Context: an optimization exercise on an open-source flow, tuned for small area and a short achievable clock period. The choices shown serve that exercise and are no tape-out recipe. Only simulation tests tie the RTL to the original design; equivalence was not proved. Some runs may be left out. An edit can pass the tests and still lose a function that they never use.

==> flow/design.v <==
module Compare_and_Swap #(
    parameter BIT_WIDTH = 8
    )
(
    input  [BIT_WIDTH-1:0] a,
    input  [BIT_WIDTH-1:0] b,
    output [BIT_WIDTH-1:0] big,
    output [BIT_WIDTH-1:0] sme
 );
wire [7:0] g0 = b & ~a;
wire [7:0] l0 = a & ~b;
wire [3:0] g1, l1;
wire [1:0] g2, l2;
genvar k;
generate
  for (k = 0; k < 4; k = k + 1) begin : t1
    assign g1[k] = g0[2*k+1] | (~l0[2*k+1] & g0[2*k]);
    assign l1[k] = l0[2*k+1] | (~g0[2*k+1] & l0[2*k]);
  end
  for (k = 0; k < 2; k = k + 1) begin : t2
    assign g2[k] = g1[2*k+1] | (~l1[2*k+1] & g1[2*k]);
    assign l2[k] = l1[2*k+1] | (~g1[2*k+1] & l1[2*k]);
  end
endgenerate
wire a_lt_b = g2[1] | (~l2[1] & g2[0]);
assign big = a_lt_b ? b : a;
assign sme = a_lt_b ? a : b;
endmodule
module OE_Sort #(
    parameter BIT_WIDTH = 8,
    parameter N = 16
    )
(
    input clk,
    input rst,
    input in_valid,
    input [BIT_WIDTH*N-1:0] list,
    output out_valid,
    output [BIT_WIDTH*N-1:0] sorted_list
    );
reg [3:0] valid_pipe;
always @(posedge clk)
    if (rst) valid_pipe <= 4'b0;
    else valid_pipe <= {valid_pipe[2:0], in_valid};
assign out_valid = valid_pipe[3];
wire [7:0] l1_0, l1_13;
Compare_and_Swap #(.BIT_WIDTH(8)) cs_1_0_13 (.a(list[7:0]), .b(list[111:104]), .big(l1_0), .sme(l1_13));
wire [7:0] l1_1, l1_12;
Compare_and_Swap #(.BIT_WIDTH(8)) cs_1_1_12 (.a(list[15:8]), .b(list[103:96]), .big(l1_1), .sme(l1_12));
wire [7:0] l1_2, l1_15;
Compare_and_Swap #(.BIT_WIDTH(8)) cs_1_2_15 (.a(list[23:16]), .b(list[127:120]), .big(l1_2), .sme(l1_15));
wire [7:0] l1_3, l1_14;
Compare_and_Swap #(.BIT_WIDTH(8)) cs_1_3_14 (.a(list[31:24]), .b(list[119:112]), .big(l1_3), .sme(l1_14));
wire [7:0] l1_4, l1_8;
Compare_and_Swap #(.BIT_WIDTH(8)) cs_1_4_8 (.a(list[39:32]), .b(list[71:64]), .big(l1_4), .sme(l1_8));
wire [7:0] l1_5, l1_6;
Compare_and_Swap #(.BIT_WIDTH(8)) cs_1_5_6 (.a(list[47:40]), .b(list[55:48]), .big(l1_5), .sme(l1_6));
wire [7:0] l1_7, l1_11;
Compare_and_Swap #(.BIT_WIDTH(8)) cs_1_7_11 (.a(list[63:56]), .b(list[95:88]), .big(l1_7), .sme(l1_11));
wire [7:0] l1_9, l1_10;
Compare_and_Swap #(.BIT_WIDTH(8)) cs_1_9_10 (.a(list[79:72]), .b(list[87:80]), .big(l1_9), .sme(l1_10));
wire [7:0] l2_0, l2_5;
Compare_and_Swap #(.BIT_WIDTH(8)) cs_2_0_5 (.a(l1_0), .b(l1_5), .big(l2_0), .sme(l2_5));
wire [7:0] l2_1, l2_7;
Compare_and_Swap #(.BIT_WIDTH(8)) cs_2_1_7 (.a(l1_1), .b(l1_7), .big(l2_1), .sme(l2_7));
wire [7:0] l2_2, l2_9;
Compare_and_Swap #(.BIT_WIDTH(8)) cs_2_2_9 (.a(l1_2), .b(l1_9), .big(l2_2), .sme(l2_9));
wire [7:0] l2_3, l2_4;
Compare_and_Swap #(.BIT_WIDTH(8)) cs_2_3_4 (.a(l1_3), .b(l1_4), .big(l2_3), .sme(l2_4));
wire [7:0] l2_6, l2_13;
Compare_and_Swap #(.BIT_WIDTH(8)) cs_2_6_13 (.a(l1_6), .b(l1_13), .big(l2_6), .sme(l2_13));
wire [7:0] l2_8, l2_14;
Compare_and_Swap #(.BIT_WIDTH(8)) cs_2_8_14 (.a(l1_8), .b(l1_14), .big(l2_8), .sme(l2_14));
wire [7:0] l2_10, l2_15;
Compare_and_Swap #(.BIT_WIDTH(8)) cs_2_10_15 (.a(l1_10), .b(l1_15), .big(l2_10), .sme(l2_15));
wire [7:0] l2_11, l2_12;
Compare_and_Swap #(.BIT_WIDTH(8)) cs_2_11_12 (.a(l1_11), .b(l1_12), .big(l2_11), .sme(l2_12));
reg [7:0] r2_0;
always @(posedge clk) r2_0 <= l2_0;
reg [7:0] r2_1;
always @(posedge clk) r2_1 <= l2_1;
reg [7:0] r2_2;
always @(posedge clk) r2_2 <= l2_2;
reg [7:0] r2_3;
always @(posedge clk) r2_3 <= l2_3;
reg [7:0] r2_4;
always @(posedge clk) r2_4 <= l2_4;
reg [7:0] r2_5;
always @(posedge clk) r2_5 <= l2_5;
reg [7:0] r2_6;
always @(posedge clk) r2_6 <= l2_6;
reg [7:0] r2_7;
always @(posedge clk) r2_7 <= l2_7;
reg [7:0] r2_8;
always @(posedge clk) r2_8 <= l2_8;
reg [7:0] r2_9;
always @(posedge clk) r2_9 <= l2_9;
reg [7:0] r2_10;
always @(posedge clk) r2_10 <= l2_10;
reg [7:0] r2_11;
always @(posedge clk) r2_11 <= l2_11;
reg [7:0] r2_12;
always @(posedge clk) r2_12 <= l2_12;
reg [7:0] r2_13;
always @(posedge clk) r2_13 <= l2_13;
reg [7:0] r2_14;
always @(posedge clk) r2_14 <= l2_14;
reg [7:0] r2_15;
always @(posedge clk) r2_15 <= l2_15;
wire [7:0] l3_0, l3_1;
Compare_and_Swap #(.BIT_WIDTH(8)) cs_3_0_1 (.a(r2_0), .b(r2_1), .big(l3_0), .sme(l3_1));
wire [7:0] l3_2, l3_3;
Compare_and_Swap #(.BIT_WIDTH(8)) cs_3_2_3 (.a(r2_2), .b(r2_3), .big(l3_2), .sme(l3_3));
wire [7:0] l3_4, l3_5;
Compare_and_Swap #(.BIT_WIDTH(8)) cs_3_4_5 (.a(r2_4), .b(r2_5), .big(l3_4), .sme(l3_5));
wire [7:0] l3_6, l3_8;
Compare_and_Swap #(.BIT_WIDTH(8)) cs_3_6_8 (.a(r2_6), .b(r2_8), .big(l3_6), .sme(l3_8));
wire [7:0] l3_7, l3_9;
Compare_and_Swap #(.BIT_WIDTH(8)) cs_3_7_9 (.a(r2_7), .b(r2_9), .big(l3_7), .sme(l3_9));
wire [7:0] l3_10, l3_11;
Compare_and_Swap #(.BIT_WIDTH(8)) cs_3_10_11 (.a(r2_10), .b(r2_11), .big(l3_10), .sme(l3_11));
wire [7:0] l3_12, l3_13;
Compare_and_Swap #(.BIT_WIDTH(8)) cs_3_12_13 (.a(r2_12), .b(r2_13), .big(l3_12), .sme(l3_13));
wire [7:0] l3_14, l3_15;
Compare_and_Swap #(.BIT_WIDTH(8)) cs_3_14_15 (.a(r2_14), .b(r2_15), .big(l3_14), .sme(l3_15));
wire [7:0] l4_0, l4_2;
Compare_and_Swap #(.BIT_WIDTH(8)) cs_4_0_2 (.a(l3_0), .b(l3_2), .big(l4_0), .sme(l4_2));
wire [7:0] l4_1, l4_3;
Compare_and_Swap #(.BIT_WIDTH(8)) cs_4_1_3 (.a(l3_1), .b(l3_3), .big(l4_1), .sme(l4_3));
wire [7:0] l4_4, l4_10;
Compare_and_Swap #(.BIT_WIDTH(8)) cs_4_4_10 (.a(l3_4), .b(l3_10), .big(l4_4), .sme(l4_10));
wire [7:0] l4_5, l4_11;
Compare_and_Swap #(.BIT_WIDTH(8)) cs_4_5_11 (.a(l3_5), .b(l3_11), .big(l4_5), .sme(l4_11));
wire [7:0] l4_6, l4_7;
Compare_and_Swap #(.BIT_WIDTH(8)) cs_4_6_7 (.a(l3_6), .b(l3_7), .big(l4_6), .sme(l4_7));
wire [7:0] l4_8, l4_9;
Compare_and_Swap #(.BIT_WIDTH(8)) cs_4_8_9 (.a(l3_8), .b(l3_9), .big(l4_8), .sme(l4_9));
wire [7:0] l4_12, l4_14;
Compare_and_Swap #(.BIT_WIDTH(8)) cs_4_12_14 (.a(l3_12), .b(l3_14), .big(l4_12), .sme(l4_14));
wire [7:0] l4_13, l4_15;
Compare_and_Swap #(.BIT_WIDTH(8)) cs_4_13_15 (.a(l3_13), .b(l3_15), .big(l4_13), .sme(l4_15));
reg [7:0] r4_0;
always @(posedge clk) r4_0 <= l4_0;
reg [7:0] r4_1;
always @(posedge clk) r4_1 <= l4_1;
reg [7:0] r4_2;
always @(posedge clk) r4_2 <= l4_2;
reg [7:0] r4_3;
always @(posedge clk) r4_3 <= l4_3;
reg [7:0] r4_4;
always @(posedge clk) r4_4 <= l4_4;
reg [7:0] r4_5;
always @(posedge clk) r4_5 <= l4_5;
reg [7:0] r4_6;
always @(posedge clk) r4_6 <= l4_6;
reg [7:0] r4_7;
always @(posedge clk) r4_7 <= l4_7;
reg [7:0] r4_8;
always @(posedge clk) r4_8 <= l4_8;
reg [7:0] r4_9;
always @(posedge clk) r4_9 <= l4_9;
reg [7:0] r4_10;
always @(posedge clk) r4_10 <= l4_10;
reg [7:0] r4_11;
always @(posedge clk) r4_11 <= l4_11;
reg [7:0] r4_12;
always @(posedge clk) r4_12 <= l4_12;
reg [7:0] r4_13;
always @(posedge clk) r4_13 <= l4_13;
reg [7:0] r4_14;
always @(posedge clk) r4_14 <= l4_14;
reg [7:0] r4_15;
always @(posedge clk) r4_15 <= l4_15;
wire [7:0] l5_1, l5_2;
Compare_and_Swap #(.BIT_WIDTH(8)) cs_5_1_2 (.a(r4_1), .b(r4_2), .big(l5_1), .sme(l5_2));
wire [7:0] l5_3, l5_12;
Compare_and_Swap #(.BIT_WIDTH(8)) cs_5_3_12 (.a(r4_3), .b(r4_12), .big(l5_3), .sme(l5_12));
wire [7:0] l5_4, l5_6;
Compare_and_Swap #(.BIT_WIDTH(8)) cs_5_4_6 (.a(r4_4), .b(r4_6), .big(l5_4), .sme(l5_6));
wire [7:0] l5_5, l5_7;
Compare_and_Swap #(.BIT_WIDTH(8)) cs_5_5_7 (.a(r4_5), .b(r4_7), .big(l5_5), .sme(l5_7));
wire [7:0] l5_8, l5_10;
Compare_and_Swap #(.BIT_WIDTH(8)) cs_5_8_10 (.a(r4_8), .b(r4_10), .big(l5_8), .sme(l5_10));
wire [7:0] l5_9, l5_11;
Compare_and_Swap #(.BIT_WIDTH(8)) cs_5_9_11 (.a(r4_9), .b(r4_11), .big(l5_9), .sme(l5_11));
wire [7:0] l5_13, l5_14;
Compare_and_Swap #(.BIT_WIDTH(8)) cs_5_13_14 (.a(r4_13), .b(r4_14), .big(l5_13), .sme(l5_14));
wire [7:0] l6_1, l6_4;
Compare_and_Swap #(.BIT_WIDTH(8)) cs_6_1_4 (.a(l5_1), .b(l5_4), .big(l6_1), .sme(l6_4));
wire [7:0] l6_2, l6_6;
Compare_and_Swap #(.BIT_WIDTH(8)) cs_6_2_6 (.a(l5_2), .b(l5_6), .big(l6_2), .sme(l6_6));
wire [7:0] l6_5, l6_8;
Compare_and_Swap #(.BIT_WIDTH(8)) cs_6_5_8 (.a(l5_5), .b(l5_8), .big(l6_5), .sme(l6_8));
wire [7:0] l6_7, l6_10;
Compare_and_Swap #(.BIT_WIDTH(8)) cs_6_7_10 (.a(l5_7), .b(l5_10), .big(l6_7), .sme(l6_10));
wire [7:0] l6_9, l6_13;
Compare_and_Swap #(.BIT_WIDTH(8)) cs_6_9_13 (.a(l5_9), .b(l5_13), .big(l6_9), .sme(l6_13));
wire [7:0] l6_11, l6_14;
Compare_and_Swap #(.BIT_WIDTH(8)) cs_6_11_14 (.a(l5_11), .b(l5_14), .big(l6_11), .sme(l6_14));
reg [7:0] r6_0;
always @(posedge clk) r6_0 <= r4_0;
reg [7:0] r6_1;
always @(posedge clk) r6_1 <= l6_1;
reg [7:0] r6_2;
always @(posedge clk) r6_2 <= l6_2;
reg [7:0] r6_3;
always @(posedge clk) r6_3 <= l5_3;
reg [7:0] r6_4;
always @(posedge clk) r6_4 <= l6_4;
reg [7:0] r6_5;
always @(posedge clk) r6_5 <= l6_5;
reg [7:0] r6_6;
always @(posedge clk) r6_6 <= l6_6;
reg [7:0] r6_7;
always @(posedge clk) r6_7 <= l6_7;
reg [7:0] r6_8;
always @(posedge clk) r6_8 <= l6_8;
reg [7:0] r6_9;
always @(posedge clk) r6_9 <= l6_9;
reg [7:0] r6_10;
always @(posedge clk) r6_10 <= l6_10;
reg [7:0] r6_11;
always @(posedge clk) r6_11 <= l6_11;
reg [7:0] r6_12;
always @(posedge clk) r6_12 <= l5_12;
reg [7:0] r6_13;
always @(posedge clk) r6_13 <= l6_13;
reg [7:0] r6_14;
always @(posedge clk) r6_14 <= l6_14;
reg [7:0] r6_15;
always @(posedge clk) r6_15 <= r4_15;
wire [7:0] l7_2, l7_4;
Compare_and_Swap #(.BIT_WIDTH(8)) cs_7_2_4 (.a(r6_2), .b(r6_4), .big(l7_2), .sme(l7_4));
wire [7:0] l7_3, l7_6;
Compare_and_Swap #(.BIT_WIDTH(8)) cs_7_3_6 (.a(r6_3), .b(r6_6), .big(l7_3), .sme(l7_6));
wire [7:0] l7_9, l7_12;
Compare_and_Swap #(.BIT_WIDTH(8)) cs_7_9_12 (.a(r6_9), .b(r6_12), .big(l7_9), .sme(l7_12));
wire [7:0] l7_11, l7_13;
Compare_and_Swap #(.BIT_WIDTH(8)) cs_7_11_13 (.a(r6_11), .b(r6_13), .big(l7_11), .sme(l7_13));
wire [7:0] l8_3, l8_5;
Compare_and_Swap #(.BIT_WIDTH(8)) cs_8_3_5 (.a(l7_3), .b(r6_5), .big(l8_3), .sme(l8_5));
wire [7:0] l8_6, l8_8;
Compare_and_Swap #(.BIT_WIDTH(8)) cs_8_6_8 (.a(l7_6), .b(r6_8), .big(l8_6), .sme(l8_8));
wire [7:0] l8_7, l8_9;
Compare_and_Swap #(.BIT_WIDTH(8)) cs_8_7_9 (.a(r6_7), .b(l7_9), .big(l8_7), .sme(l8_9));
wire [7:0] l8_10, l8_12;
Compare_and_Swap #(.BIT_WIDTH(8)) cs_8_10_12 (.a(r6_10), .b(l7_12), .big(l8_10), .sme(l8_12));
reg [7:0] r8_0;
always @(posedge clk) r8_0 <= r6_0;
reg [7:0] r8_1;
always @(posedge clk) r8_1 <= r6_1;
reg [7:0] r8_2;
always @(posedge clk) r8_2 <= l7_2;
reg [7:0] r8_3;
always @(posedge clk) r8_3 <= l8_3;
reg [7:0] r8_4;
always @(posedge clk) r8_4 <= l7_4;
reg [7:0] r8_5;
always @(posedge clk) r8_5 <= l8_5;
reg [7:0] r8_6;
always @(posedge clk) r8_6 <= l8_6;
reg [7:0] r8_7;
always @(posedge clk) r8_7 <= l8_7;
reg [7:0] r8_8;
always @(posedge clk) r8_8 <= l8_8;
reg [7:0] r8_9;
always @(posedge clk) r8_9 <= l8_9;
reg [7:0] r8_10;
always @(posedge clk) r8_10 <= l8_10;
reg [7:0] r8_11;
always @(posedge clk) r8_11 <= l7_11;
reg [7:0] r8_12;
always @(posedge clk) r8_12 <= l8_12;
reg [7:0] r8_13;
always @(posedge clk) r8_13 <= l7_13;
reg [7:0] r8_14;
always @(posedge clk) r8_14 <= r6_14;
reg [7:0] r8_15;
always @(posedge clk) r8_15 <= r6_15;
wire [7:0] l9_3, l9_4;
Compare_and_Swap #(.BIT_WIDTH(8)) cs_9_3_4 (.a(r8_3), .b(r8_4), .big(l9_3), .sme(l9_4));
wire [7:0] l9_5, l9_6;
Compare_and_Swap #(.BIT_WIDTH(8)) cs_9_5_6 (.a(r8_5), .b(r8_6), .big(l9_5), .sme(l9_6));
wire [7:0] l9_7, l9_8;
Compare_and_Swap #(.BIT_WIDTH(8)) cs_9_7_8 (.a(r8_7), .b(r8_8), .big(l9_7), .sme(l9_8));
wire [7:0] l9_9, l9_10;
Compare_and_Swap #(.BIT_WIDTH(8)) cs_9_9_10 (.a(r8_9), .b(r8_10), .big(l9_9), .sme(l9_10));
wire [7:0] l9_11, l9_12;
Compare_and_Swap #(.BIT_WIDTH(8)) cs_9_11_12 (.a(r8_11), .b(r8_12), .big(l9_11), .sme(l9_12));
wire [7:0] l10_6, l10_7;
Compare_and_Swap #(.BIT_WIDTH(8)) cs_10_6_7 (.a(l9_6), .b(l9_7), .big(l10_6), .sme(l10_7));
wire [7:0] l10_8, l10_9;
Compare_and_Swap #(.BIT_WIDTH(8)) cs_10_8_9 (.a(l9_8), .b(l9_9), .big(l10_8), .sme(l10_9));
assign sorted_list[7:0] = r8_0;
assign sorted_list[15:8] = r8_1;
assign sorted_list[23:16] = r8_2;
assign sorted_list[31:24] = l9_3;
assign sorted_list[39:32] = l9_4;
assign sorted_list[47:40] = l9_5;
assign sorted_list[55:48] = l10_6;
assign sorted_list[63:56] = l10_7;
assign sorted_list[71:64] = l10_8;
assign sorted_list[79:72] = l10_9;
assign sorted_list[87:80] = l9_10;
assign sorted_list[95:88] = l9_11;
assign sorted_list[103:96] = l9_12;
assign sorted_list[111:104] = r8_13;
assign sorted_list[119:112] = r8_14;
assign sorted_list[127:120] = r8_15;
endmodule
==> flow/run.sh <==
#!/bin/bash
# synth_recipe.tcl (not shown) runs the flow's synth.tcl, then flattens the netlist and writes it again
# the make line also repeats each setting of config.mk as NAME=value (left out here)
make -C /OpenROAD-flow-scripts/flow DESIGN_CONFIG=/design/flow/config.mk WORK_HOME=/design/flow/orfs CLKGATE_MAP_FILE= SYNTH_SCRIPT=/design/flow/synth_recipe.tcl finish
==> flow/config.mk <==
export PLATFORM = sky130hd
export DESIGN_NAME = OE_Sort
export DESIGN_NICKNAME = OE_Sort
export VERILOG_FILES = /design/flow/design.v
export SDC_FILE = /design/flow/constraint.sdc
export NUM_CORES = 4
export LEC_CHECK = 0
export ABC_AREA = 1
export CAP_MARGIN = 20
export CORE_MARGIN = 2
export CORE_UTILIZATION = 40
export SLEW_MARGIN = 20
==> flow/constraint.sdc <==
create_clock -name core_clock -period 2.5 [get_ports {clk}]
set_input_delay 0.5000 -clock core_clock [delete_from_list [all_inputs] [get_ports {clk}]]
set_output_delay 0.5000 -clock core_clock [all_outputs]
set_load 0.01 [all_outputs]
run_1/pins.png
Pins as bars across the die edge, other pins in grey.
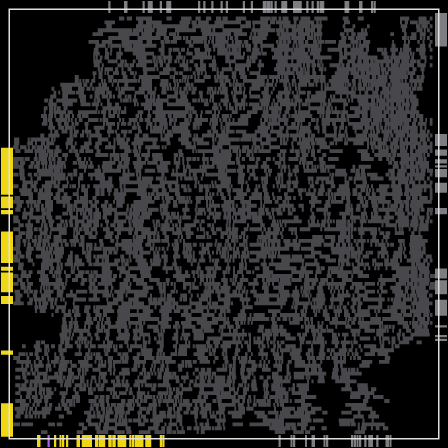
legend:
  `clk`:
    colour: purple
    pins: 1
    direction: input
    edge: bottom
  `list`:
    colour: yellow
    pins: 128
    direction: input
    edge: 83 left, 45 bottom
all pins by edge: 83 left, 66 bottom, 64 right, 47 top

run_1/final_congestion.png
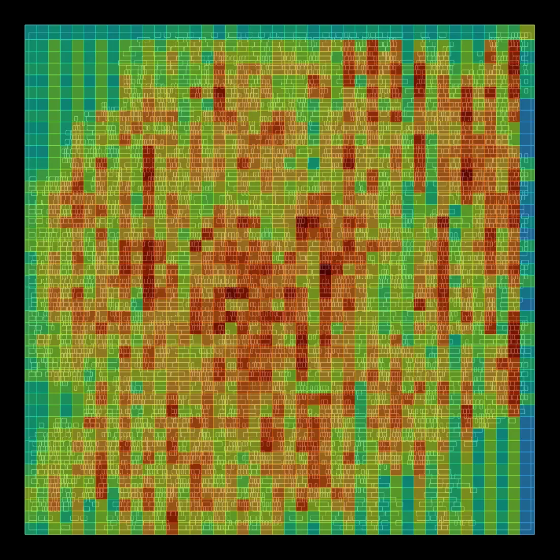
highest-utilization routing layer at the global route stage: met2
met1 usage in global routing: 29.8%

==> metrics.yaml, run 1 <==
synth:
  ys_async_sr_fraction_pct: 0
  total_nets_after_synthesis: 6261
  synth.ff_latch_count: 516
  synth-edff-count: 0
  ys_types: 37
  netlist_area_um2: 34600
  synthCells: 6130
  synth_top_cells_by_area: "sky130_fd_sc_hd__nand2_1 (31%), sky130_fd_sc_hd__dfxtp_1 (30%), sky130_fd_sc_hd__nand3_1 (13%)"
global_routing:
  grt_first_pass_wirelength_mm: 176
  gr-usage-met2_pct: 42.6
clock_tree:
  clk_pin_slew_worst_paths_ps: 60
  tritoncts: "built"
  ctsHoldBuffers: 0
sta:
  final_setup_tns_ps: -35050
  post-route-period-util_pct: 135
  setup_ws_ps: -878
  setup_viol: 77
  clock-skew-final_ps: 24.9
  setup_repair_after_global_routing_missed_its_margin: "yes"
final_layout:
  nFlopsAndLatches: 516
  non_clock_inverter_count: 823
  design_area_um2: 47800
  top_area_cell_class: "multi-input combinational cells"
  layout_commonest_cell: "sky130_fd_sc_hd__nand2_1"
  buffer_area_share_pct: 19.7
  seq_area_share_pct: 21.9
  most-common-layout-cells: "sky130_fd_sc_hd__nand2_1 (2644), sky130_fd_sc_hd__nand3_1 (888), sky130_fd_sc_hd__inv_1 (767)"
critical_path:
  worstPathArrival_ps: 2880
  r2r_cells: 17
  r2r_setup_slk_ps: 140
  critPathCaptureType: "output pin"
  worst-path-stages: 17
  critical_path.startpoint: "r8_7[7]$_DFF_P_"
floorplanning:
  dieArea_um2: 89000
  row_count: 107
  tap-cell-count: 1144
  core_area_um2: 85500
  initial_utilization_pct: 40.5
routing:
  drc_viols: 0
  initialDrtViolationCount: 2677
  met3WireLength_mm: 4.07
run_status:
  run_status: "complete, but fails checks"
  failed_layout_checks: "setup timing"
place:
  detailed_place.area_um2: 43100
  place_hpwl_mm: 88.5
run_1/gate_families.png
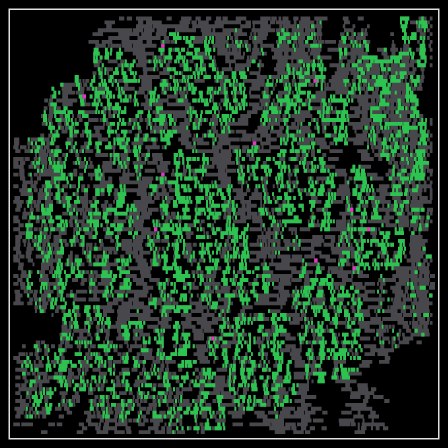
legend:
  NAND gates:
    colour: green
    cells: 3890
    where: all over the die
  AND and OR gates:
    colour: magenta
    cells: 11

run_1/met3.png
The bar under the picture is 100 um long.
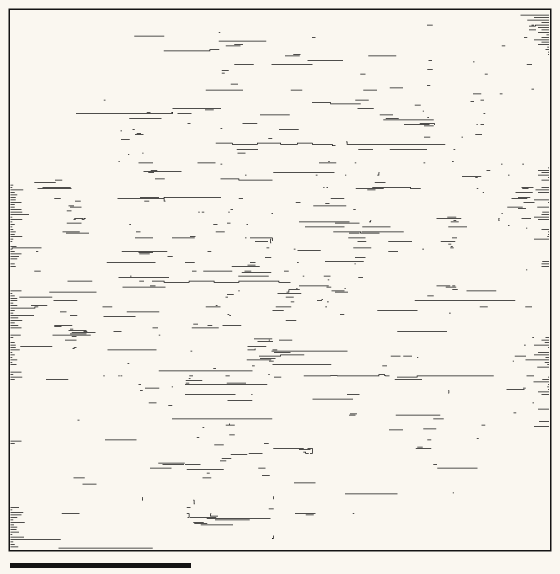
share of all routed wire: 3.7%
nets with wire on the layer: 446
longest straight run: 55.2 um
wire length on this layer: 4070 um
total via count after detailed routing: 39608
detailed-route wire length: 112 mm
met3 usage in global routing: 2.11%

run 1: cells in the mapped netlist, types with 3 or more instances:
master,count
sky130_fd_sc_hd__o21ai_0,191
sky130_fd_sc_hd__a21oi_1,106
sky130_fd_sc_hd__a31oi_1,9
sky130_fd_sc_hd__nor2_2,15
sky130_fd_sc_hd__mux2i_1,3
sky130_fd_sc_hd__nand4_1,48
sky130_fd_sc_hd__nor2_4,6
sky130_fd_sc_hd__nand2_2,66
sky130_fd_sc_hd__buf_2,123
sky130_fd_sc_hd__nand3_1,913
sky130_fd_sc_hd__o31ai_1,4
sky130_fd_sc_hd__o21a_2,6
sky130_fd_sc_hd__o21a_1,27
sky130_fd_sc_hd__clkbuf_1,16
sky130_fd_sc_hd__a21oi_2,4
sky130_fd_sc_hd__dfxtp_1,516
sky130_fd_sc_hd__nand2_4,27
sky130_fd_sc_hd__or2_1,9
sky130_fd_sc_hd__buf_6,34
sky130_fd_sc_hd__o211ai_1,14
sky130_fd_sc_hd__nor3_1,4
sky130_fd_sc_hd__o2111ai_1,5
sky130_fd_sc_hd__nand3b_1,3
sky130_fd_sc_hd__nand2_1,2818
sky130_fd_sc_hd__nor2_1,195
sky130_fd_sc_hd__inv_2,25
sky130_fd_sc_hd__o21ai_1,73
sky130_fd_sc_hd__o21ai_2,9
sky130_fd_sc_hd__buf_4,49
sky130_fd_sc_hd__inv_1,798
sky130_fd_sc_hd__o22ai_1,5
run 1: worst min path at each step:
stage,slack [ps],end,start
after detailed placement,310,r8_14[3]$_DFF_P_,r6_14[3]$_DFF_P_
after global routing,330,r8_1[1]$_DFF_P_,r6_1[1]$_DFF_P_
after global placement,310,r6_0[6]$_DFF_P_,r4_0[6]$_DFF_P_
after CTS,330,r8_1[4]$_DFF_P_,r6_1[4]$_DFF_P_
final,320,r8_15[4]$_DFF_P_,r6_15[4]$_DFF_P_
after floorplan,310,r6_0[0]$_DFF_P_,r4_0[0]$_DFF_P_
run 1: cells by family (layout without fill, tap and decap cells):
logic type	count (synthesis)	in the layout	share of synthesized area, %
AND/OR/NAND/NOR	4110	4123	49.8
flip-flops	516	516	29.8
buffers and inverters	1045	2031	13.0
AO/OA/AOI/OAI	456	456	7.29
multiplexers	3	3	0.0867
run 1: timing repair:
action,4_1_cts,5_1_grt
pin swaps,52,119
cloned,11,15
gates resized for setup,569,498
buffers inserted,48,55
endpoints found under the setup margin,86,494
run_1/drive_strength.png
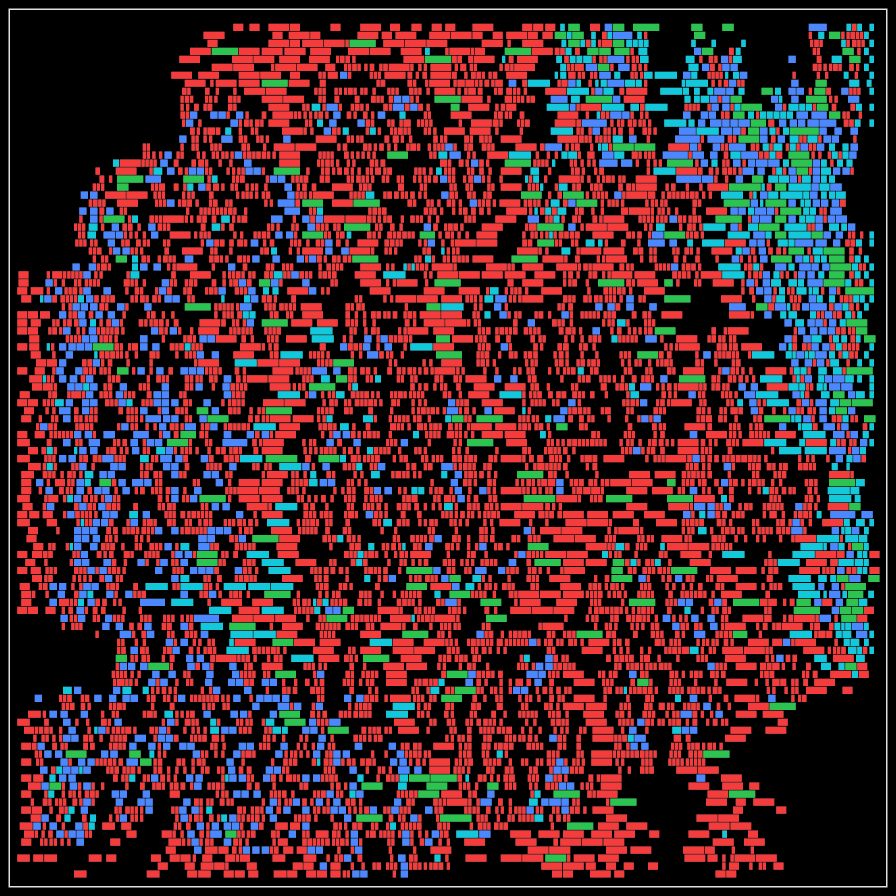

## Run 2: files that changed since run 1, shown whole
==> flow/design.v <==
module Compare_and_Swap #(
    parameter BIT_WIDTH = 8
    )
(
    input  [BIT_WIDTH-1:0] a,
    input  [BIT_WIDTH-1:0] b,
    output [BIT_WIDTH-1:0] big,
    output [BIT_WIDTH-1:0] sme
 );
wire [7:0] g0 = b & ~a;
wire [7:0] l0 = a & ~b;
wire [3:0] g1, l1;
wire [1:0] g2, l2;
genvar k;
generate
  for (k = 0; k < 4; k = k + 1) begin : t1
    assign g1[k] = g0[2*k+1] | (~l0[2*k+1] & g0[2*k]);
    assign l1[k] = l0[2*k+1] | (~g0[2*k+1] & l0[2*k]);
  end
  for (k = 0; k < 2; k = k + 1) begin : t2
    assign g2[k] = g1[2*k+1] | (~l1[2*k+1] & g1[2*k]);
    assign l2[k] = l1[2*k+1] | (~g1[2*k+1] & l1[2*k]);
  end
endgenerate
wire a_lt_b = g2[1] | (~l2[1] & g2[0]);
assign big = a_lt_b ? b : a;
assign sme = a_lt_b ? a : b;
endmodule
module OE_Sort #(
    parameter BIT_WIDTH = 8,
    parameter N = 16
    )
(
    input clk,
    input rst,
    input in_valid,
    input [BIT_WIDTH*N-1:0] list,
    output out_valid,
    output [BIT_WIDTH*N-1:0] sorted_list
    );
reg [4:0] valid_pipe;
always @(posedge clk)
    if (rst) valid_pipe <= 5'b0;
    else valid_pipe <= {valid_pipe[3:0], in_valid};
assign out_valid = valid_pipe[4];
wire [7:0] l1_0, l1_13;
Compare_and_Swap #(.BIT_WIDTH(8)) cs_1_0_13 (.a(list[7:0]), .b(list[111:104]), .big(l1_0), .sme(l1_13));
wire [7:0] l1_1, l1_12;
Compare_and_Swap #(.BIT_WIDTH(8)) cs_1_1_12 (.a(list[15:8]), .b(list[103:96]), .big(l1_1), .sme(l1_12));
wire [7:0] l1_2, l1_15;
Compare_and_Swap #(.BIT_WIDTH(8)) cs_1_2_15 (.a(list[23:16]), .b(list[127:120]), .big(l1_2), .sme(l1_15));
wire [7:0] l1_3, l1_14;
Compare_and_Swap #(.BIT_WIDTH(8)) cs_1_3_14 (.a(list[31:24]), .b(list[119:112]), .big(l1_3), .sme(l1_14));
wire [7:0] l1_4, l1_8;
Compare_and_Swap #(.BIT_WIDTH(8)) cs_1_4_8 (.a(list[39:32]), .b(list[71:64]), .big(l1_4), .sme(l1_8));
wire [7:0] l1_5, l1_6;
Compare_and_Swap #(.BIT_WIDTH(8)) cs_1_5_6 (.a(list[47:40]), .b(list[55:48]), .big(l1_5), .sme(l1_6));
wire [7:0] l1_7, l1_11;
Compare_and_Swap #(.BIT_WIDTH(8)) cs_1_7_11 (.a(list[63:56]), .b(list[95:88]), .big(l1_7), .sme(l1_11));
wire [7:0] l1_9, l1_10;
Compare_and_Swap #(.BIT_WIDTH(8)) cs_1_9_10 (.a(list[79:72]), .b(list[87:80]), .big(l1_9), .sme(l1_10));
reg [7:0] r1_0;
always @(posedge clk) r1_0 <= l1_0;
reg [7:0] r1_1;
always @(posedge clk) r1_1 <= l1_1;
reg [7:0] r1_2;
always @(posedge clk) r1_2 <= l1_2;
reg [7:0] r1_3;
always @(posedge clk) r1_3 <= l1_3;
reg [7:0] r1_4;
always @(posedge clk) r1_4 <= l1_4;
reg [7:0] r1_5;
always @(posedge clk) r1_5 <= l1_5;
reg [7:0] r1_6;
always @(posedge clk) r1_6 <= l1_6;
reg [7:0] r1_7;
always @(posedge clk) r1_7 <= l1_7;
reg [7:0] r1_8;
always @(posedge clk) r1_8 <= l1_8;
reg [7:0] r1_9;
always @(posedge clk) r1_9 <= l1_9;
reg [7:0] r1_10;
always @(posedge clk) r1_10 <= l1_10;
reg [7:0] r1_11;
always @(posedge clk) r1_11 <= l1_11;
reg [7:0] r1_12;
always @(posedge clk) r1_12 <= l1_12;
reg [7:0] r1_13;
always @(posedge clk) r1_13 <= l1_13;
reg [7:0] r1_14;
always @(posedge clk) r1_14 <= l1_14;
reg [7:0] r1_15;
always @(posedge clk) r1_15 <= l1_15;
wire [7:0] l2_0, l2_5;
Compare_and_Swap #(.BIT_WIDTH(8)) cs_2_0_5 (.a(r1_0), .b(r1_5), .big(l2_0), .sme(l2_5));
wire [7:0] l2_1, l2_7;
Compare_and_Swap #(.BIT_WIDTH(8)) cs_2_1_7 (.a(r1_1), .b(r1_7), .big(l2_1), .sme(l2_7));
wire [7:0] l2_2, l2_9;
Compare_and_Swap #(.BIT_WIDTH(8)) cs_2_2_9 (.a(r1_2), .b(r1_9), .big(l2_2), .sme(l2_9));
wire [7:0] l2_3, l2_4;
Compare_and_Swap #(.BIT_WIDTH(8)) cs_2_3_4 (.a(r1_3), .b(r1_4), .big(l2_3), .sme(l2_4));
wire [7:0] l2_6, l2_13;
Compare_and_Swap #(.BIT_WIDTH(8)) cs_2_6_13 (.a(r1_6), .b(r1_13), .big(l2_6), .sme(l2_13));
wire [7:0] l2_8, l2_14;
Compare_and_Swap #(.BIT_WIDTH(8)) cs_2_8_14 (.a(r1_8), .b(r1_14), .big(l2_8), .sme(l2_14));
wire [7:0] l2_10, l2_15;
Compare_and_Swap #(.BIT_WIDTH(8)) cs_2_10_15 (.a(r1_10), .b(r1_15), .big(l2_10), .sme(l2_15));
wire [7:0] l2_11, l2_12;
Compare_and_Swap #(.BIT_WIDTH(8)) cs_2_11_12 (.a(r1_11), .b(r1_12), .big(l2_11), .sme(l2_12));
wire [7:0] l3_0, l3_1;
Compare_and_Swap #(.BIT_WIDTH(8)) cs_3_0_1 (.a(l2_0), .b(l2_1), .big(l3_0), .sme(l3_1));
wire [7:0] l3_2, l3_3;
Compare_and_Swap #(.BIT_WIDTH(8)) cs_3_2_3 (.a(l2_2), .b(l2_3), .big(l3_2), .sme(l3_3));
wire [7:0] l3_4, l3_5;
Compare_and_Swap #(.BIT_WIDTH(8)) cs_3_4_5 (.a(l2_4), .b(l2_5), .big(l3_4), .sme(l3_5));
wire [7:0] l3_6, l3_8;
Compare_and_Swap #(.BIT_WIDTH(8)) cs_3_6_8 (.a(l2_6), .b(l2_8), .big(l3_6), .sme(l3_8));
wire [7:0] l3_7, l3_9;
Compare_and_Swap #(.BIT_WIDTH(8)) cs_3_7_9 (.a(l2_7), .b(l2_9), .big(l3_7), .sme(l3_9));
wire [7:0] l3_10, l3_11;
Compare_and_Swap #(.BIT_WIDTH(8)) cs_3_10_11 (.a(l2_10), .b(l2_11), .big(l3_10), .sme(l3_11));
wire [7:0] l3_12, l3_13;
Compare_and_Swap #(.BIT_WIDTH(8)) cs_3_12_13 (.a(l2_12), .b(l2_13), .big(l3_12), .sme(l3_13));
wire [7:0] l3_14, l3_15;
Compare_and_Swap #(.BIT_WIDTH(8)) cs_3_14_15 (.a(l2_14), .b(l2_15), .big(l3_14), .sme(l3_15));
reg [7:0] r3_0;
always @(posedge clk) r3_0 <= l3_0;
reg [7:0] r3_1;
always @(posedge clk) r3_1 <= l3_1;
reg [7:0] r3_2;
always @(posedge clk) r3_2 <= l3_2;
reg [7:0] r3_3;
always @(posedge clk) r3_3 <= l3_3;
reg [7:0] r3_4;
always @(posedge clk) r3_4 <= l3_4;
reg [7:0] r3_5;
always @(posedge clk) r3_5 <= l3_5;
reg [7:0] r3_6;
always @(posedge clk) r3_6 <= l3_6;
reg [7:0] r3_7;
always @(posedge clk) r3_7 <= l3_7;
reg [7:0] r3_8;
always @(posedge clk) r3_8 <= l3_8;
reg [7:0] r3_9;
always @(posedge clk) r3_9 <= l3_9;
reg [7:0] r3_10;
always @(posedge clk) r3_10 <= l3_10;
reg [7:0] r3_11;
always @(posedge clk) r3_11 <= l3_11;
reg [7:0] r3_12;
always @(posedge clk) r3_12 <= l3_12;
reg [7:0] r3_13;
always @(posedge clk) r3_13 <= l3_13;
reg [7:0] r3_14;
always @(posedge clk) r3_14 <= l3_14;
reg [7:0] r3_15;
always @(posedge clk) r3_15 <= l3_15;
wire [7:0] l4_0, l4_2;
Compare_and_Swap #(.BIT_WIDTH(8)) cs_4_0_2 (.a(r3_0), .b(r3_2), .big(l4_0), .sme(l4_2));
wire [7:0] l4_1, l4_3;
Compare_and_Swap #(.BIT_WIDTH(8)) cs_4_1_3 (.a(r3_1), .b(r3_3), .big(l4_1), .sme(l4_3));
wire [7:0] l4_4, l4_10;
Compare_and_Swap #(.BIT_WIDTH(8)) cs_4_4_10 (.a(r3_4), .b(r3_10), .big(l4_4), .sme(l4_10));
wire [7:0] l4_5, l4_11;
Compare_and_Swap #(.BIT_WIDTH(8)) cs_4_5_11 (.a(r3_5), .b(r3_11), .big(l4_5), .sme(l4_11));
wire [7:0] l4_6, l4_7;
Compare_and_Swap #(.BIT_WIDTH(8)) cs_4_6_7 (.a(r3_6), .b(r3_7), .big(l4_6), .sme(l4_7));
wire [7:0] l4_8, l4_9;
Compare_and_Swap #(.BIT_WIDTH(8)) cs_4_8_9 (.a(r3_8), .b(r3_9), .big(l4_8), .sme(l4_9));
wire [7:0] l4_12, l4_14;
Compare_and_Swap #(.BIT_WIDTH(8)) cs_4_12_14 (.a(r3_12), .b(r3_14), .big(l4_12), .sme(l4_14));
wire [7:0] l4_13, l4_15;
Compare_and_Swap #(.BIT_WIDTH(8)) cs_4_13_15 (.a(r3_13), .b(r3_15), .big(l4_13), .sme(l4_15));
wire [7:0] l5_1, l5_2;
Compare_and_Swap #(.BIT_WIDTH(8)) cs_5_1_2 (.a(l4_1), .b(l4_2), .big(l5_1), .sme(l5_2));
wire [7:0] l5_3, l5_12;
Compare_and_Swap #(.BIT_WIDTH(8)) cs_5_3_12 (.a(l4_3), .b(l4_12), .big(l5_3), .sme(l5_12));
wire [7:0] l5_4, l5_6;
Compare_and_Swap #(.BIT_WIDTH(8)) cs_5_4_6 (.a(l4_4), .b(l4_6), .big(l5_4), .sme(l5_6));
wire [7:0] l5_5, l5_7;
Compare_and_Swap #(.BIT_WIDTH(8)) cs_5_5_7 (.a(l4_5), .b(l4_7), .big(l5_5), .sme(l5_7));
wire [7:0] l5_8, l5_10;
Compare_and_Swap #(.BIT_WIDTH(8)) cs_5_8_10 (.a(l4_8), .b(l4_10), .big(l5_8), .sme(l5_10));
wire [7:0] l5_9, l5_11;
Compare_and_Swap #(.BIT_WIDTH(8)) cs_5_9_11 (.a(l4_9), .b(l4_11), .big(l5_9), .sme(l5_11));
wire [7:0] l5_13, l5_14;
Compare_and_Swap #(.BIT_WIDTH(8)) cs_5_13_14 (.a(l4_13), .b(l4_14), .big(l5_13), .sme(l5_14));
reg [7:0] r5_0;
always @(posedge clk) r5_0 <= l4_0;
reg [7:0] r5_1;
always @(posedge clk) r5_1 <= l5_1;
reg [7:0] r5_2;
always @(posedge clk) r5_2 <= l5_2;
reg [7:0] r5_3;
always @(posedge clk) r5_3 <= l5_3;
reg [7:0] r5_4;
always @(posedge clk) r5_4 <= l5_4;
reg [7:0] r5_5;
always @(posedge clk) r5_5 <= l5_5;
reg [7:0] r5_6;
always @(posedge clk) r5_6 <= l5_6;
reg [7:0] r5_7;
always @(posedge clk) r5_7 <= l5_7;
reg [7:0] r5_8;
always @(posedge clk) r5_8 <= l5_8;
reg [7:0] r5_9;
always @(posedge clk) r5_9 <= l5_9;
reg [7:0] r5_10;
always @(posedge clk) r5_10 <= l5_10;
reg [7:0] r5_11;
always @(posedge clk) r5_11 <= l5_11;
reg [7:0] r5_12;
always @(posedge clk) r5_12 <= l5_12;
reg [7:0] r5_13;
always @(posedge clk) r5_13 <= l5_13;
reg [7:0] r5_14;
always @(posedge clk) r5_14 <= l5_14;
reg [7:0] r5_15;
always @(posedge clk) r5_15 <= l4_15;
wire [7:0] l6_1, l6_4;
Compare_and_Swap #(.BIT_WIDTH(8)) cs_6_1_4 (.a(r5_1), .b(r5_4), .big(l6_1), .sme(l6_4));
wire [7:0] l6_2, l6_6;
Compare_and_Swap #(.BIT_WIDTH(8)) cs_6_2_6 (.a(r5_2), .b(r5_6), .big(l6_2), .sme(l6_6));
wire [7:0] l6_5, l6_8;
Compare_and_Swap #(.BIT_WIDTH(8)) cs_6_5_8 (.a(r5_5), .b(r5_8), .big(l6_5), .sme(l6_8));
wire [7:0] l6_7, l6_10;
Compare_and_Swap #(.BIT_WIDTH(8)) cs_6_7_10 (.a(r5_7), .b(r5_10), .big(l6_7), .sme(l6_10));
wire [7:0] l6_9, l6_13;
Compare_and_Swap #(.BIT_WIDTH(8)) cs_6_9_13 (.a(r5_9), .b(r5_13), .big(l6_9), .sme(l6_13));
wire [7:0] l6_11, l6_14;
Compare_and_Swap #(.BIT_WIDTH(8)) cs_6_11_14 (.a(r5_11), .b(r5_14), .big(l6_11), .sme(l6_14));
wire [7:0] l7_2, l7_4;
Compare_and_Swap #(.BIT_WIDTH(8)) cs_7_2_4 (.a(l6_2), .b(l6_4), .big(l7_2), .sme(l7_4));
wire [7:0] l7_3, l7_6;
Compare_and_Swap #(.BIT_WIDTH(8)) cs_7_3_6 (.a(r5_3), .b(l6_6), .big(l7_3), .sme(l7_6));
wire [7:0] l7_9, l7_12;
Compare_and_Swap #(.BIT_WIDTH(8)) cs_7_9_12 (.a(l6_9), .b(r5_12), .big(l7_9), .sme(l7_12));
wire [7:0] l7_11, l7_13;
Compare_and_Swap #(.BIT_WIDTH(8)) cs_7_11_13 (.a(l6_11), .b(l6_13), .big(l7_11), .sme(l7_13));
reg [7:0] r7_0;
always @(posedge clk) r7_0 <= r5_0;
reg [7:0] r7_1;
always @(posedge clk) r7_1 <= l6_1;
reg [7:0] r7_2;
always @(posedge clk) r7_2 <= l7_2;
reg [7:0] r7_3;
always @(posedge clk) r7_3 <= l7_3;
reg [7:0] r7_4;
always @(posedge clk) r7_4 <= l7_4;
reg [7:0] r7_5;
always @(posedge clk) r7_5 <= l6_5;
reg [7:0] r7_6;
always @(posedge clk) r7_6 <= l7_6;
reg [7:0] r7_7;
always @(posedge clk) r7_7 <= l6_7;
reg [7:0] r7_8;
always @(posedge clk) r7_8 <= l6_8;
reg [7:0] r7_9;
always @(posedge clk) r7_9 <= l7_9;
reg [7:0] r7_10;
always @(posedge clk) r7_10 <= l6_10;
reg [7:0] r7_11;
always @(posedge clk) r7_11 <= l7_11;
reg [7:0] r7_12;
always @(posedge clk) r7_12 <= l7_12;
reg [7:0] r7_13;
always @(posedge clk) r7_13 <= l7_13;
reg [7:0] r7_14;
always @(posedge clk) r7_14 <= l6_14;
reg [7:0] r7_15;
always @(posedge clk) r7_15 <= r5_15;
wire [7:0] l8_3, l8_5;
Compare_and_Swap #(.BIT_WIDTH(8)) cs_8_3_5 (.a(r7_3), .b(r7_5), .big(l8_3), .sme(l8_5));
wire [7:0] l8_6, l8_8;
Compare_and_Swap #(.BIT_WIDTH(8)) cs_8_6_8 (.a(r7_6), .b(r7_8), .big(l8_6), .sme(l8_8));
wire [7:0] l8_7, l8_9;
Compare_and_Swap #(.BIT_WIDTH(8)) cs_8_7_9 (.a(r7_7), .b(r7_9), .big(l8_7), .sme(l8_9));
wire [7:0] l8_10, l8_12;
Compare_and_Swap #(.BIT_WIDTH(8)) cs_8_10_12 (.a(r7_10), .b(r7_12), .big(l8_10), .sme(l8_12));
wire [7:0] l9_3, l9_4;
Compare_and_Swap #(.BIT_WIDTH(8)) cs_9_3_4 (.a(l8_3), .b(r7_4), .big(l9_3), .sme(l9_4));
wire [7:0] l9_5, l9_6;
Compare_and_Swap #(.BIT_WIDTH(8)) cs_9_5_6 (.a(l8_5), .b(l8_6), .big(l9_5), .sme(l9_6));
wire [7:0] l9_7, l9_8;
Compare_and_Swap #(.BIT_WIDTH(8)) cs_9_7_8 (.a(l8_7), .b(l8_8), .big(l9_7), .sme(l9_8));
wire [7:0] l9_9, l9_10;
Compare_and_Swap #(.BIT_WIDTH(8)) cs_9_9_10 (.a(l8_9), .b(l8_10), .big(l9_9), .sme(l9_10));
wire [7:0] l9_11, l9_12;
Compare_and_Swap #(.BIT_WIDTH(8)) cs_9_11_12 (.a(r7_11), .b(l8_12), .big(l9_11), .sme(l9_12));
reg [7:0] r9_0;
always @(posedge clk) r9_0 <= r7_0;
reg [7:0] r9_1;
always @(posedge clk) r9_1 <= r7_1;
reg [7:0] r9_2;
always @(posedge clk) r9_2 <= r7_2;
reg [7:0] r9_3;
always @(posedge clk) r9_3 <= l9_3;
reg [7:0] r9_4;
always @(posedge clk) r9_4 <= l9_4;
reg [7:0] r9_5;
always @(posedge clk) r9_5 <= l9_5;
reg [7:0] r9_6;
always @(posedge clk) r9_6 <= l9_6;
reg [7:0] r9_7;
always @(posedge clk) r9_7 <= l9_7;
reg [7:0] r9_8;
always @(posedge clk) r9_8 <= l9_8;
reg [7:0] r9_9;
always @(posedge clk) r9_9 <= l9_9;
reg [7:0] r9_10;
always @(posedge clk) r9_10 <= l9_10;
reg [7:0] r9_11;
always @(posedge clk) r9_11 <= l9_11;
reg [7:0] r9_12;
always @(posedge clk) r9_12 <= l9_12;
reg [7:0] r9_13;
always @(posedge clk) r9_13 <= r7_13;
reg [7:0] r9_14;
always @(posedge clk) r9_14 <= r7_14;
reg [7:0] r9_15;
always @(posedge clk) r9_15 <= r7_15;
wire [7:0] l10_6, l10_7;
Compare_and_Swap #(.BIT_WIDTH(8)) cs_10_6_7 (.a(r9_6), .b(r9_7), .big(l10_6), .sme(l10_7));
wire [7:0] l10_8, l10_9;
Compare_and_Swap #(.BIT_WIDTH(8)) cs_10_8_9 (.a(r9_8), .b(r9_9), .big(l10_8), .sme(l10_9));
assign sorted_list[7:0] = r9_0;
assign sorted_list[15:8] = r9_1;
assign sorted_list[23:16] = r9_2;
assign sorted_list[31:24] = r9_3;
assign sorted_list[39:32] = r9_4;
assign sorted_list[47:40] = r9_5;
assign sorted_list[55:48] = l10_6;
assign sorted_list[63:56] = l10_7;
assign sorted_list[71:64] = l10_8;
assign sorted_list[79:72] = l10_9;
assign sorted_list[87:80] = r9_10;
assign sorted_list[95:88] = r9_11;
assign sorted_list[103:96] = r9_12;
assign sorted_list[111:104] = r9_13;
assign sorted_list[119:112] = r9_14;
assign sorted_list[127:120] = r9_15;
endmodule
run_2/drive_strength.png
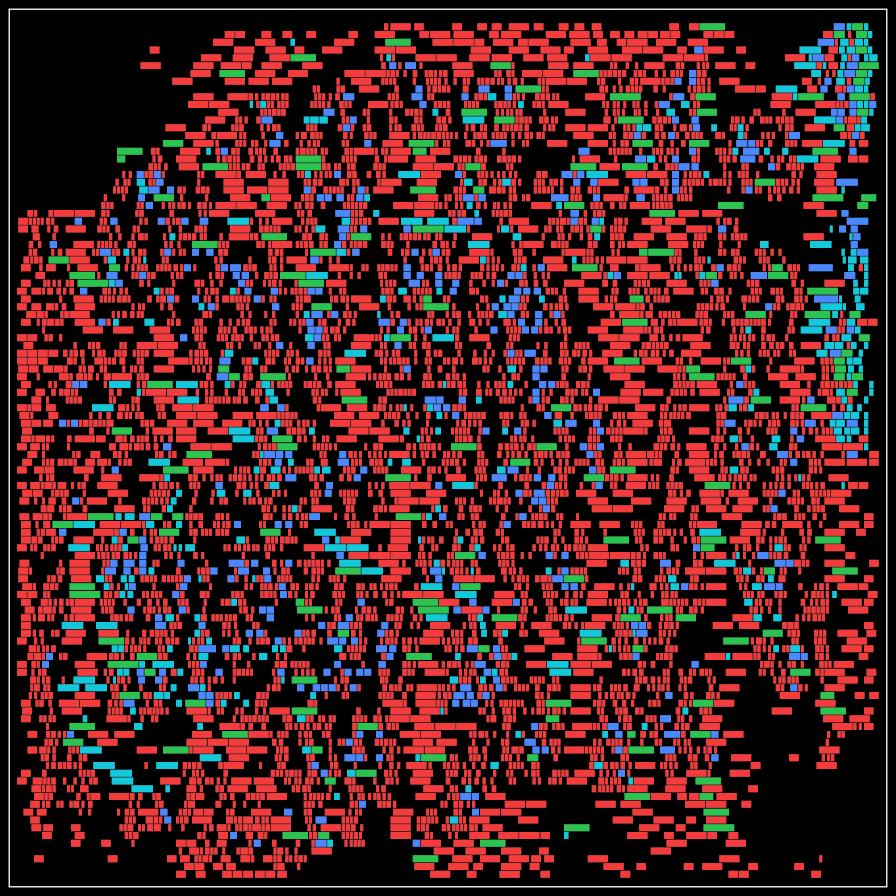
legend:
  drive 1 or less:
    colour: red
    cells: 5615
    most_used: nand2_1
  drive 6 and up:
    colour: green
    cells: 181
    most_used: clkbuf_16
  drive 3 to 4:
    colour: blue
    cells: 441
    most_used: buf_4
  drive 2:
    colour: cyan
    cells: 372
    most_used: nand2_2

run_2/gate_families.png
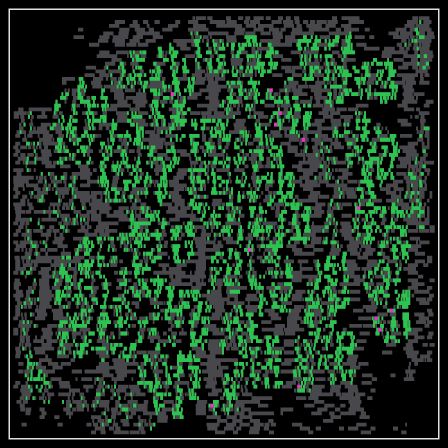
legend:
  AND and OR gates:
    colour: magenta
    cells: 12
  NAND gates:
    colour: green
    cells: 3511
    where: all over the die

run_2/final_congestion.png
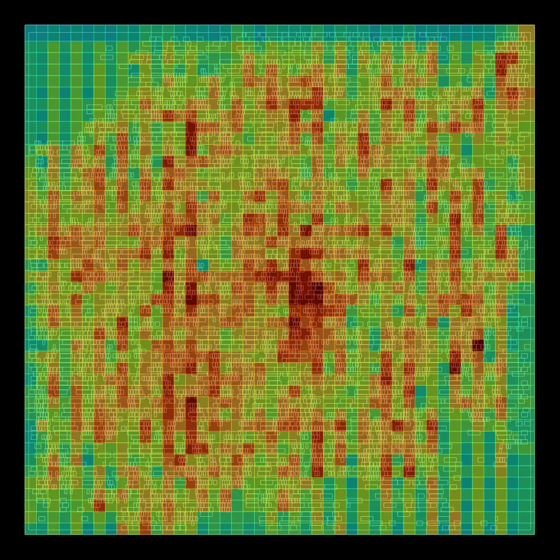
met3 usage in global routing: 2.60%
overall fraction of global-route tracks in use: 22.5%
average detailed-routed wire length per instance: 14.0 um

run_2/met3.png
The bar under the picture is 100 um long.
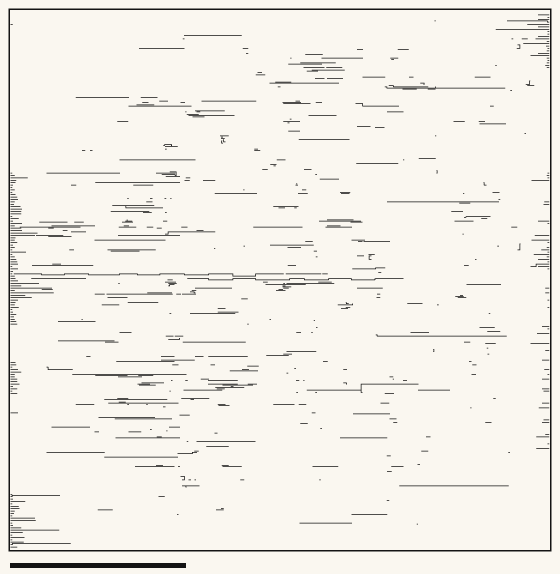
wire length on this layer: 4820 um
nets with wire on the layer: 460

==> run 2 against run 1 <==
Net effect: still fails the layout checks on setup timing; via count shrank 5.6%; synthesized area rose by 5.6%; die area rose by 5.5%; global-route usage decreased by 1.3 points; cell count shrank 5.9%; synthesized cell count down 1.8%; worst hold slack lost 7.2 ps; utilization down 4.6 points.
==> metrics.yaml, run 2 <==
run_status:
  run_status: "complete, but fails checks"
  failed_layout_checks: "setup timing"
global_routing:
  grt_first_pass_wirelength_mm: 171
sta:
  setup_ws_ps: -364
  final_setup_tns_ps: -5050
  setup_repair_after_global_routing_missed_its_margin: "yes"
  clock-skew-final_ps: 28.0
  post-route-period-util_pct: 115
  setup_viol: 26
  final.min_clock_period_ps: 2860
floorplanning:
  row_count: 110
  initial_utilization_pct: 40.5
  dieArea_um2: 93900
  core_area_um2: 90300
clock_tree:
  clk_pin_slew_worst_paths_ps: 60
  cts_made_buffers: 72
  clock-sinks: 645
  tritoncts: "built"
  clock_tree.buffer_depth: 3
synth:
  synth_top_cells_by_area: "sky130_fd_sc_hd__dfxtp_1 (35%), sky130_fd_sc_hd__nand2_1 (26%), sky130_fd_sc_hd__nand3_1 (11%)"
  ys_async_sr_fraction_pct: 0
  synth_top_family_by_area: "simple AND/OR/NAND/NOR gates"
  synth-compound-area-share_pct: 8.71
  netlist_area_um2: 36600
  post_synth_most_frequent_cells: "sky130_fd_sc_hd__nand2_1 (2570), sky130_fd_sc_hd__inv_1 (819), sky130_fd_sc_hd__nand3_1 (789)"
  synth_xor_xnor_area_share_pct: 0
  synth.ff_latch_count: 645
  yosys.area_share.simple_pct: 43.3
  post-synth-top-count-cell: "sky130_fd_sc_hd__nand2_1"
  ys_types: 43
  muxShareOfSynthArea_pct: 0.137
  synthCells: 6018
routing:
  initialDrtViolationCount: 2370
  routed_wirelength_mm: 109
  drc_viols: 0
  ant_nets: 0
  via_count: 37371
critical_path:
  critPathCaptureType: "output pin"
  critical_path.startpoint: "r9_9[2]$_DFF_P_"
  worstPathArrival_ps: 2360
  reg2reg_from: "r1_7[7]$_DFF_P_"
  r2r_cells: 18
  r2r_setup_slk_ps: 60
  crit_fanout: 6
final_layout:
  layout_commonest_cell: "sky130_fd_sc_hd__nand2_1"
  design_area_um2: 46200
  most-common-layout-cells: "sky130_fd_sc_hd__nand2_1 (2475), sky130_fd_sc_hd__inv_1 (804), sky130_fd_sc_hd__nand3_1 (777)"
place:
  post-place-ws_ps: -48.4
  place_hpwl_mm: 86.8
worst_hold_path:
  hold_start: "r7_14[5]$_DFF_P_"
run 2: what timing repair did:
action,CTS,global route
pin swaps,9,80
setup buffers,19,79
hold buffers,0,0
gates resized for setup,209,344
endpoints found under the setup margin,30,414
gates cloned,3,16
run 2: area by class of cell:
cell class	instances	area share [%]
clock buffer	89	4.35
inverter	843	6.87
tap	1176	3.18
multi-input combinational	4340	43.9
timing repair buffer	649	12.5
clock inverter	43	1.09
sequential	645	28.1
run 2: metal layers:
| metal | track usage (%) | share of wire (%) |
|---|---|---|
| met3 | 2.60 | 4.4 |
| met5 | 0 | 0 |
| met2 | 39.0 | 48 |
| met1 | 28.4 | 44 |
| met4 | 8.69 | 3.6 |
run 2: worst min-delay path by stage:
| stage | to | depth (start not counted) | slack (ps) |
|---|---|---|---|
| after floorplan | r7_0[0]$_DFF_P_ | 0 | 310 |
| after global placement | r9_0[5]$_DFF_P_ | 0 | 310 |
| after detailed placement | r9_0[0]$_DFF_P_ | 0 | 310 |
| after CTS | r9_14[5]$_DFF_P_ | 0 | 320 |
| after global routing | r9_0[6]$_DFF_P_ | 0 | 330 |
| final | r9_14[5]$_DFF_P_ | 0 | 320 |
run 2: worst max-delay path, stage by stage (launching register included):
cell	delay [ps]
sky130_fd_sc_hd__dfxtp_1	370
sky130_fd_sc_hd__inv_1	80
sky130_fd_sc_hd__o211ai_1	80
sky130_fd_sc_hd__o2111ai_1	130
sky130_fd_sc_hd__o211ai_1	130
sky130_fd_sc_hd__nand2_1	70
sky130_fd_sc_hd__o211ai_1	160
sky130_fd_sc_hd__buf_4	200
sky130_fd_sc_hd__buf_6	110
sky130_fd_sc_hd__buf_6	120
sky130_fd_sc_hd__nand2_2	50
sky130_fd_sc_hd__o21ai_1	80
sky130_fd_sc_hd__buf_2	150
run_2/pins.png
Pins as bars across the die edge, other pins in grey.
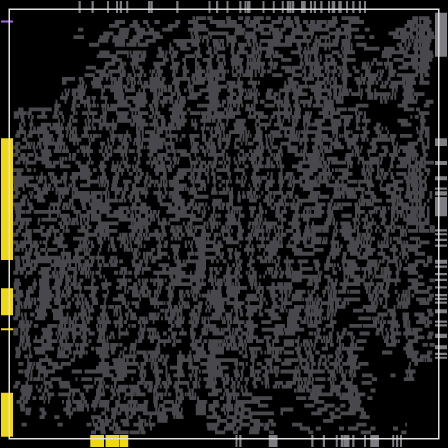

--- run 3: outline of the changes from run 2 ---
flow/design.v: 342 -> 619 lines; modules unchanged: 0
  Compare_and_Swap: edited, 28 -> 25 lines
  OE_Sort: edited, 314 -> 594 lines
==> module Compare_and_Swap as of run 3 <==
module Compare_and_Swap #(
    parameter BIT_WIDTH = 8
    )
(
    input  [BIT_WIDTH-1:0] a,
    input  [BIT_WIDTH-1:0] b,
    output a_lt_b
 );
wire [7:0] g0 = b & ~a;
wire [7:0] l0 = a & ~b;
wire [3:0] g1, l1;
wire [1:0] g2, l2;
genvar k;
generate
  for (k = 0; k < 4; k = k + 1) begin : t1
    assign g1[k] = g0[2*k+1] | (~l0[2*k+1] & g0[2*k]);
    assign l1[k] = l0[2*k+1] | (~g0[2*k+1] & l0[2*k]);
  end
  for (k = 0; k < 2; k = k + 1) begin : t2
    assign g2[k] = g1[2*k+1] | (~l1[2*k+1] & g1[2*k]);
    assign l2[k] = l1[2*k+1] | (~g1[2*k+1] & l1[2*k]);
  end
endgenerate
assign a_lt_b = g2[1] | (~l2[1] & g2[0]);
endmodule
--- a/flow/config.mk
+++ b/flow/config.mk
@@ -9,4 +9,4 @@
 export CAP_MARGIN = 20
 export CORE_MARGIN = 2
-export CORE_UTILIZATION = 40
+export CORE_UTILIZATION = 55
 export SLEW_MARGIN = 20
run_3/pins.png
Pins as bars across the die edge, other pins in grey.
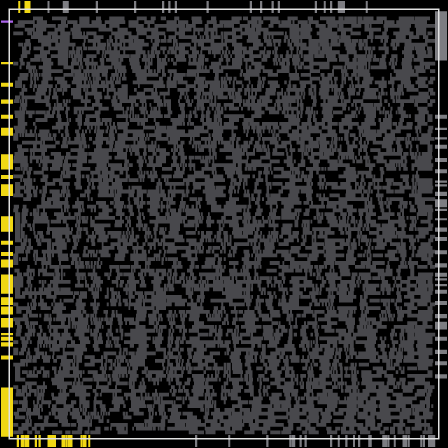
legend:
  `list`:
    colour: yellow
    pins: 128
    direction: input
    edge: 99 left, 24 bottom, 5 top
  `clk`:
    colour: purple
    pins: 1
    direction: input
    edge: left

run_3/met3.png
The bar under the picture is 100 um long.
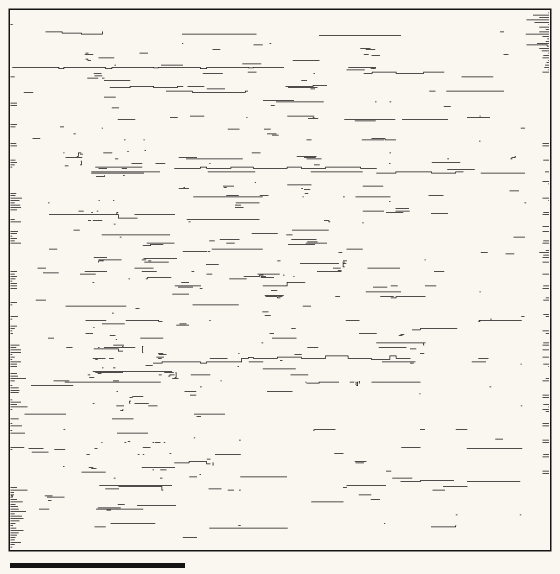
share of all routed wire: 4.2%
main direction: horizontal

run_3/drive_strength.png
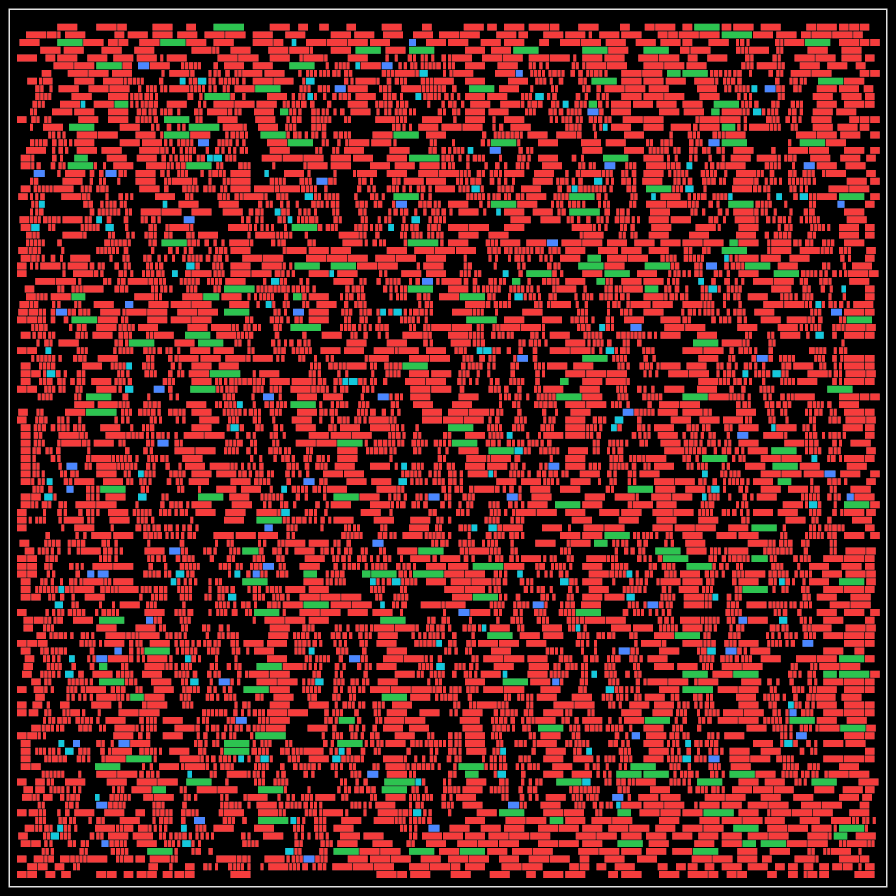
legend:
  drive 3 to 4:
    colour: blue
    cells: 77
    most_used: nand2_4
  drive 6 and up:
    colour: green
    cells: 186
    most_used: clkbuf_16
  drive 1 or less:
    colour: red
    cells: 6864
    most_used: nand2_1
  drive 2:
    colour: cyan
    cells: 143

run_3/gate_families.png
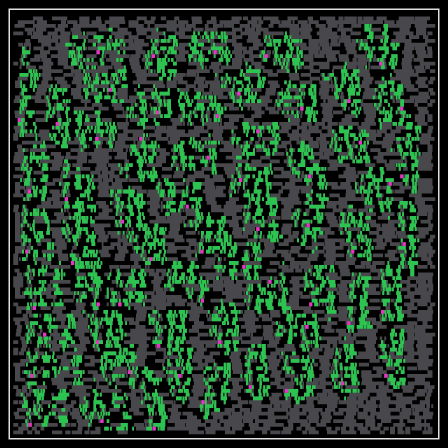
legend:
  AND and OR gates:
    colour: magenta
    cells: 60
    where: all over the die
  NAND gates:
    colour: green
    cells: 4320
    where: all over the die

==> run 3 against run 2 <==
Net effect: now clean on timing, DRC and antenna; sequential share of layout area rose by 17 points; clock-buffer cell count rose by 79; final area rose by 25%.
==> metrics.yaml, run 3 <==
clock_tree:
  tritoncts: "built"
  cts_resized: 0
  cts_post_setup_buffers_inserted: 0
  clock_tree.buffer_depth: 3
  ctsHoldBuffers: 0
global_routing:
  grt_first_pass_wirelength_mm: 183
synth:
  ys_types: 14
  synth.ff_latch_count: 1290
  synth-compound-area-share_pct: 2.78
  yosys.area_share.simple_pct: 37.1
  ys_async_sr_fraction_pct: 0
  synth_top_cells_by_area: "sky130_fd_sc_hd__dfxtp_1 (50%), sky130_fd_sc_hd__nand2_1 (23%), sky130_fd_sc_hd__nand3_1 (11%)"
worst_hold_path:
  hold_depth: 3
  hold_start: "in_valid"
  hold_end: "valid_pipe[0]$_SDFF_PP0_"
final_layout:
  most-common-layout-cells: "sky130_fd_sc_hd__nand2_1 (3120), sky130_fd_sc_hd__dfxtp_1 (1290), sky130_fd_sc_hd__nand3_1 (1080)"
  design_area_um2: 57800
place:
  place_hpwl_mm: 85.4
  post-place-ws_ps: 337
critical_path:
  crit_fanout: 1
  reg2reg_from: "q1_s1[5]$_DFF_P_"
  cp_cell_sequence: "clkdlybuf4s50_1"
  timing.critical_path.slowest_stage_cell: "sky130_fd_sc_hd__clkdlybuf4s50_1"
  cpPeakStageDelay_ps: 580
  worstPathArrival_ps: 1600
run_status:
  run_status: "timing/DRC/antenna clean"
sta:
  setup_viol: 0
  final.min_clock_period_ps: 2100
  clock-skew-final_ps: 23.7
floorplanning:
  row_count: 111
routing:
  initialDrtViolationCount: 2623
run 3: cell types whose count changed in the layout (fill, tap and decap cells not counted), sizes merged, moves of 26 or more:
| cell | delta |
|---|---|
| nand3 | +288 |
| o211ai | -26 |
| nand2 | +568 |
| nor2 | -102 |
| inv | -109 |
| nand4 | -40 |
| o21ai | -214 |
| dfxtp | +645 |
| clkbuf | +78 |
| buf | -414 |
| or2 | +50 |
| clkdlybuf4s50 | +30 |
| a21oi | -68 |
| o21a | +34 |
run 3: logic make-up after synthesis:
logic type             after synthesis
and+or+nand+nor                   4510
DFF                               1290
AOI/OAI and AO/OA                  240
buffers and inverters              971
run 3: worst max path at each step:
stage          slack (ps)               from                end  depth (start not counted)
2_1_floorplan        1070            list[5]   q0_s1[4]$_DFF_P_                          9
3_3_place_gp          390            list[5]  q13_s1[7]$_DFF_P_                          9
3_5_place_dp          340            list[3]  q13_s1[1]$_DFF_P_                         10
4_1_cts               340  q4_s10[2]$_DFF_P_    sorted_list[34]                          1
5_1_grt               330  q6_s10[1]$_DFF_P_    sorted_list[49]                          1
6_report              400  q6_s10[1]$_DFF_P_    sorted_list[49]                          1
run 3: final cells by class:
class	count	share of cell area (%)
Sequential cell	1290	44.6
Multi-Input combinational cell	4750	35.4
Clock buffer	168	6.37
Inverter	730	4.74
Timing Repair Buffer	264	4.55
Tap cell	1243	2.69
Clock inverter	68	1.61
Antenna cell	7	0.0303
run 3: through the flow:
stage | hold WS (ps)
6_report | 293
3_3_place_gp | 309
4_1_cts | 239
2_1_floorplan | 310
3_5_place_dp | 312
5_1_grt | 264
run 3: routing by layer:
metal	vias up	global-route usage, %	wire length (um)
li1	21958	-	-
met1	18202	30.2	51200
met2	922	39.8	52500
met3	209	3.48	4740
met4	0	10.0	4560
met5	-	0	0
run 3: worst register-to-register path, delay by kind of cell, from the launching register on:
family	cells	cell delay, ps
DFF	1	430
buffers and inverters	1	80
and+or+nand+nor	6	1060
AOI/OAI and AO/OA	1	70
run_3/final_congestion.png
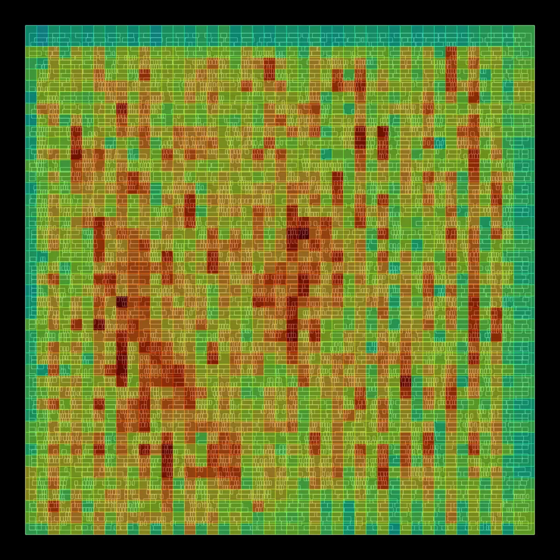

==> inputs of run 4 (changes only) <==
--- a/flow/config.mk
+++ b/flow/config.mk
@@ -11,2 +11,3 @@
 export CORE_UTILIZATION = 55
+export SETUP_SLACK_MARGIN = 0.8
 export SLEW_MARGIN = 20
run_4/final_congestion.png
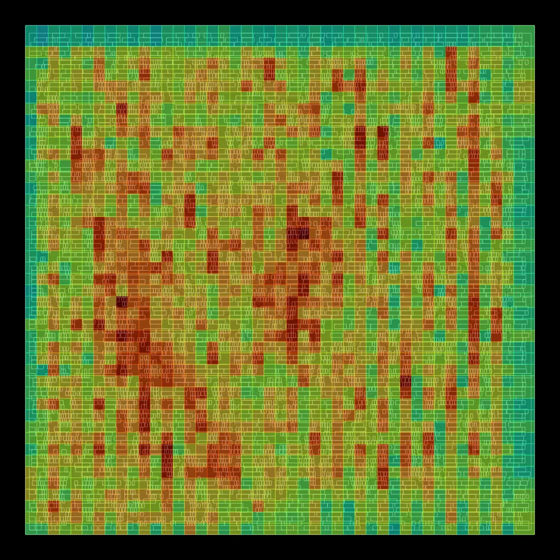
overall fraction of global-route tracks in use: 23.6%
met2 track utilization from global routing: 39.8%
average detailed-routed wire length per instance: 13.3 um
final core area utilization: 62.8%

run_4/drive_strength.png
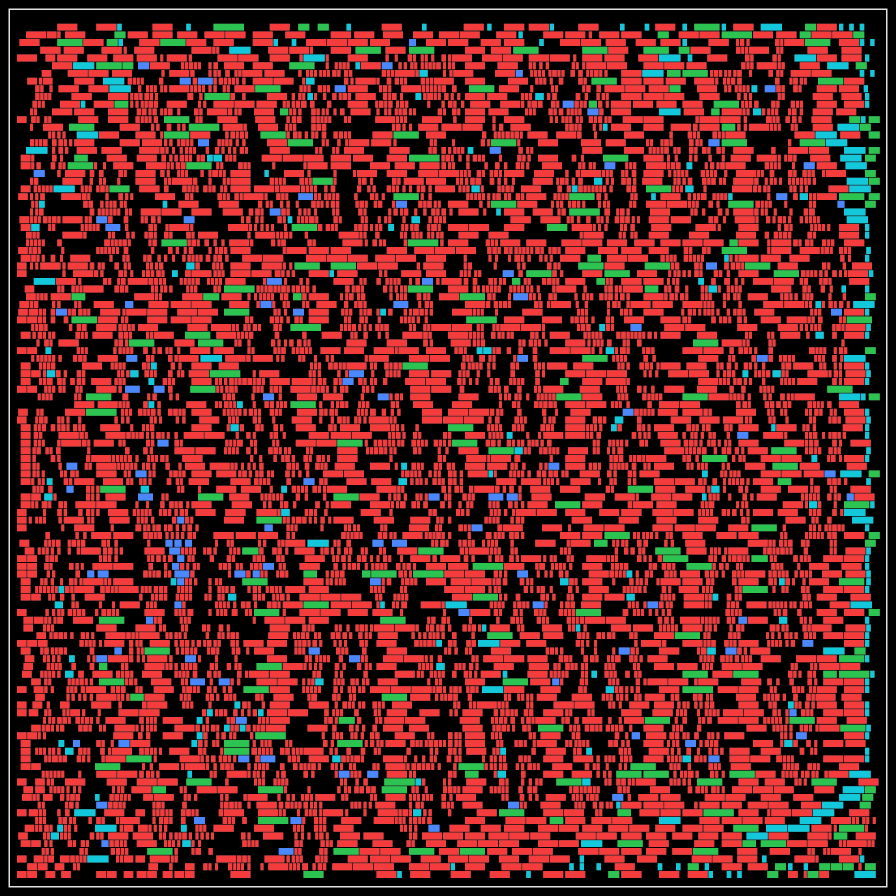
legend:
  drive 6 and up:
    colour: green
    cells: 232
    most_used: clkbuf_16
  drive 2:
    colour: cyan
    cells: 261
    most_used: buf_2
  drive 3 to 4:
    colour: blue
    cells: 116
    most_used: nand2_4
  drive 1 or less:
    colour: red
    cells: 6669
    most_used: nand2_1
area added between synthesis and finish: 12.8%
design area: 57800 um2

==> run 4 against run 3 <==
Net effect: first-iteration DRC count grew 0.30%; via count hardly changed; critical path depth unchanged; flip-flop and latch count unchanged; cell count about the same; final area about the same; setup slack better by 430 ps; synthesized cell count unchanged; worst hold slack improved by 1.5 ps; global-route usage about the same; critical path type unchanged; critical endpoint is now sorted_list[4].
==> metrics.yaml, run 4 <==
clock_tree:
  cts_made_buffers: 131
  clock_tree.buffer_depth: 3
  clock-sinks: 1290
  ctsHoldBuffers: 0
  clk_pin_slew_worst_paths_ps: 60
  cts_root_buf: "sky130_fd_sc_hd__clkbuf_16"
  tritoncts: "built"
synth:
  post_synth_most_frequent_cells: "sky130_fd_sc_hd__nand2_1 (3120), sky130_fd_sc_hd__dfxtp_1 (1290), sky130_fd_sc_hd__nand3_1 (1080)"
  netlist_area_um2: 51300
  synth-edff-count: 0
  synth_ff_type: "sky130_fd_sc_hd__dfxtp_1"
  ys_types: 14
  total_nets_after_synthesis: 7142
  synthCells: 7011
  synth.largest_area_cell: "sky130_fd_sc_hd__dfxtp_1"
  ys_async_sr_fraction_pct: 0
  synth.ff_latch_count: 1290
  synth_top_cells_by_area: "sky130_fd_sc_hd__dfxtp_1 (50%), sky130_fd_sc_hd__nand2_1 (23%), sky130_fd_sc_hd__nand3_1 (11%)"
  post-synth-top-count-cell: "sky130_fd_sc_hd__nand2_1"
sta:
  maximum_operating_frequency_ghz: 0.599
  drv_slew: 0
  post-route-period-util_pct: 66.7
  final_setup_tns_ps: 0
  clock-skew-final_ps: 23.1
  setup_repair_after_global_routing_missed_its_margin: "yes"
  setup_viol: 0
  max-slew-margin-rel_pct: 75.5
  hold_viol_final: 0
  final.min_clock_period_ps: 1670
floorplanning:
  dieWidth_um: 309
  initial_utilization_pct: 55.7
  core_area_um2: 92100
  row_count: 111
  dieArea_um2: 95700
critical_path:
  critical_path.startpoint_type: "flip-flop"
  worstPathArrival_ps: 1170
  path_delay_family: "flip-flops"
  path_buf_inv: 1
  crit_fanout: 1
  critPathCaptureType: "output pin"
  timing.critical_path.slowest_stage_cell: "sky130_fd_sc_hd__dfxtp_2"
  cp_cell_sequence: "buf_6"
  cpPeakStageDelay_ps: 330
global_routing:
  globalRouteOverflowTotal: 0
  grt_first_pass_wirelength_mm: 183
run_status:
  run_status: "timing/DRC/antenna clean"
place:
  gp_congestion: 0.882
  place_hpwl_mm: 85.4
routing:
  via_count: 41302
  ant_nets: 0
  initialDrtViolationCount: 2631
  routed_wirelength_mm: 114
  drc_viols: 0
final_layout:
  final_layout_size_suffix_gt1_share_pct: 8.37
  layout_commonest_cell: "sky130_fd_sc_hd__nand2_1"
  most-common-layout-cells: "sky130_fd_sc_hd__nand2_1 (3109), sky130_fd_sc_hd__dfxtp_1 (1237), sky130_fd_sc_hd__nand3_1 (1080)"
run_4/met3.png
The bar under the picture is 100 um long.
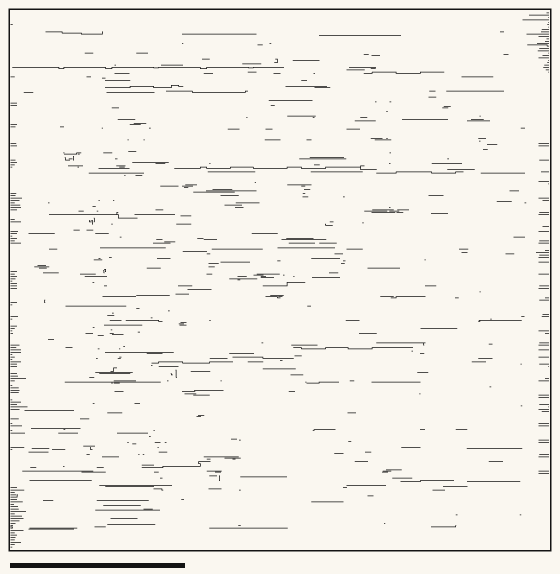
longest straight run: 54.7 um
wire length on this layer: 4840 um
nets with wire on the layer: 444
main direction: horizontal
share of all routed wire: 4.3%

run_4/pins.png
Pins as bars across the die edge, other pins in grey.
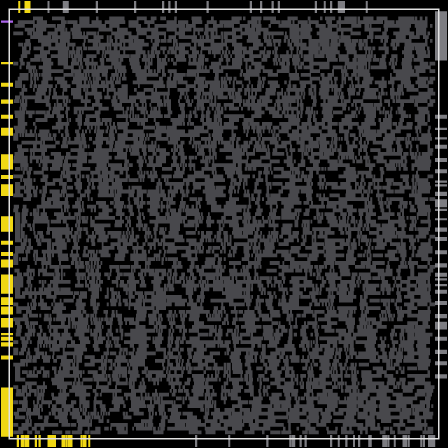
legend:
  `list`:
    colour: yellow
    pins: 128
    direction: input
    edge: 99 left, 24 bottom, 5 top
  `clk`:
    colour: purple
    pins: 1
    direction: input
    edge: left

-- run 4: worst min-delay path, stage by stage --
cell and delay, ps:
sky130_fd_sc_hd__clkdlybuf4s50_1 390, sky130_fd_sc_hd__inv_1 50, sky130_fd_sc_hd__nor2_1 30
-- run 4: cells by family (layout without fill, tap and decap cells) --
group           count (synthesis)  count (layout)  synth area share [%]
buf+inv                       971            1238                  9.74
other cells                     0               3                     0
flops                        1290            1290                  50.4
compound gates                240             240                  2.78
simple gates                 4510            4510                  37.1
-- run 4: what timing repair did --
action	CTS	global route
gates cloned	0	0
endpoints found under the setup margin	152	225
gates resized for setup	565	99
pin swaps	1	1
setup buffers	2	6
-- run 4: area by class of cell --
cell class / count / area, um2
antenna: 3 / 7.51
clock buffer: 168 / 3680
clock inverter: 68 / 933
fill: 8190 / 34200
inverter: 730 / 2740
multi-input combinational: 4750 / 20700
sequential: 1290 / 25900
tap: 1243 / 1560
timing repair buffer: 272 / 2310
-- run 4: per-stage QoR --
stage / instances / setup slack, ps / instance area (um2) / utilization (%) / hold slack, ps
3_3_place_gp: 8277 / 388 / 53200 / 57.8 / 309
2_1_floorplan: 7011 / 1070 / 51300 / - / 310
5_1_grt: 8522 / 697 / 57800 / 62.8 / 264
4_1_cts: 8515 / 748 / 57400 / 62.3 / 239
3_5_place_dp: 8277 / 337 / 53200 / 57.8 / 312
6_report: 8524 / 832 / 57800 / 62.8 / 295
-- run 4: path summary, 6_finish.rpt --
kind	start	depth (start not counted)	slack, ps	endpoint
max	q0_s10[4]$_DFF_P_	1	830	sorted_list[4]
min	in_valid	3	290	valid_pipe[0]$_SDFF_PP0_
max reg2reg	q13_s1[6]$_DFF_P_	8	890	q13_s2[4]$_DFF_P_
min reg2reg	q15_s6[0]$_DFF_P_	0	310	q15_s7[0]$_DFF_P_
-- run 4: layer usage --
metal	vias to the layer above	routed length (um)	part of all wire, %	global-route usage (%)
met3	204	4840	4.3	3.48
met4	0	4360	3.8	10.3
li1	21968	-	-	-
met5	-	0	0	0
met2	894	53000	47	39.8
met1	18236	51400	45	30.2
run_4/gate_families.png
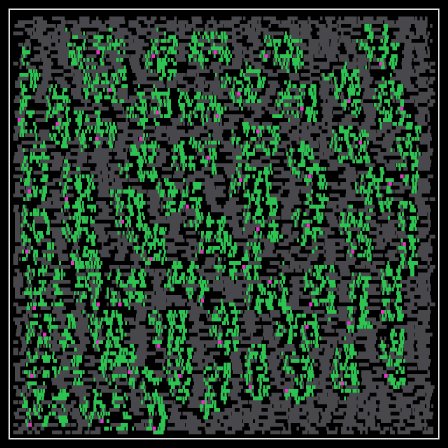

==> inputs of run 5 (changes only) <==
==> flow/flow/run.sh (new file) <==
#!/bin/bash
# The standard layout (standard.sh, ORFS from synthesis to finish), except that
# buffer_ports gives every input and output port a sky130_fd_sc_hd__buf_2 instead of the
# delay buffer (clkdlybuf4s50_1) it picks by default. Each ORFS step keeps its own log under
# orfs/logs/; make's full output goes to standard.log here.
set -euo pipefail
export BUFFER_PORTS_ARGS="-buffer_cell sky130_fd_sc_hd__buf_2"
bash standard.sh finish > standard.log 2>&1
==> flow/standard.sh (new file) <==
#!/bin/bash
# synth_recipe.tcl (not shown) runs the flow's synth.tcl, then flattens the netlist and writes it again
# the make line also repeats each setting of config.mk as NAME=value (left out here)
make -C /OpenROAD-flow-scripts/flow DESIGN_CONFIG=/design/flow/config.mk WORK_HOME=/design/flow/orfs CLKGATE_MAP_FILE= SYNTH_SCRIPT=/design/flow/synth_recipe.tcl "${@:-finish}"
--- a/flow/config.mk
+++ b/flow/config.mk
@@ -11,2 +11,4 @@
 export CORE_UTILIZATION = 55
+export CTS_CLUSTER_DIAMETER = 80
+export CTS_CLUSTER_SIZE = 30
 export SETUP_SLACK_MARGIN = 0.8
removed: flow/run.sh
run_5/gate_families.png
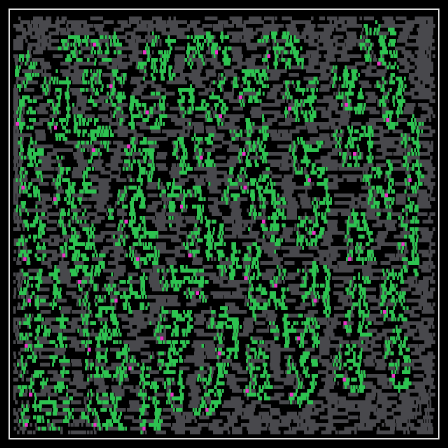
legend:
  NAND gates:
    colour: green
    cells: 4320
    where: all over the die
  AND and OR gates:
    colour: magenta
    cells: 60
    where: all over the die

run_5/drive_strength.png
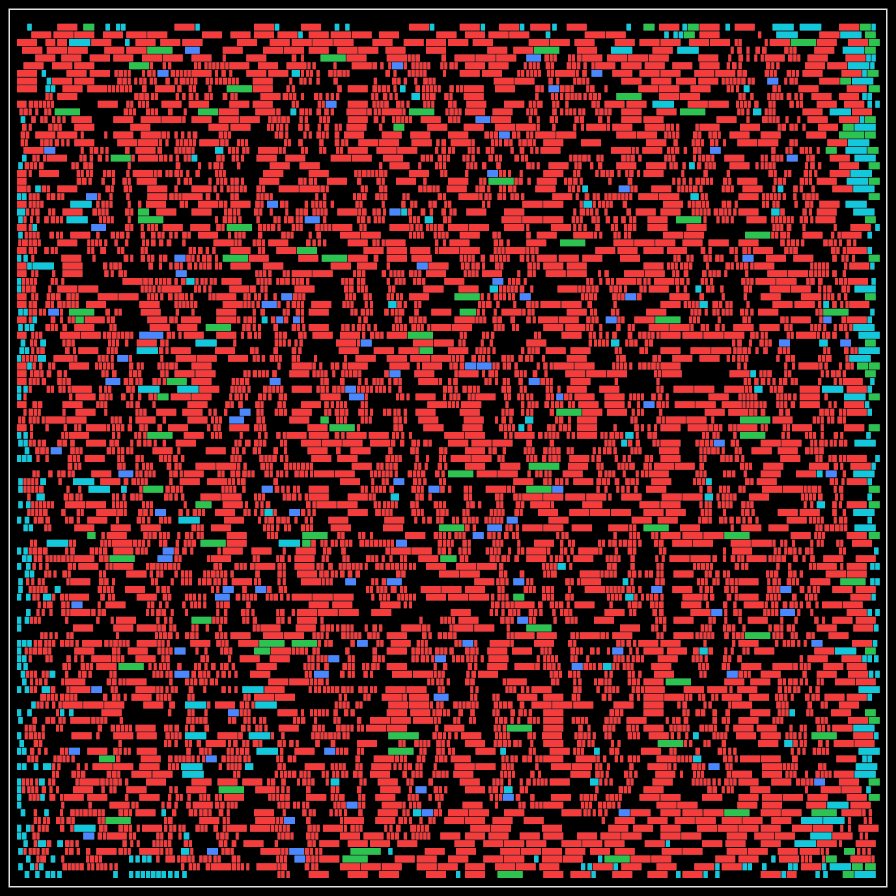
legend:
  drive 6 and up:
    colour: green
    cells: 120
    most_used: clkbuf_16
  drive 3 to 4:
    colour: blue
    cells: 108
    most_used: nand2_4
  drive 1 or less:
    colour: red
    cells: 6548
    most_used: nand2_1
  drive 2:
    colour: cyan
    cells: 354
    most_used: buf_2

run_5/final_congestion.png
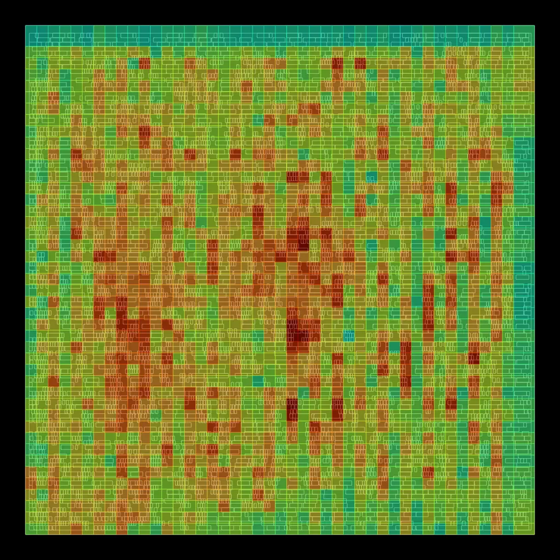
average detailed-routed wire length per instance: 13.5 um
overall fraction of global-route tracks in use: 23.5%
final core area utilization: 59.1%

run_5/pins.png
Pins as bars across the die edge, other pins in grey.
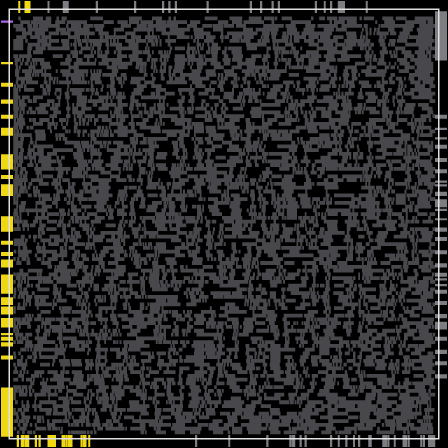
legend:
  `list`:
    colour: yellow
    pins: 128
    direction: input
    edge: 99 left, 24 bottom, 5 top
  `clk`:
    colour: purple
    pins: 1
    direction: input
    edge: left
all pins by edge: 100 left, 76 right, 55 bottom, 29 top

==> run 5 against run 4 <==
Net effect: first-iteration DRC count grew 0.38%; cell count down 1.8%; critical path type unchanged; final area shrank 5.8%; register-to-register slack better by 20 ps; utilization is 3.7 points lower; fmax grew 0.83%; via count decreased by 2.3%; clock-buffer cell count is 110 lower; setup slack improved by 14 ps; sequential share of layout area increased by 2.8 points; largest cell class unchanged; die area unchanged.
==> metrics.yaml, run 5 <==
floorplanning:
  dieWidth_um: 309
  initial_utilization_pct: 55.7
  core_area_um2: 92100
  row_count: 111
sta:
  post-route-period-util_pct: 66.2
  setup_repair_after_global_routing_missed_its_margin: "yes"
  setup_viol: 0
  max-slew-margin-rel_pct: 73.7
  hold_viol_final: 0
  maximum_operating_frequency_ghz: 0.604
critical_path:
  worst-path-stages: 1
  cpPeakStageDelay_ps: 350
  path_delay_family: "flip-flops"
  cp_cell_sequence: "buf_6"
  worstPathArrival_ps: 1150
  regToRegEndpoint: "q3_s2[1]$_DFF_P_"
  r2r_cells: 8
  reg2reg_from: "q4_s1[7]$_DFF_P_"
  timing.critical_path.slowest_stage_cell: "sky130_fd_sc_hd__dfxtp_2"
final_layout:
  most-common-layout-cells: "sky130_fd_sc_hd__nand2_1 (3120), sky130_fd_sc_hd__dfxtp_1 (1223), sky130_fd_sc_hd__nand3_1 (1080)"
  n_fill_cell: 8533
  syn2layout_area_growth_pct: 6.21
  layout_commonest_cell: "sky130_fd_sc_hd__nand2_1"
  final_layout_size_suffix_gt1_share_pct: 8.16
synth:
  synth_top_cells_by_area: "sky130_fd_sc_hd__dfxtp_1 (50%), sky130_fd_sc_hd__nand2_1 (23%), sky130_fd_sc_hd__nand3_1 (11%)"
  ys_types: 14
  synth_ff_type: "sky130_fd_sc_hd__dfxtp_1"
  total_nets_after_synthesis: 7142
  synth-edff-count: 0
  netlist_area_um2: 51300
  post_synth_most_frequent_cells: "sky130_fd_sc_hd__nand2_1 (3120), sky130_fd_sc_hd__dfxtp_1 (1290), sky130_fd_sc_hd__nand3_1 (1080)"
  synthCells: 7011
  synth.ff_latch_count: 1290
run_status:
  run_status: "timing/DRC/antenna clean"
routing:
  ant_nets: 0
  drc_viols: 0
  initialDrtViolationCount: 2641
  routed_wirelength_mm: 113
place:
  placedCellCount: 8272
  place_hpwl_mm: 85.9
  gp_congestion: 0.877
worst_hold_path:
  hold_depth: 3
clock_tree:
  clk_pin_slew_worst_paths_ps: 100
  cts_root_buf: "sky130_fd_sc_hd__clkbuf_16"
  cts_made_buffers: 53
  clock_tree.buffer_depth: 3
  clock-sinks: 1290
global_routing:
  grt_first_pass_wirelength_mm: 183
==> run 5: kinds of logic after synthesis <==
logic type / synth area share [%]
AND/OR/NAND/NOR: 37.1
flip-flops: 50.4
buffers and inverters: 9.74
AO/OA/AOI/OAI: 2.78
==> run 5: metal layers <==
metal	global-route usage, %	part of all wire [%]
met1	31.4	46
met2	39.9	47
met3	2.62	3.4
met4	7.33	3.3
met5	0	0
==> run 5: how the worst min path moves through the flow <==
stage               slack [ps]                 to         startpoint
floorplan                  310  q0_s10[0]$_DFF_P_   q0_s9[0]$_DFF_P_
global placement           310  q15_s9[2]$_DFF_P_  q15_s8[2]$_DFF_P_
detailed placement         310   q1_s8[7]$_DFF_P_   q1_s7[7]$_DFF_P_
CTS                       0.09   q8_s1[5]$_DFF_P_           list[37]
global route                20   q8_s1[5]$_DFF_P_           list[37]
finish                      40  q15_s1[5]$_DFF_P_           list[21]
==> run 5: cell type report <==
class	instances	area, um2	area share (%)
clock inverter	19	298	0.547
timing repair buffer	283	1790	3.28
inverter	730	2740	5.03
tap	1243	1560	2.86
sequential	1290	25900	47.6
clock buffer	58	1380	2.53
multi-input combinational	4750	20800	38.2
==> run 5: repair_timing <==
| item | 4_1_cts | 5_1_grt |
|---|---|---|
| hold endpoints to repair | 22 | 0 |
| buffers inserted | 2 | 0 |
| gates resized for setup | 22 | 145 |
| setup endpoints to repair | 47 | 269 |
| pin swaps | 1 | 1 |
| hold buffers | 22 | 0 |
| gates cloned | 0 | 0 |
==> run 5: through the flow <==
stage / instance area, um2 / hold slack [ps] / worst slack (ps)
final: 54500 / 44.6 / 845
after global routing: 54500 / 20.6 / 773
after CTS: 53900 / 0.0916 / 782
after detailed placement: 51900 / 312 / 682
after global placement: 51900 / 310 / 691
after floorplan: 51300 / 310 / 1070
run_5/met3.png
The bar under the picture is 100 um long.
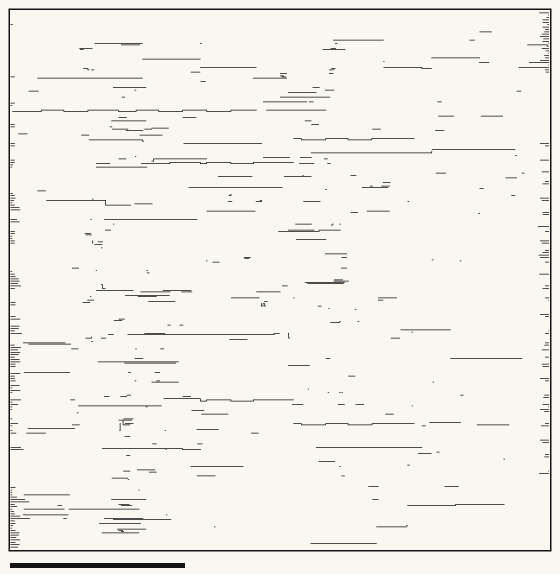

==> inputs of run 6 (changes only) <==
--- a/flow/design.v
+++ b/flow/design.v
@@ -8,18 +8,14 @@
  );
-wire [7:0] g0 = b & ~a;
-wire [7:0] l0 = a & ~b;
-wire [3:0] g1, l1;
-wire [1:0] g2, l2;
+wire [7:0] G = b & ~a;
+wire [7:0] P = b | ~a;
+wire [3:0] g2, p2;
+wire [4:0] c;
+assign c[0] = 1'b0;
 genvar k;
-generate
-  for (k = 0; k < 4; k = k + 1) begin : t1
-    assign g1[k] = g0[2*k+1] | (~l0[2*k+1] & g0[2*k]);
-    assign l1[k] = l0[2*k+1] | (~g0[2*k+1] & l0[2*k]);
-  end
-  for (k = 0; k < 2; k = k + 1) begin : t2
-    assign g2[k] = g1[2*k+1] | (~l1[2*k+1] & g1[2*k]);
-    assign l2[k] = l1[2*k+1] | (~g1[2*k+1] & l1[2*k]);
-  end
-endgenerate
-assign a_lt_b = g2[1] | (~l2[1] & g2[0]);
+generate for (k = 0; k < 4; k = k + 1) begin : t
+  assign g2[k] = G[2*k+1] | (P[2*k+1] & G[2*k]);
+  assign p2[k] = P[2*k+1] & P[2*k];
+  assign c[k+1] = g2[k] | (p2[k] & c[k]);
+end endgenerate
+assign a_lt_b = c[4];
 endmodule
run_6/met3.png
The bar under the picture is 100 um long.
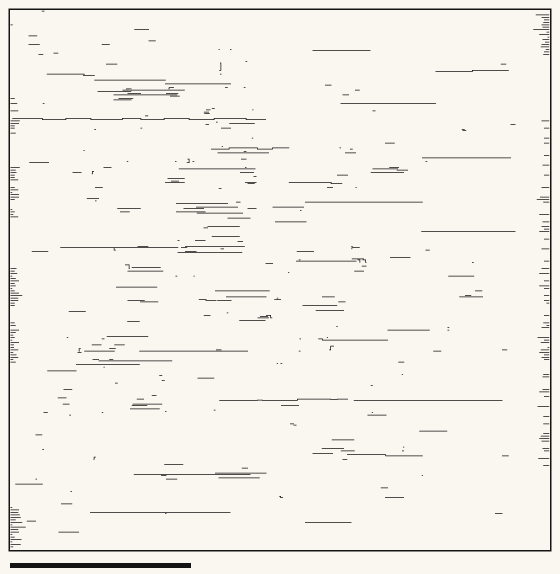
wire length on this layer: 3240 um
nets with wire on the layer: 323
main direction: horizontal

run_6/gate_families.png
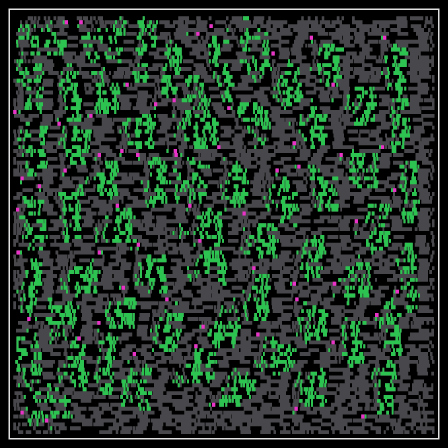
legend:
  AND and OR gates:
    colour: magenta
    cells: 60
    where: all over the die
  NAND gates:
    colour: green
    cells: 3241
    where: all over the die

==> run 6 against run 5 <==
Net effect: highest routed layer unchanged; clock-buffer cell count unchanged; first-iteration DRC count down 12%; non-clock buffer count up 34; global-route usage down 0.87 points; critical path depth unchanged; via count down 10%; synthesized area down 7.2%; critical endpoint is now sorted_list[22]; final area down 5.6%.
==> metrics.yaml, run 6 <==
run_status:
  run_status: "timing/DRC/antenna clean"
routing:
  drc_viols: 0
  routed_wirelength_mm: 103
  via_count: 36158
  ant_nets: 0
  initialDrtViolationCount: 2323
clock_tree:
  cts_root_buf: "sky130_fd_sc_hd__clkbuf_16"
  tritoncts: "built"
  ctsHoldBuffers: 0
  clock-sinks: 1290
  clock_tree.buffer_depth: 3
  clk_pin_slew_worst_paths_ps: 100
  cts_made_buffers: 52
critical_path:
  reg2reg_from: "q14_s1[7]$_DFF_P_"
  critPathCaptureType: "output pin"
  cpPeakStageDelay_ps: 360
  cp_cell_sequence: "buf_2"
  critical_path.startpoint: "q2_s10[6]$_DFF_P_"
  worstPathArrival_ps: 1150
  path_delay_family: "flip-flops"
  critical_path.startpoint_type: "flip-flop"
  timing.critical_path.slowest_stage_cell: "sky130_fd_sc_hd__dfxtp_1"
  r2r_setup_slk_ps: 870
synth:
  synth.largest_area_cell: "sky130_fd_sc_hd__dfxtp_1"
  post_synth_most_frequent_cells: "sky130_fd_sc_hd__nand2_1 (2280), sky130_fd_sc_hd__dfxtp_1 (1290), sky130_fd_sc_hd__inv_1 (850)"
  post-synth-top-count-cell: "sky130_fd_sc_hd__nand2_1"
  total_nets_after_synthesis: 6302
  synthCells: 6171
  synth-edff-count: 0
  ys_async_sr_fraction_pct: 0
  ys_types: 18
  synth.ff_latch_count: 1290
global_routing:
  globalRouteOverflowTotal: 0
worst_hold_path:
  hold_start: "in_valid"
floorplanning:
  row_count: 107
  initial_utilization_pct: 55.7
sta:
  maximum_operating_frequency_ghz: 0.607
  max-slew-margin-rel_pct: 57.6
  setup_viol: 0
  setup_repair_after_global_routing_missed_its_margin: "no"
  final_setup_tns_ps: 0
  post-route-period-util_pct: 65.9
  final.min_clock_period_ps: 1650
final_layout:
  most-common-layout-cells: "sky130_fd_sc_hd__nand2_1 (2280), sky130_fd_sc_hd__dfxtp_1 (1276), sky130_fd_sc_hd__inv_1 (850)"
  n_fill_cell: 7892
  fin_cells: 7528
  layout_commonest_cell: "sky130_fd_sc_hd__nand2_1"
place:
  place_hpwl_mm: 80.4
run_6/final_congestion.png
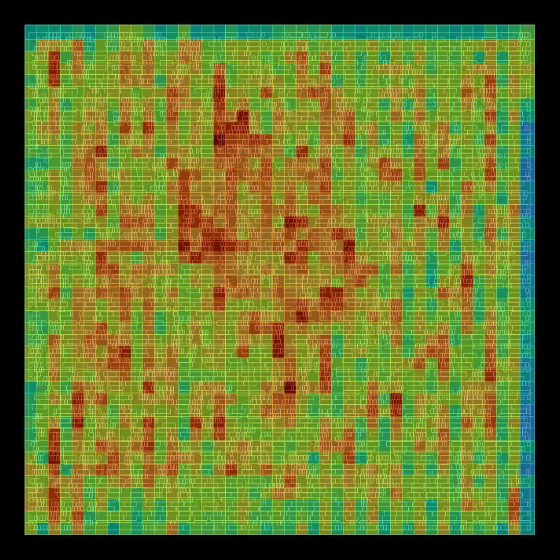
average detailed-routed wire length per instance: 13.7 um
final core area utilization: 60.2%
met1 usage in global routing: 29.4%

run_6/pins.png
Pins as bars across the die edge, other pins in grey.
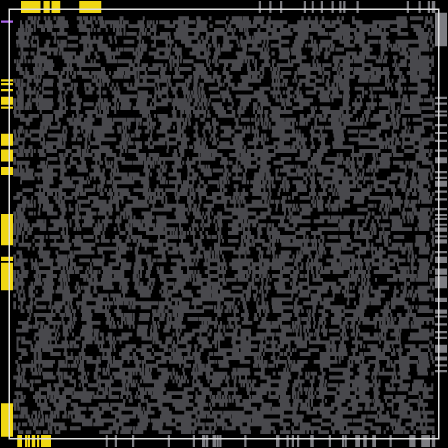
legend:
  `clk`:
    colour: purple
    pins: 1
    direction: input
    edge: left
  `list`:
    colour: yellow
    pins: 128
    direction: input
    edge: 73 left, 40 top, 15 bottom
number of port buffers: 259
horizontal extent of the die: 298 um

## run 6: worst paths after layout
path                                                  to  depth (start not counted)
worst max-delay path                     sorted_list[22]                          1
worst min-delay path            valid_pipe[0]$_SDFF_PP0_                          3
worst max register to register         q14_s2[2]$_DFF_P_                          6
worst min register to register        q13_s10[7]$_DFF_P_                          0
## run 6: per-layer routing
layer	up-vias	GRT usage, %	wire length, um
met5	-	0	0
met4	0	6.83	3020
met3	129	2.14	3240
met2	586	39.8	50100
met1	16030	29.4	46700
li1	19413	-	-
## run 6: area by class of cell
type                    count  area (um2)  area share, %
multi-input cells        3851       17600           34.2
well taps                1144        1430           2.78
clock buffers              58        1400           2.72
inverters                 850        3190           6.21
clock inverters            16         191          0.372
repair buffers            317        1740           3.39
diodes                      2        5.00        0.00974
flip-flops and latches   1290       25800           50.3
## run 6: timing repair
item / 4_1_cts / 5_1_grt
setup buffers: 0 / 5
resized for setup: 2 / 69
cloned: 0 / 1
setup endpoints to repair: 6 / 383
pin swaps: 0 / 2
## run 6: cells by family after synthesis
kind of cell           after synthesis  share of synthesized area [%]
AND/OR/NAND/NOR                   3490                           31.1
AO/OA/AOI/OAI                      360                           5.20
buffers and inverters             1031                           9.39
flip-flops                        1290                           54.3
## run 6: per-stage QoR
step / worst slack [ps] / utilization, % / hold slack [ps] / instance area, um2
2_1_floorplan: 1120 / - / 310 / 47600
3_3_place_gp: 624 / 57.9 / 310 / 49400
3_5_place_dp: 583 / 57.9 / 312 / 49400
4_1_cts: 802 / 59.8 / 8.24 / 51000
5_1_grt: 781 / 60.2 / 34.0 / 51400
6_report: 853 / 60.2 / 48.2 / 51400
run_6/drive_strength.png
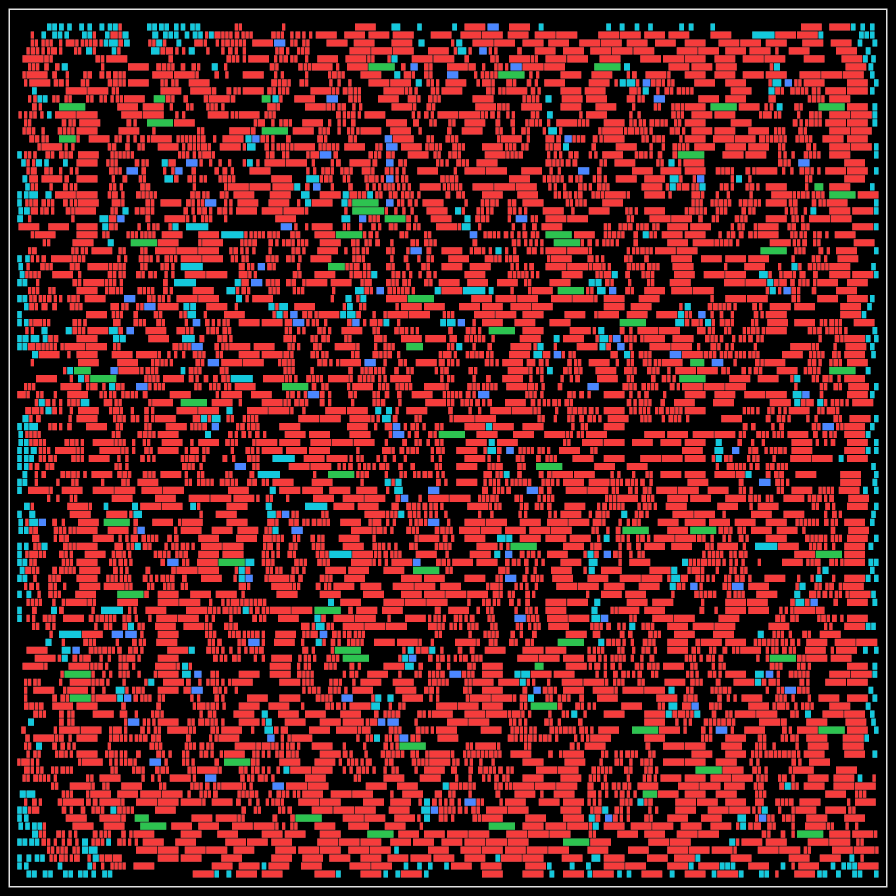

==> inputs of run 7 (changes only) <==
==> flow/flow/run.sh (replaced) <==
#!/bin/bash
# The standard layout (standard.sh, ORFS from synthesis to finish), except that
# buffer_ports gives every input and output port a sky130_fd_sc_hd__buf_1 instead of the
# delay buffer (clkdlybuf4s50_1) it picks by default. Each ORFS step keeps its own log under
# orfs/logs/; make's full output goes to standard.log here.
set -euo pipefail
export BUFFER_PORTS_ARGS="-buffer_cell sky130_fd_sc_hd__buf_1"
bash standard.sh finish > standard.log 2>&1
--- a/flow/config.mk
+++ b/flow/config.mk
@@ -10,3 +10,3 @@
 export CORE_MARGIN = 2
-export CORE_UTILIZATION = 55
+export CORE_UTILIZATION = 65
 export CTS_CLUSTER_DIAMETER = 80
run_7/drive_strength.png
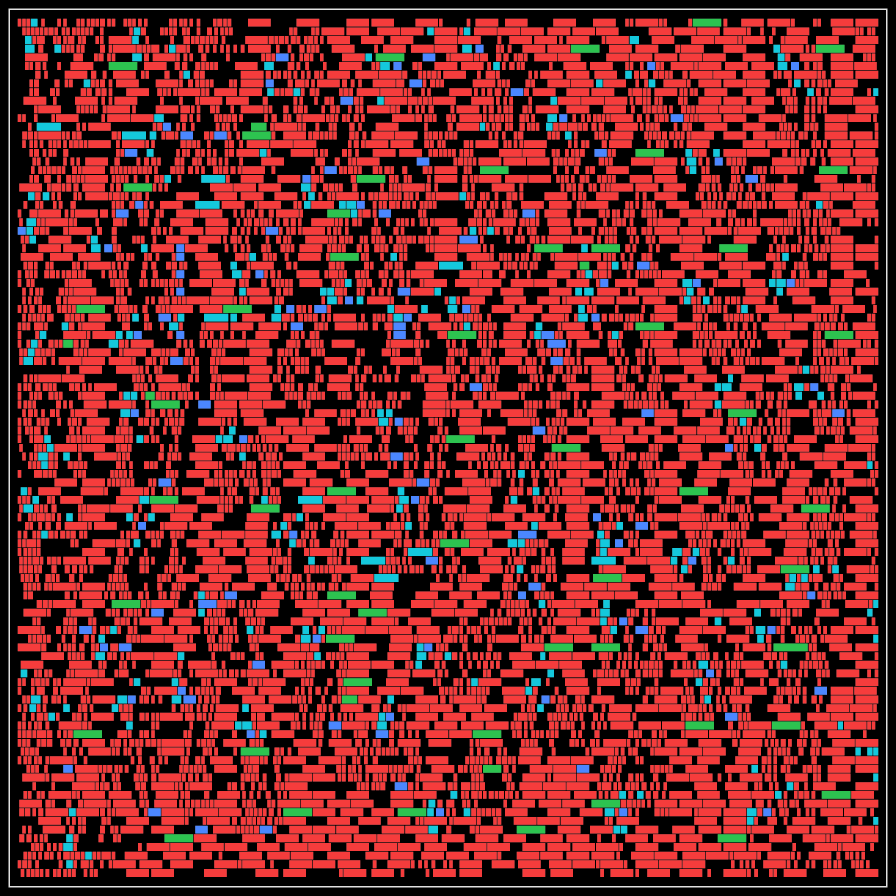
legend:
  drive 3 to 4:
    colour: blue
    cells: 114
    most_used: nand2_4
  drive 1 or less:
    colour: red
    cells: 5928
    most_used: nand2_1
  drive 6 and up:
    colour: green
    cells: 59
    most_used: clkbuf_16
  drive 2:
    colour: cyan
    cells: 271
    most_used: nand2_2
area added between synthesis and finish: 6.48%
design area: 50700 um2
slack of the critical path: 868 ps

run_7/met3.png
The bar under the picture is 100 um long.
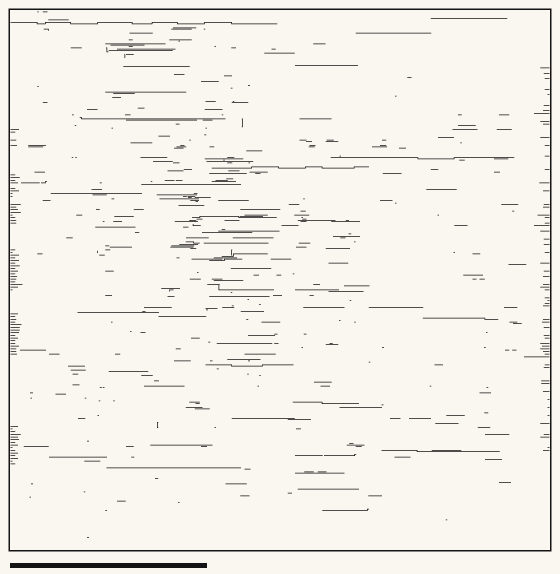
main direction: horizontal
share of all routed wire: 3.8%
wire length on this layer: 3750 um
longest straight run: 73.1 um

==> run 7 against run 6 <==
Net effect: critical path type unchanged; critical endpoint is now sorted_list[15]; via count grew 1.2%; wire length shrank 3.6%; die area shrank 15%; synthesized area is the same; clock-buffer cell count shrank 4; utilization grew 9.5 points; final area shrank 1.4%; still clean on timing, DRC and antenna.
==> metrics.yaml, run 7 <==
critical_path:
  critical_path.startpoint_type: "flip-flop"
  r2r_cells: 7
  critPathCaptureType: "output pin"
  crit_fanout: 1
  cp_cell_sequence: "buf_1"
  timing.critical_path.slowest_stage_cell: "sky130_fd_sc_hd__dfxtp_1"
  r2r_setup_slk_ps: 870
  path_delay_family: "flip-flops"
synth:
  ys_async_sr_fraction_pct: 0
  ys_types: 18
  synth-adder-area-share_pct: 0
  synth_top_family_by_area: "simple AND/OR/NAND/NOR gates"
  synth.largest_area_cell: "sky130_fd_sc_hd__dfxtp_1"
  muxShareOfSynthArea_pct: 0
  synthCells: 6171
  synth.ff_latch_count: 1290
  synth-edff-count: 0
  post-synth-top-count-cell: "sky130_fd_sc_hd__nand2_1"
  synth_top_cells_by_area: "sky130_fd_sc_hd__dfxtp_1 (54%), sky130_fd_sc_hd__nand2_1 (18%), sky130_fd_sc_hd__nand3_1 (8.8%)"
  yosys.area_share.simple_pct: 31.1
  synth_ff_type: "sky130_fd_sc_hd__dfxtp_1"
  synth_xor_xnor_area_share_pct: 0
place:
  number_of_port_buffers: 259
  place_hpwl_mm: 76.6
routing:
  routed_wirelength_mm: 99.3
  routed-wl-met2_mm: 48.2
  initialDrtViolationCount: 2359
  drc_viols: 0
  met3WireLength_mm: 3.75
clock_tree:
  cts_made_buffers: 50
  ctsHoldBuffers: 0
  tritoncts: "built"
  clock_tree.buffer_depth: 3
  clk_pin_slew_worst_paths_ps: 100
  clock-sinks: 1290
worst_hold_path:
  hold_depth: 3
global_routing:
  globalRouteOverflowTotal: 0
  grtUsageTotal_pct: 25.7
sta:
  post-route-period-util_pct: 65.3
  worst_hold_slack_ps: 51.6
  clock-skew-final_ps: 19.3
  final.min_clock_period_ps: 1630
  setup_viol: 0
  setup_repair_after_global_routing_missed_its_margin: "no"
  max-slew-margin-rel_pct: 58.2
  drv_slew: 0
  maximum_operating_frequency_ghz: 0.613
final_layout:
  most-common-layout-cells: "sky130_fd_sc_hd__nand2_1 (2280), sky130_fd_sc_hd__dfxtp_1 (1279), sky130_fd_sc_hd__inv_1 (850)"
floorplanning:
  core_area_um2: 72700
  initial_utilization_pct: 65.5
  row_count: 99
run_status:
  run_status: "timing/DRC/antenna clean"
run_7/pins.png
Pins as bars across the die edge, other pins in grey.
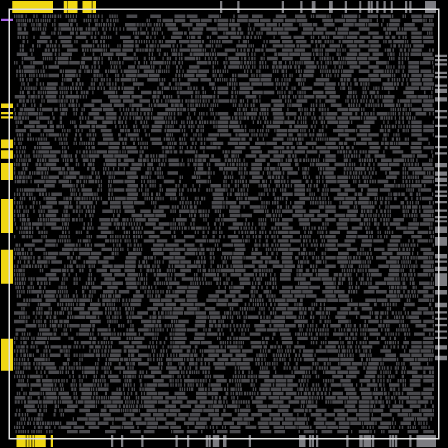
legend:
  `clk`:
    colour: purple
    pins: 1
    direction: input
    edge: left
  `list`:
    colour: yellow
    pins: 128
    direction: input
    edge: 67 left, 44 top, 17 bottom
all pins by edge: 68 left, 68 top, 64 bottom, 60 right
vertical extent of the die: 275 um
horizontal extent of the die: 275 um

run_7/final_congestion.png
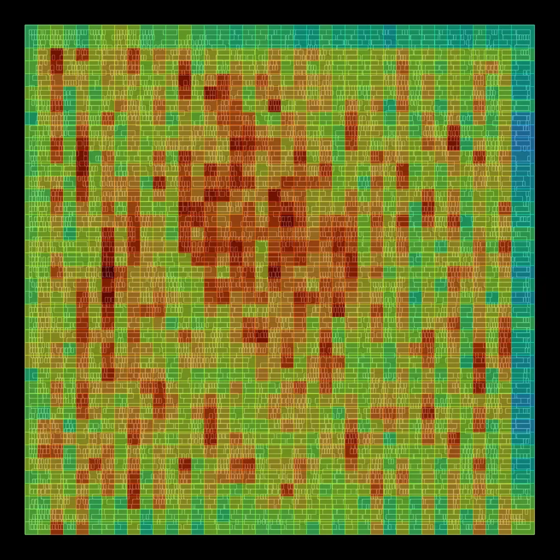
met2 track utilization from global routing: 45.1%
met3 usage in global routing: 2.48%
average detailed-routed wire length per instance: 13.5 um
met1 usage in global routing: 32.9%
final core area utilization: 69.7%

-- run 7: worst paths after layout --
| check | startpoint | endpoint |
|---|---|---|
| max | q1_s10[7]$_DFF_P_ | sorted_list[15] |
| min | in_valid | valid_pipe[0]$_SDFF_PP0_ |
| max reg2reg | q4_s2[7]$_DFF_P_ | q5_s3[0]$_DFF_P_ |
| min reg2reg | q1_s9[4]$_DFF_P_ | q1_s10[4]$_DFF_P_ |
-- run 7: worst register-to-register path: stages (launching register included) --
cell and delay (ps):
sky130_fd_sc_hd__dfxtp_1 350, sky130_fd_sc_hd__inv_1 110, sky130_fd_sc_hd__nor2_2 50, sky130_fd_sc_hd__a211oi_1 360, sky130_fd_sc_hd__nand2_4 190, sky130_fd_sc_hd__nand2_4 180, sky130_fd_sc_hd__nand2_1 70, sky130_fd_sc_hd__nand2_1 210
-- run 7: timing repair --
action | 4_1_cts | 5_1_grt
hold endpoints to repair | 0 | 0
pin swaps | 0 | 5
cloned | 0 | 4
gates resized for setup | 6 | 74
setup endpoints to repair | 8 | 380
setup buffers | 0 | 4
-- run 7: logic make-up after synthesis --
kind of cell	Yosys count
buf+inv	1031
compound gates	360
simple gates	3490
flops	1290
-- run 7: layer usage --
layer,track usage (%),vias up
li1,-,19403
met1,32.9,16251
met2,45.1,770
met3,2.48,161
met4,9.43,0
met5,0,-
-- run 7: cell type report --
class	count	area, um2
repair buffers	312	1380
multi-input cells	3854	17600
inverters	850	3190
well taps	959	1200
diodes	1	2.50
clock buffers	54	1310
clock inverters	12	131
fillers	6095	22000
flip-flops and latches	1290	25800
-- run 7: stage by stage --
stage / cells / utilization [%]
detailed placement: 7257 / 67.2
CTS: 7323 / 69.2
global placement: 7257 / 67.2
finish: 7332 / 69.7
floorplan: 6171 / -
global route: 7331 / 69.7
run_7/gate_families.png
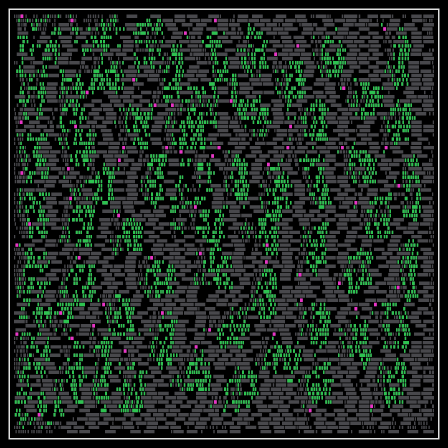

==> inputs of run 8 (changes only) <==
==> flow/run.sh (new file) <==
#!/bin/bash
# synth_recipe.tcl (not shown) runs the flow's synth.tcl, then flattens the netlist and writes it again
# the make line also repeats each setting of config.mk as NAME=value (left out here)
make -C /OpenROAD-flow-scripts/flow DESIGN_CONFIG=/design/flow/config.mk WORK_HOME=/design/flow/orfs CLKGATE_MAP_FILE= SYNTH_SCRIPT=/design/flow/synth_recipe.tcl finish
removed: flow/flow/run.sh
removed: flow/standard.sh
run_8/gate_families.png
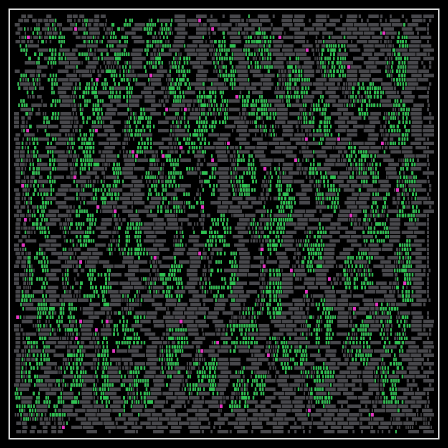
legend:
  AND and OR gates:
    colour: magenta
    cells: 60
    where: all over the die
  NAND gates:
    colour: green
    cells: 3244
    where: all over the die

run_8/final_congestion.png
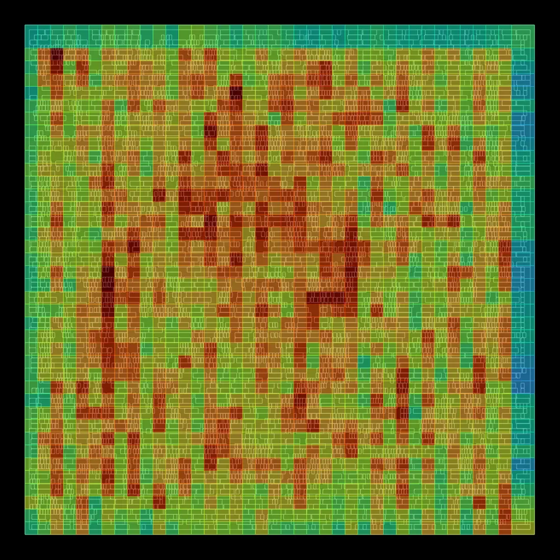
final core area utilization: 71.2%
met1 usage in global routing: 33.8%
overall fraction of global-route tracks in use: 26.6%
average detailed-routed wire length per instance: 13.9 um

run_8/drive_strength.png
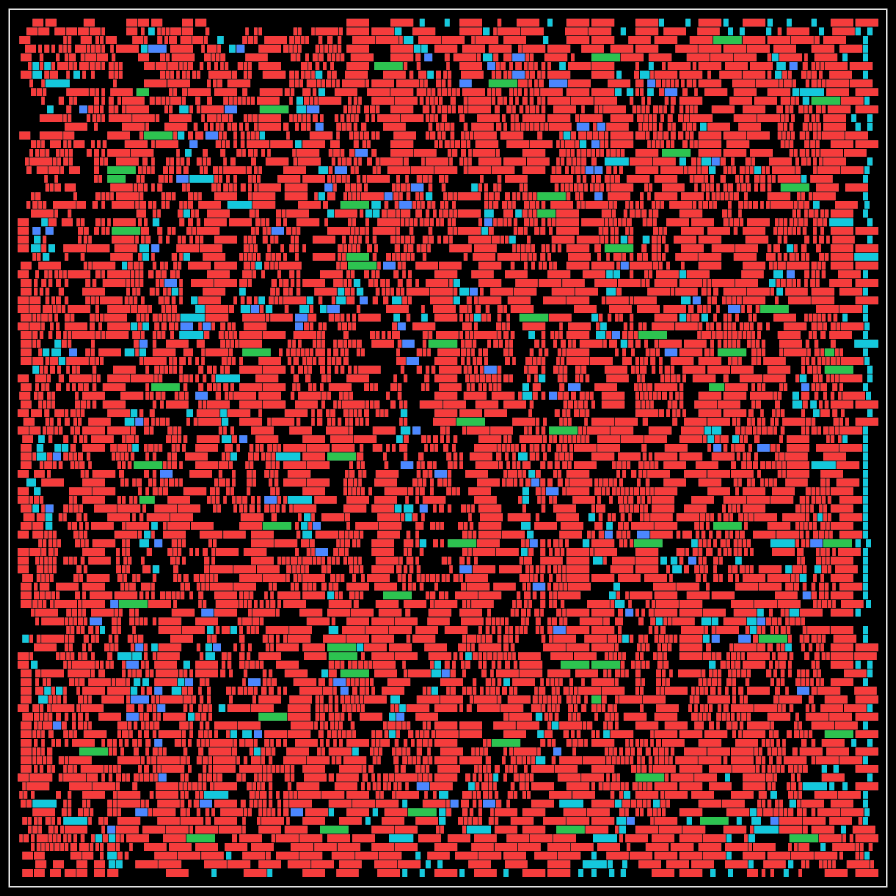
legend:
  drive 1 or less:
    colour: red
    cells: 5794
    most_used: nand2_1
  drive 6 and up:
    colour: green
    cells: 59
    most_used: clkbuf_16
  drive 3 to 4:
    colour: blue
    cells: 123
    most_used: buf_4
  drive 2:
    colour: cyan
    cells: 411
    most_used: buf_2
slack of the critical path: 819 ps
area added between synthesis and finish: 8.70%
non-clock buffer count in the final layout: 329
design area: 51700 um2

run_8/met3.png
The bar under the picture is 100 um long.
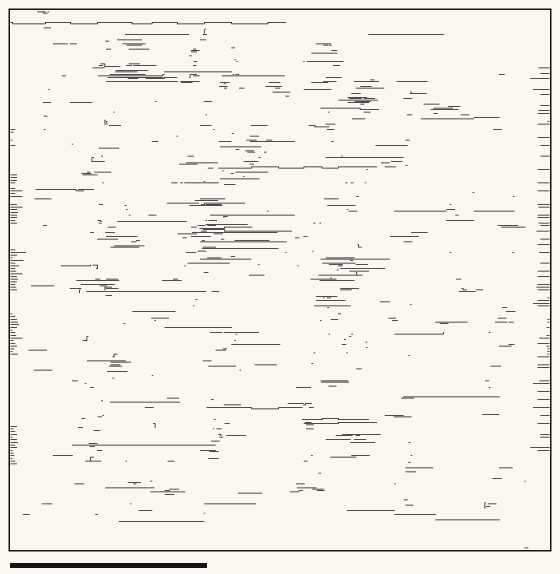
wire length on this layer: 4380 um
main direction: horizontal

==> run 8 against run 7 <==
Net effect: critical path type is now reg2reg; synthesized cell count did not move; via count rose by 1.1%; setup slack worse by 49 ps; critical path depth up 6; synthesized area unchanged; fmax is 2.9% lower; wire length up 3.2%; die area unchanged; clock-buffer cell count is 1 lower; cell count is 0.20% higher.
==> metrics.yaml, run 8 <==
final_layout:
  layout_commonest_cell: "sky130_fd_sc_hd__nand2_1"
  fin_cells: 7347
synth:
  synth.ff_latch_count: 1290
  synth_ff_type: "sky130_fd_sc_hd__dfxtp_1"
  post-synth-top-count-cell: "sky130_fd_sc_hd__nand2_1"
  ys_types: 18
  synth.largest_area_cell: "sky130_fd_sc_hd__dfxtp_1"
place:
  number_of_port_buffers: 259
  placedCellCount: 7267
  place_hpwl_mm: 78.0
  gp_congestion: 0.953
clock_tree:
  cts_post_setup_buffers_inserted: 0
  ctsHoldBuffers: 0
  clock_tree.buffer_depth: 3
  cts_root_buf: "sky130_fd_sc_hd__clkbuf_16"
routing:
  routed_wirelength_mm: 102
  ant_nets: 0
  initialDrtViolationCount: 2565
  via_count: 36980
  routed-wl-met2_mm: 49.4
critical_path:
  critPathCaptureType: "flip-flop"
  path_buf_inv: 1
  worst_setup_path_endpoint: "q3_s3[5]$_DFF_P_"
  regToRegEndpoint: "q3_s3[5]$_DFF_P_"
  path_delay_family: "simple AND/OR/NAND/NOR gates"
worst_hold_path:
  hold_depth: 0
  hold_end: "q1_s9[7]$_DFF_P_"
sta:
  post-route-period-util_pct: 67.2
  max-slew-margin-rel_pct: 68.0
floorplanning:
  core_area_um2: 72700
  dieWidth_um: 275
  dieArea_um2: 75400
global_routing:
  globalRouteOverflowTotal: 0
run_status:
  run_status: "timing/DRC/antenna clean"
-- run 8: cell counts after synthesis --
Identical to the previous run, type by type.
-- run 8: cell type report --
type	instances	area, um2
Antenna cell	1	2.50
Clock buffer	53	1300
Clock inverter	11	106
Fill cell	5952	21000
Inverter	850	3190
Multi-Input combinational cell	3854	17600
Sequential cell	1290	25900
Tap cell	959	1200
Timing Repair Buffer	329	2470
-- run 8: layer usage --
| metal | global-route usage (%) | vias up |
|---|---|---|
| li1 | - | 19446 |
| met1 | 33.8 | 16382 |
| met2 | 46.5 | 950 |
| met3 | 2.43 | 202 |
| met4 | 11.3 | 0 |
| met5 | 0 | - |
-- run 8: worst register-to-register path: stages, from the launching register on --
cell	delay, ps
sky130_fd_sc_hd__dfxtp_1	390
sky130_fd_sc_hd__inv_1	130
sky130_fd_sc_hd__nor2_2	50
sky130_fd_sc_hd__a211oi_1	440
sky130_fd_sc_hd__nand2_4	210
sky130_fd_sc_hd__nand2_4	190
sky130_fd_sc_hd__nand2_1	70
sky130_fd_sc_hd__nand2_1	130
-- run 8: cells by family after synthesis --
| logic type | Yosys count | share of synthesized area [%] |
|---|---|---|
| compound gates | 360 | 5.20 |
| buf+inv | 1031 | 9.39 |
| simple gates | 3490 | 31.1 |
| flops | 1290 | 54.3 |
-- run 8: metrics by stage --
step / hold WS [ps] / cell area (um2)
floorplan: 310 / 47600
global placement: 310 / 50600
detailed placement: 312 / 50600
CTS: 308 / 51500
global route: 328 / 51700
finish: 316 / 51700

## re-timing with driven ports
How much do the figures lean on ideal ports? The routed layouts below were timed once more, with nothing changed but the port constraints.
Step 1, drivers: a clkbuf_16 drives clk and a buf_2 each remaining input, both assumed.
Step 2 moves the port delays by t, midway between the first and last clock arrival at a register: inputs arrive t later, outputs are due t later. That takes back most of the time a late clock gives input paths.
a / b / c = ideal ports / drivers / drivers and shift; a / b = the first two.
| run | shift t [ns] | setup slack, ns | hold slack, ns | worst setup path after step 2 | clock arrival spread, ns | worst register clock-pin slew, ns |
|---|---|---|---|---|---|---|
| run 1 | 0.667 | -0.878 / -0.945 / -0.509 | 0.325 / 0.325 / 0.325 | input to register | 0.030 / 0.029 | 0.07 / 0.07 |
| run 2 | 0.694 | -0.364 / -0.435 / -0.012 | 0.317 / 0.317 / 0.317 | input to register | 0.031 / 0.032 | 0.07 / 0.07 |
| run 3 | 0.798 | 0.404 / 0.331 / 0.324 | 0.293 / 0.242 / 0.306 | input to register | 0.029 / 0.029 | 0.07 / 0.07 |
| run 4 | 0.796 | 0.832 / 0.759 / 0.323 | 0.295 / 0.243 / 0.306 | input to register | 0.027 / 0.028 | 0.07 / 0.07 |
| run 5 | 0.753 | 0.845 / 0.771 / 0.219 | 0.045 / -0.006 / 0.328 | input to register | 0.036 / 0.036 | 0.11 / 0.11 |
| run 6 | 0.711 | 0.853 / 0.784 / 0.567 | 0.048 / 0.000 / 0.332 | input to register | 0.026 / 0.026 | 0.11 / 0.11 |
| run 7 | 0.705 | 0.868 / 0.800 / 0.552 | 0.052 / 0.004 / 0.329 | input to register | 0.020 / 0.020 | 0.11 / 0.11 |
| run 8 | 0.710 | 0.819 / 0.810 / 0.294 | 0.316 / 0.316 / 0.316 | input to register | 0.025 / 0.025 | 0.11 / 0.11 |
For run 5, which loses most, drivers alone change the setup slack by -0.074 ns; drivers and shift together by -0.626 ns.
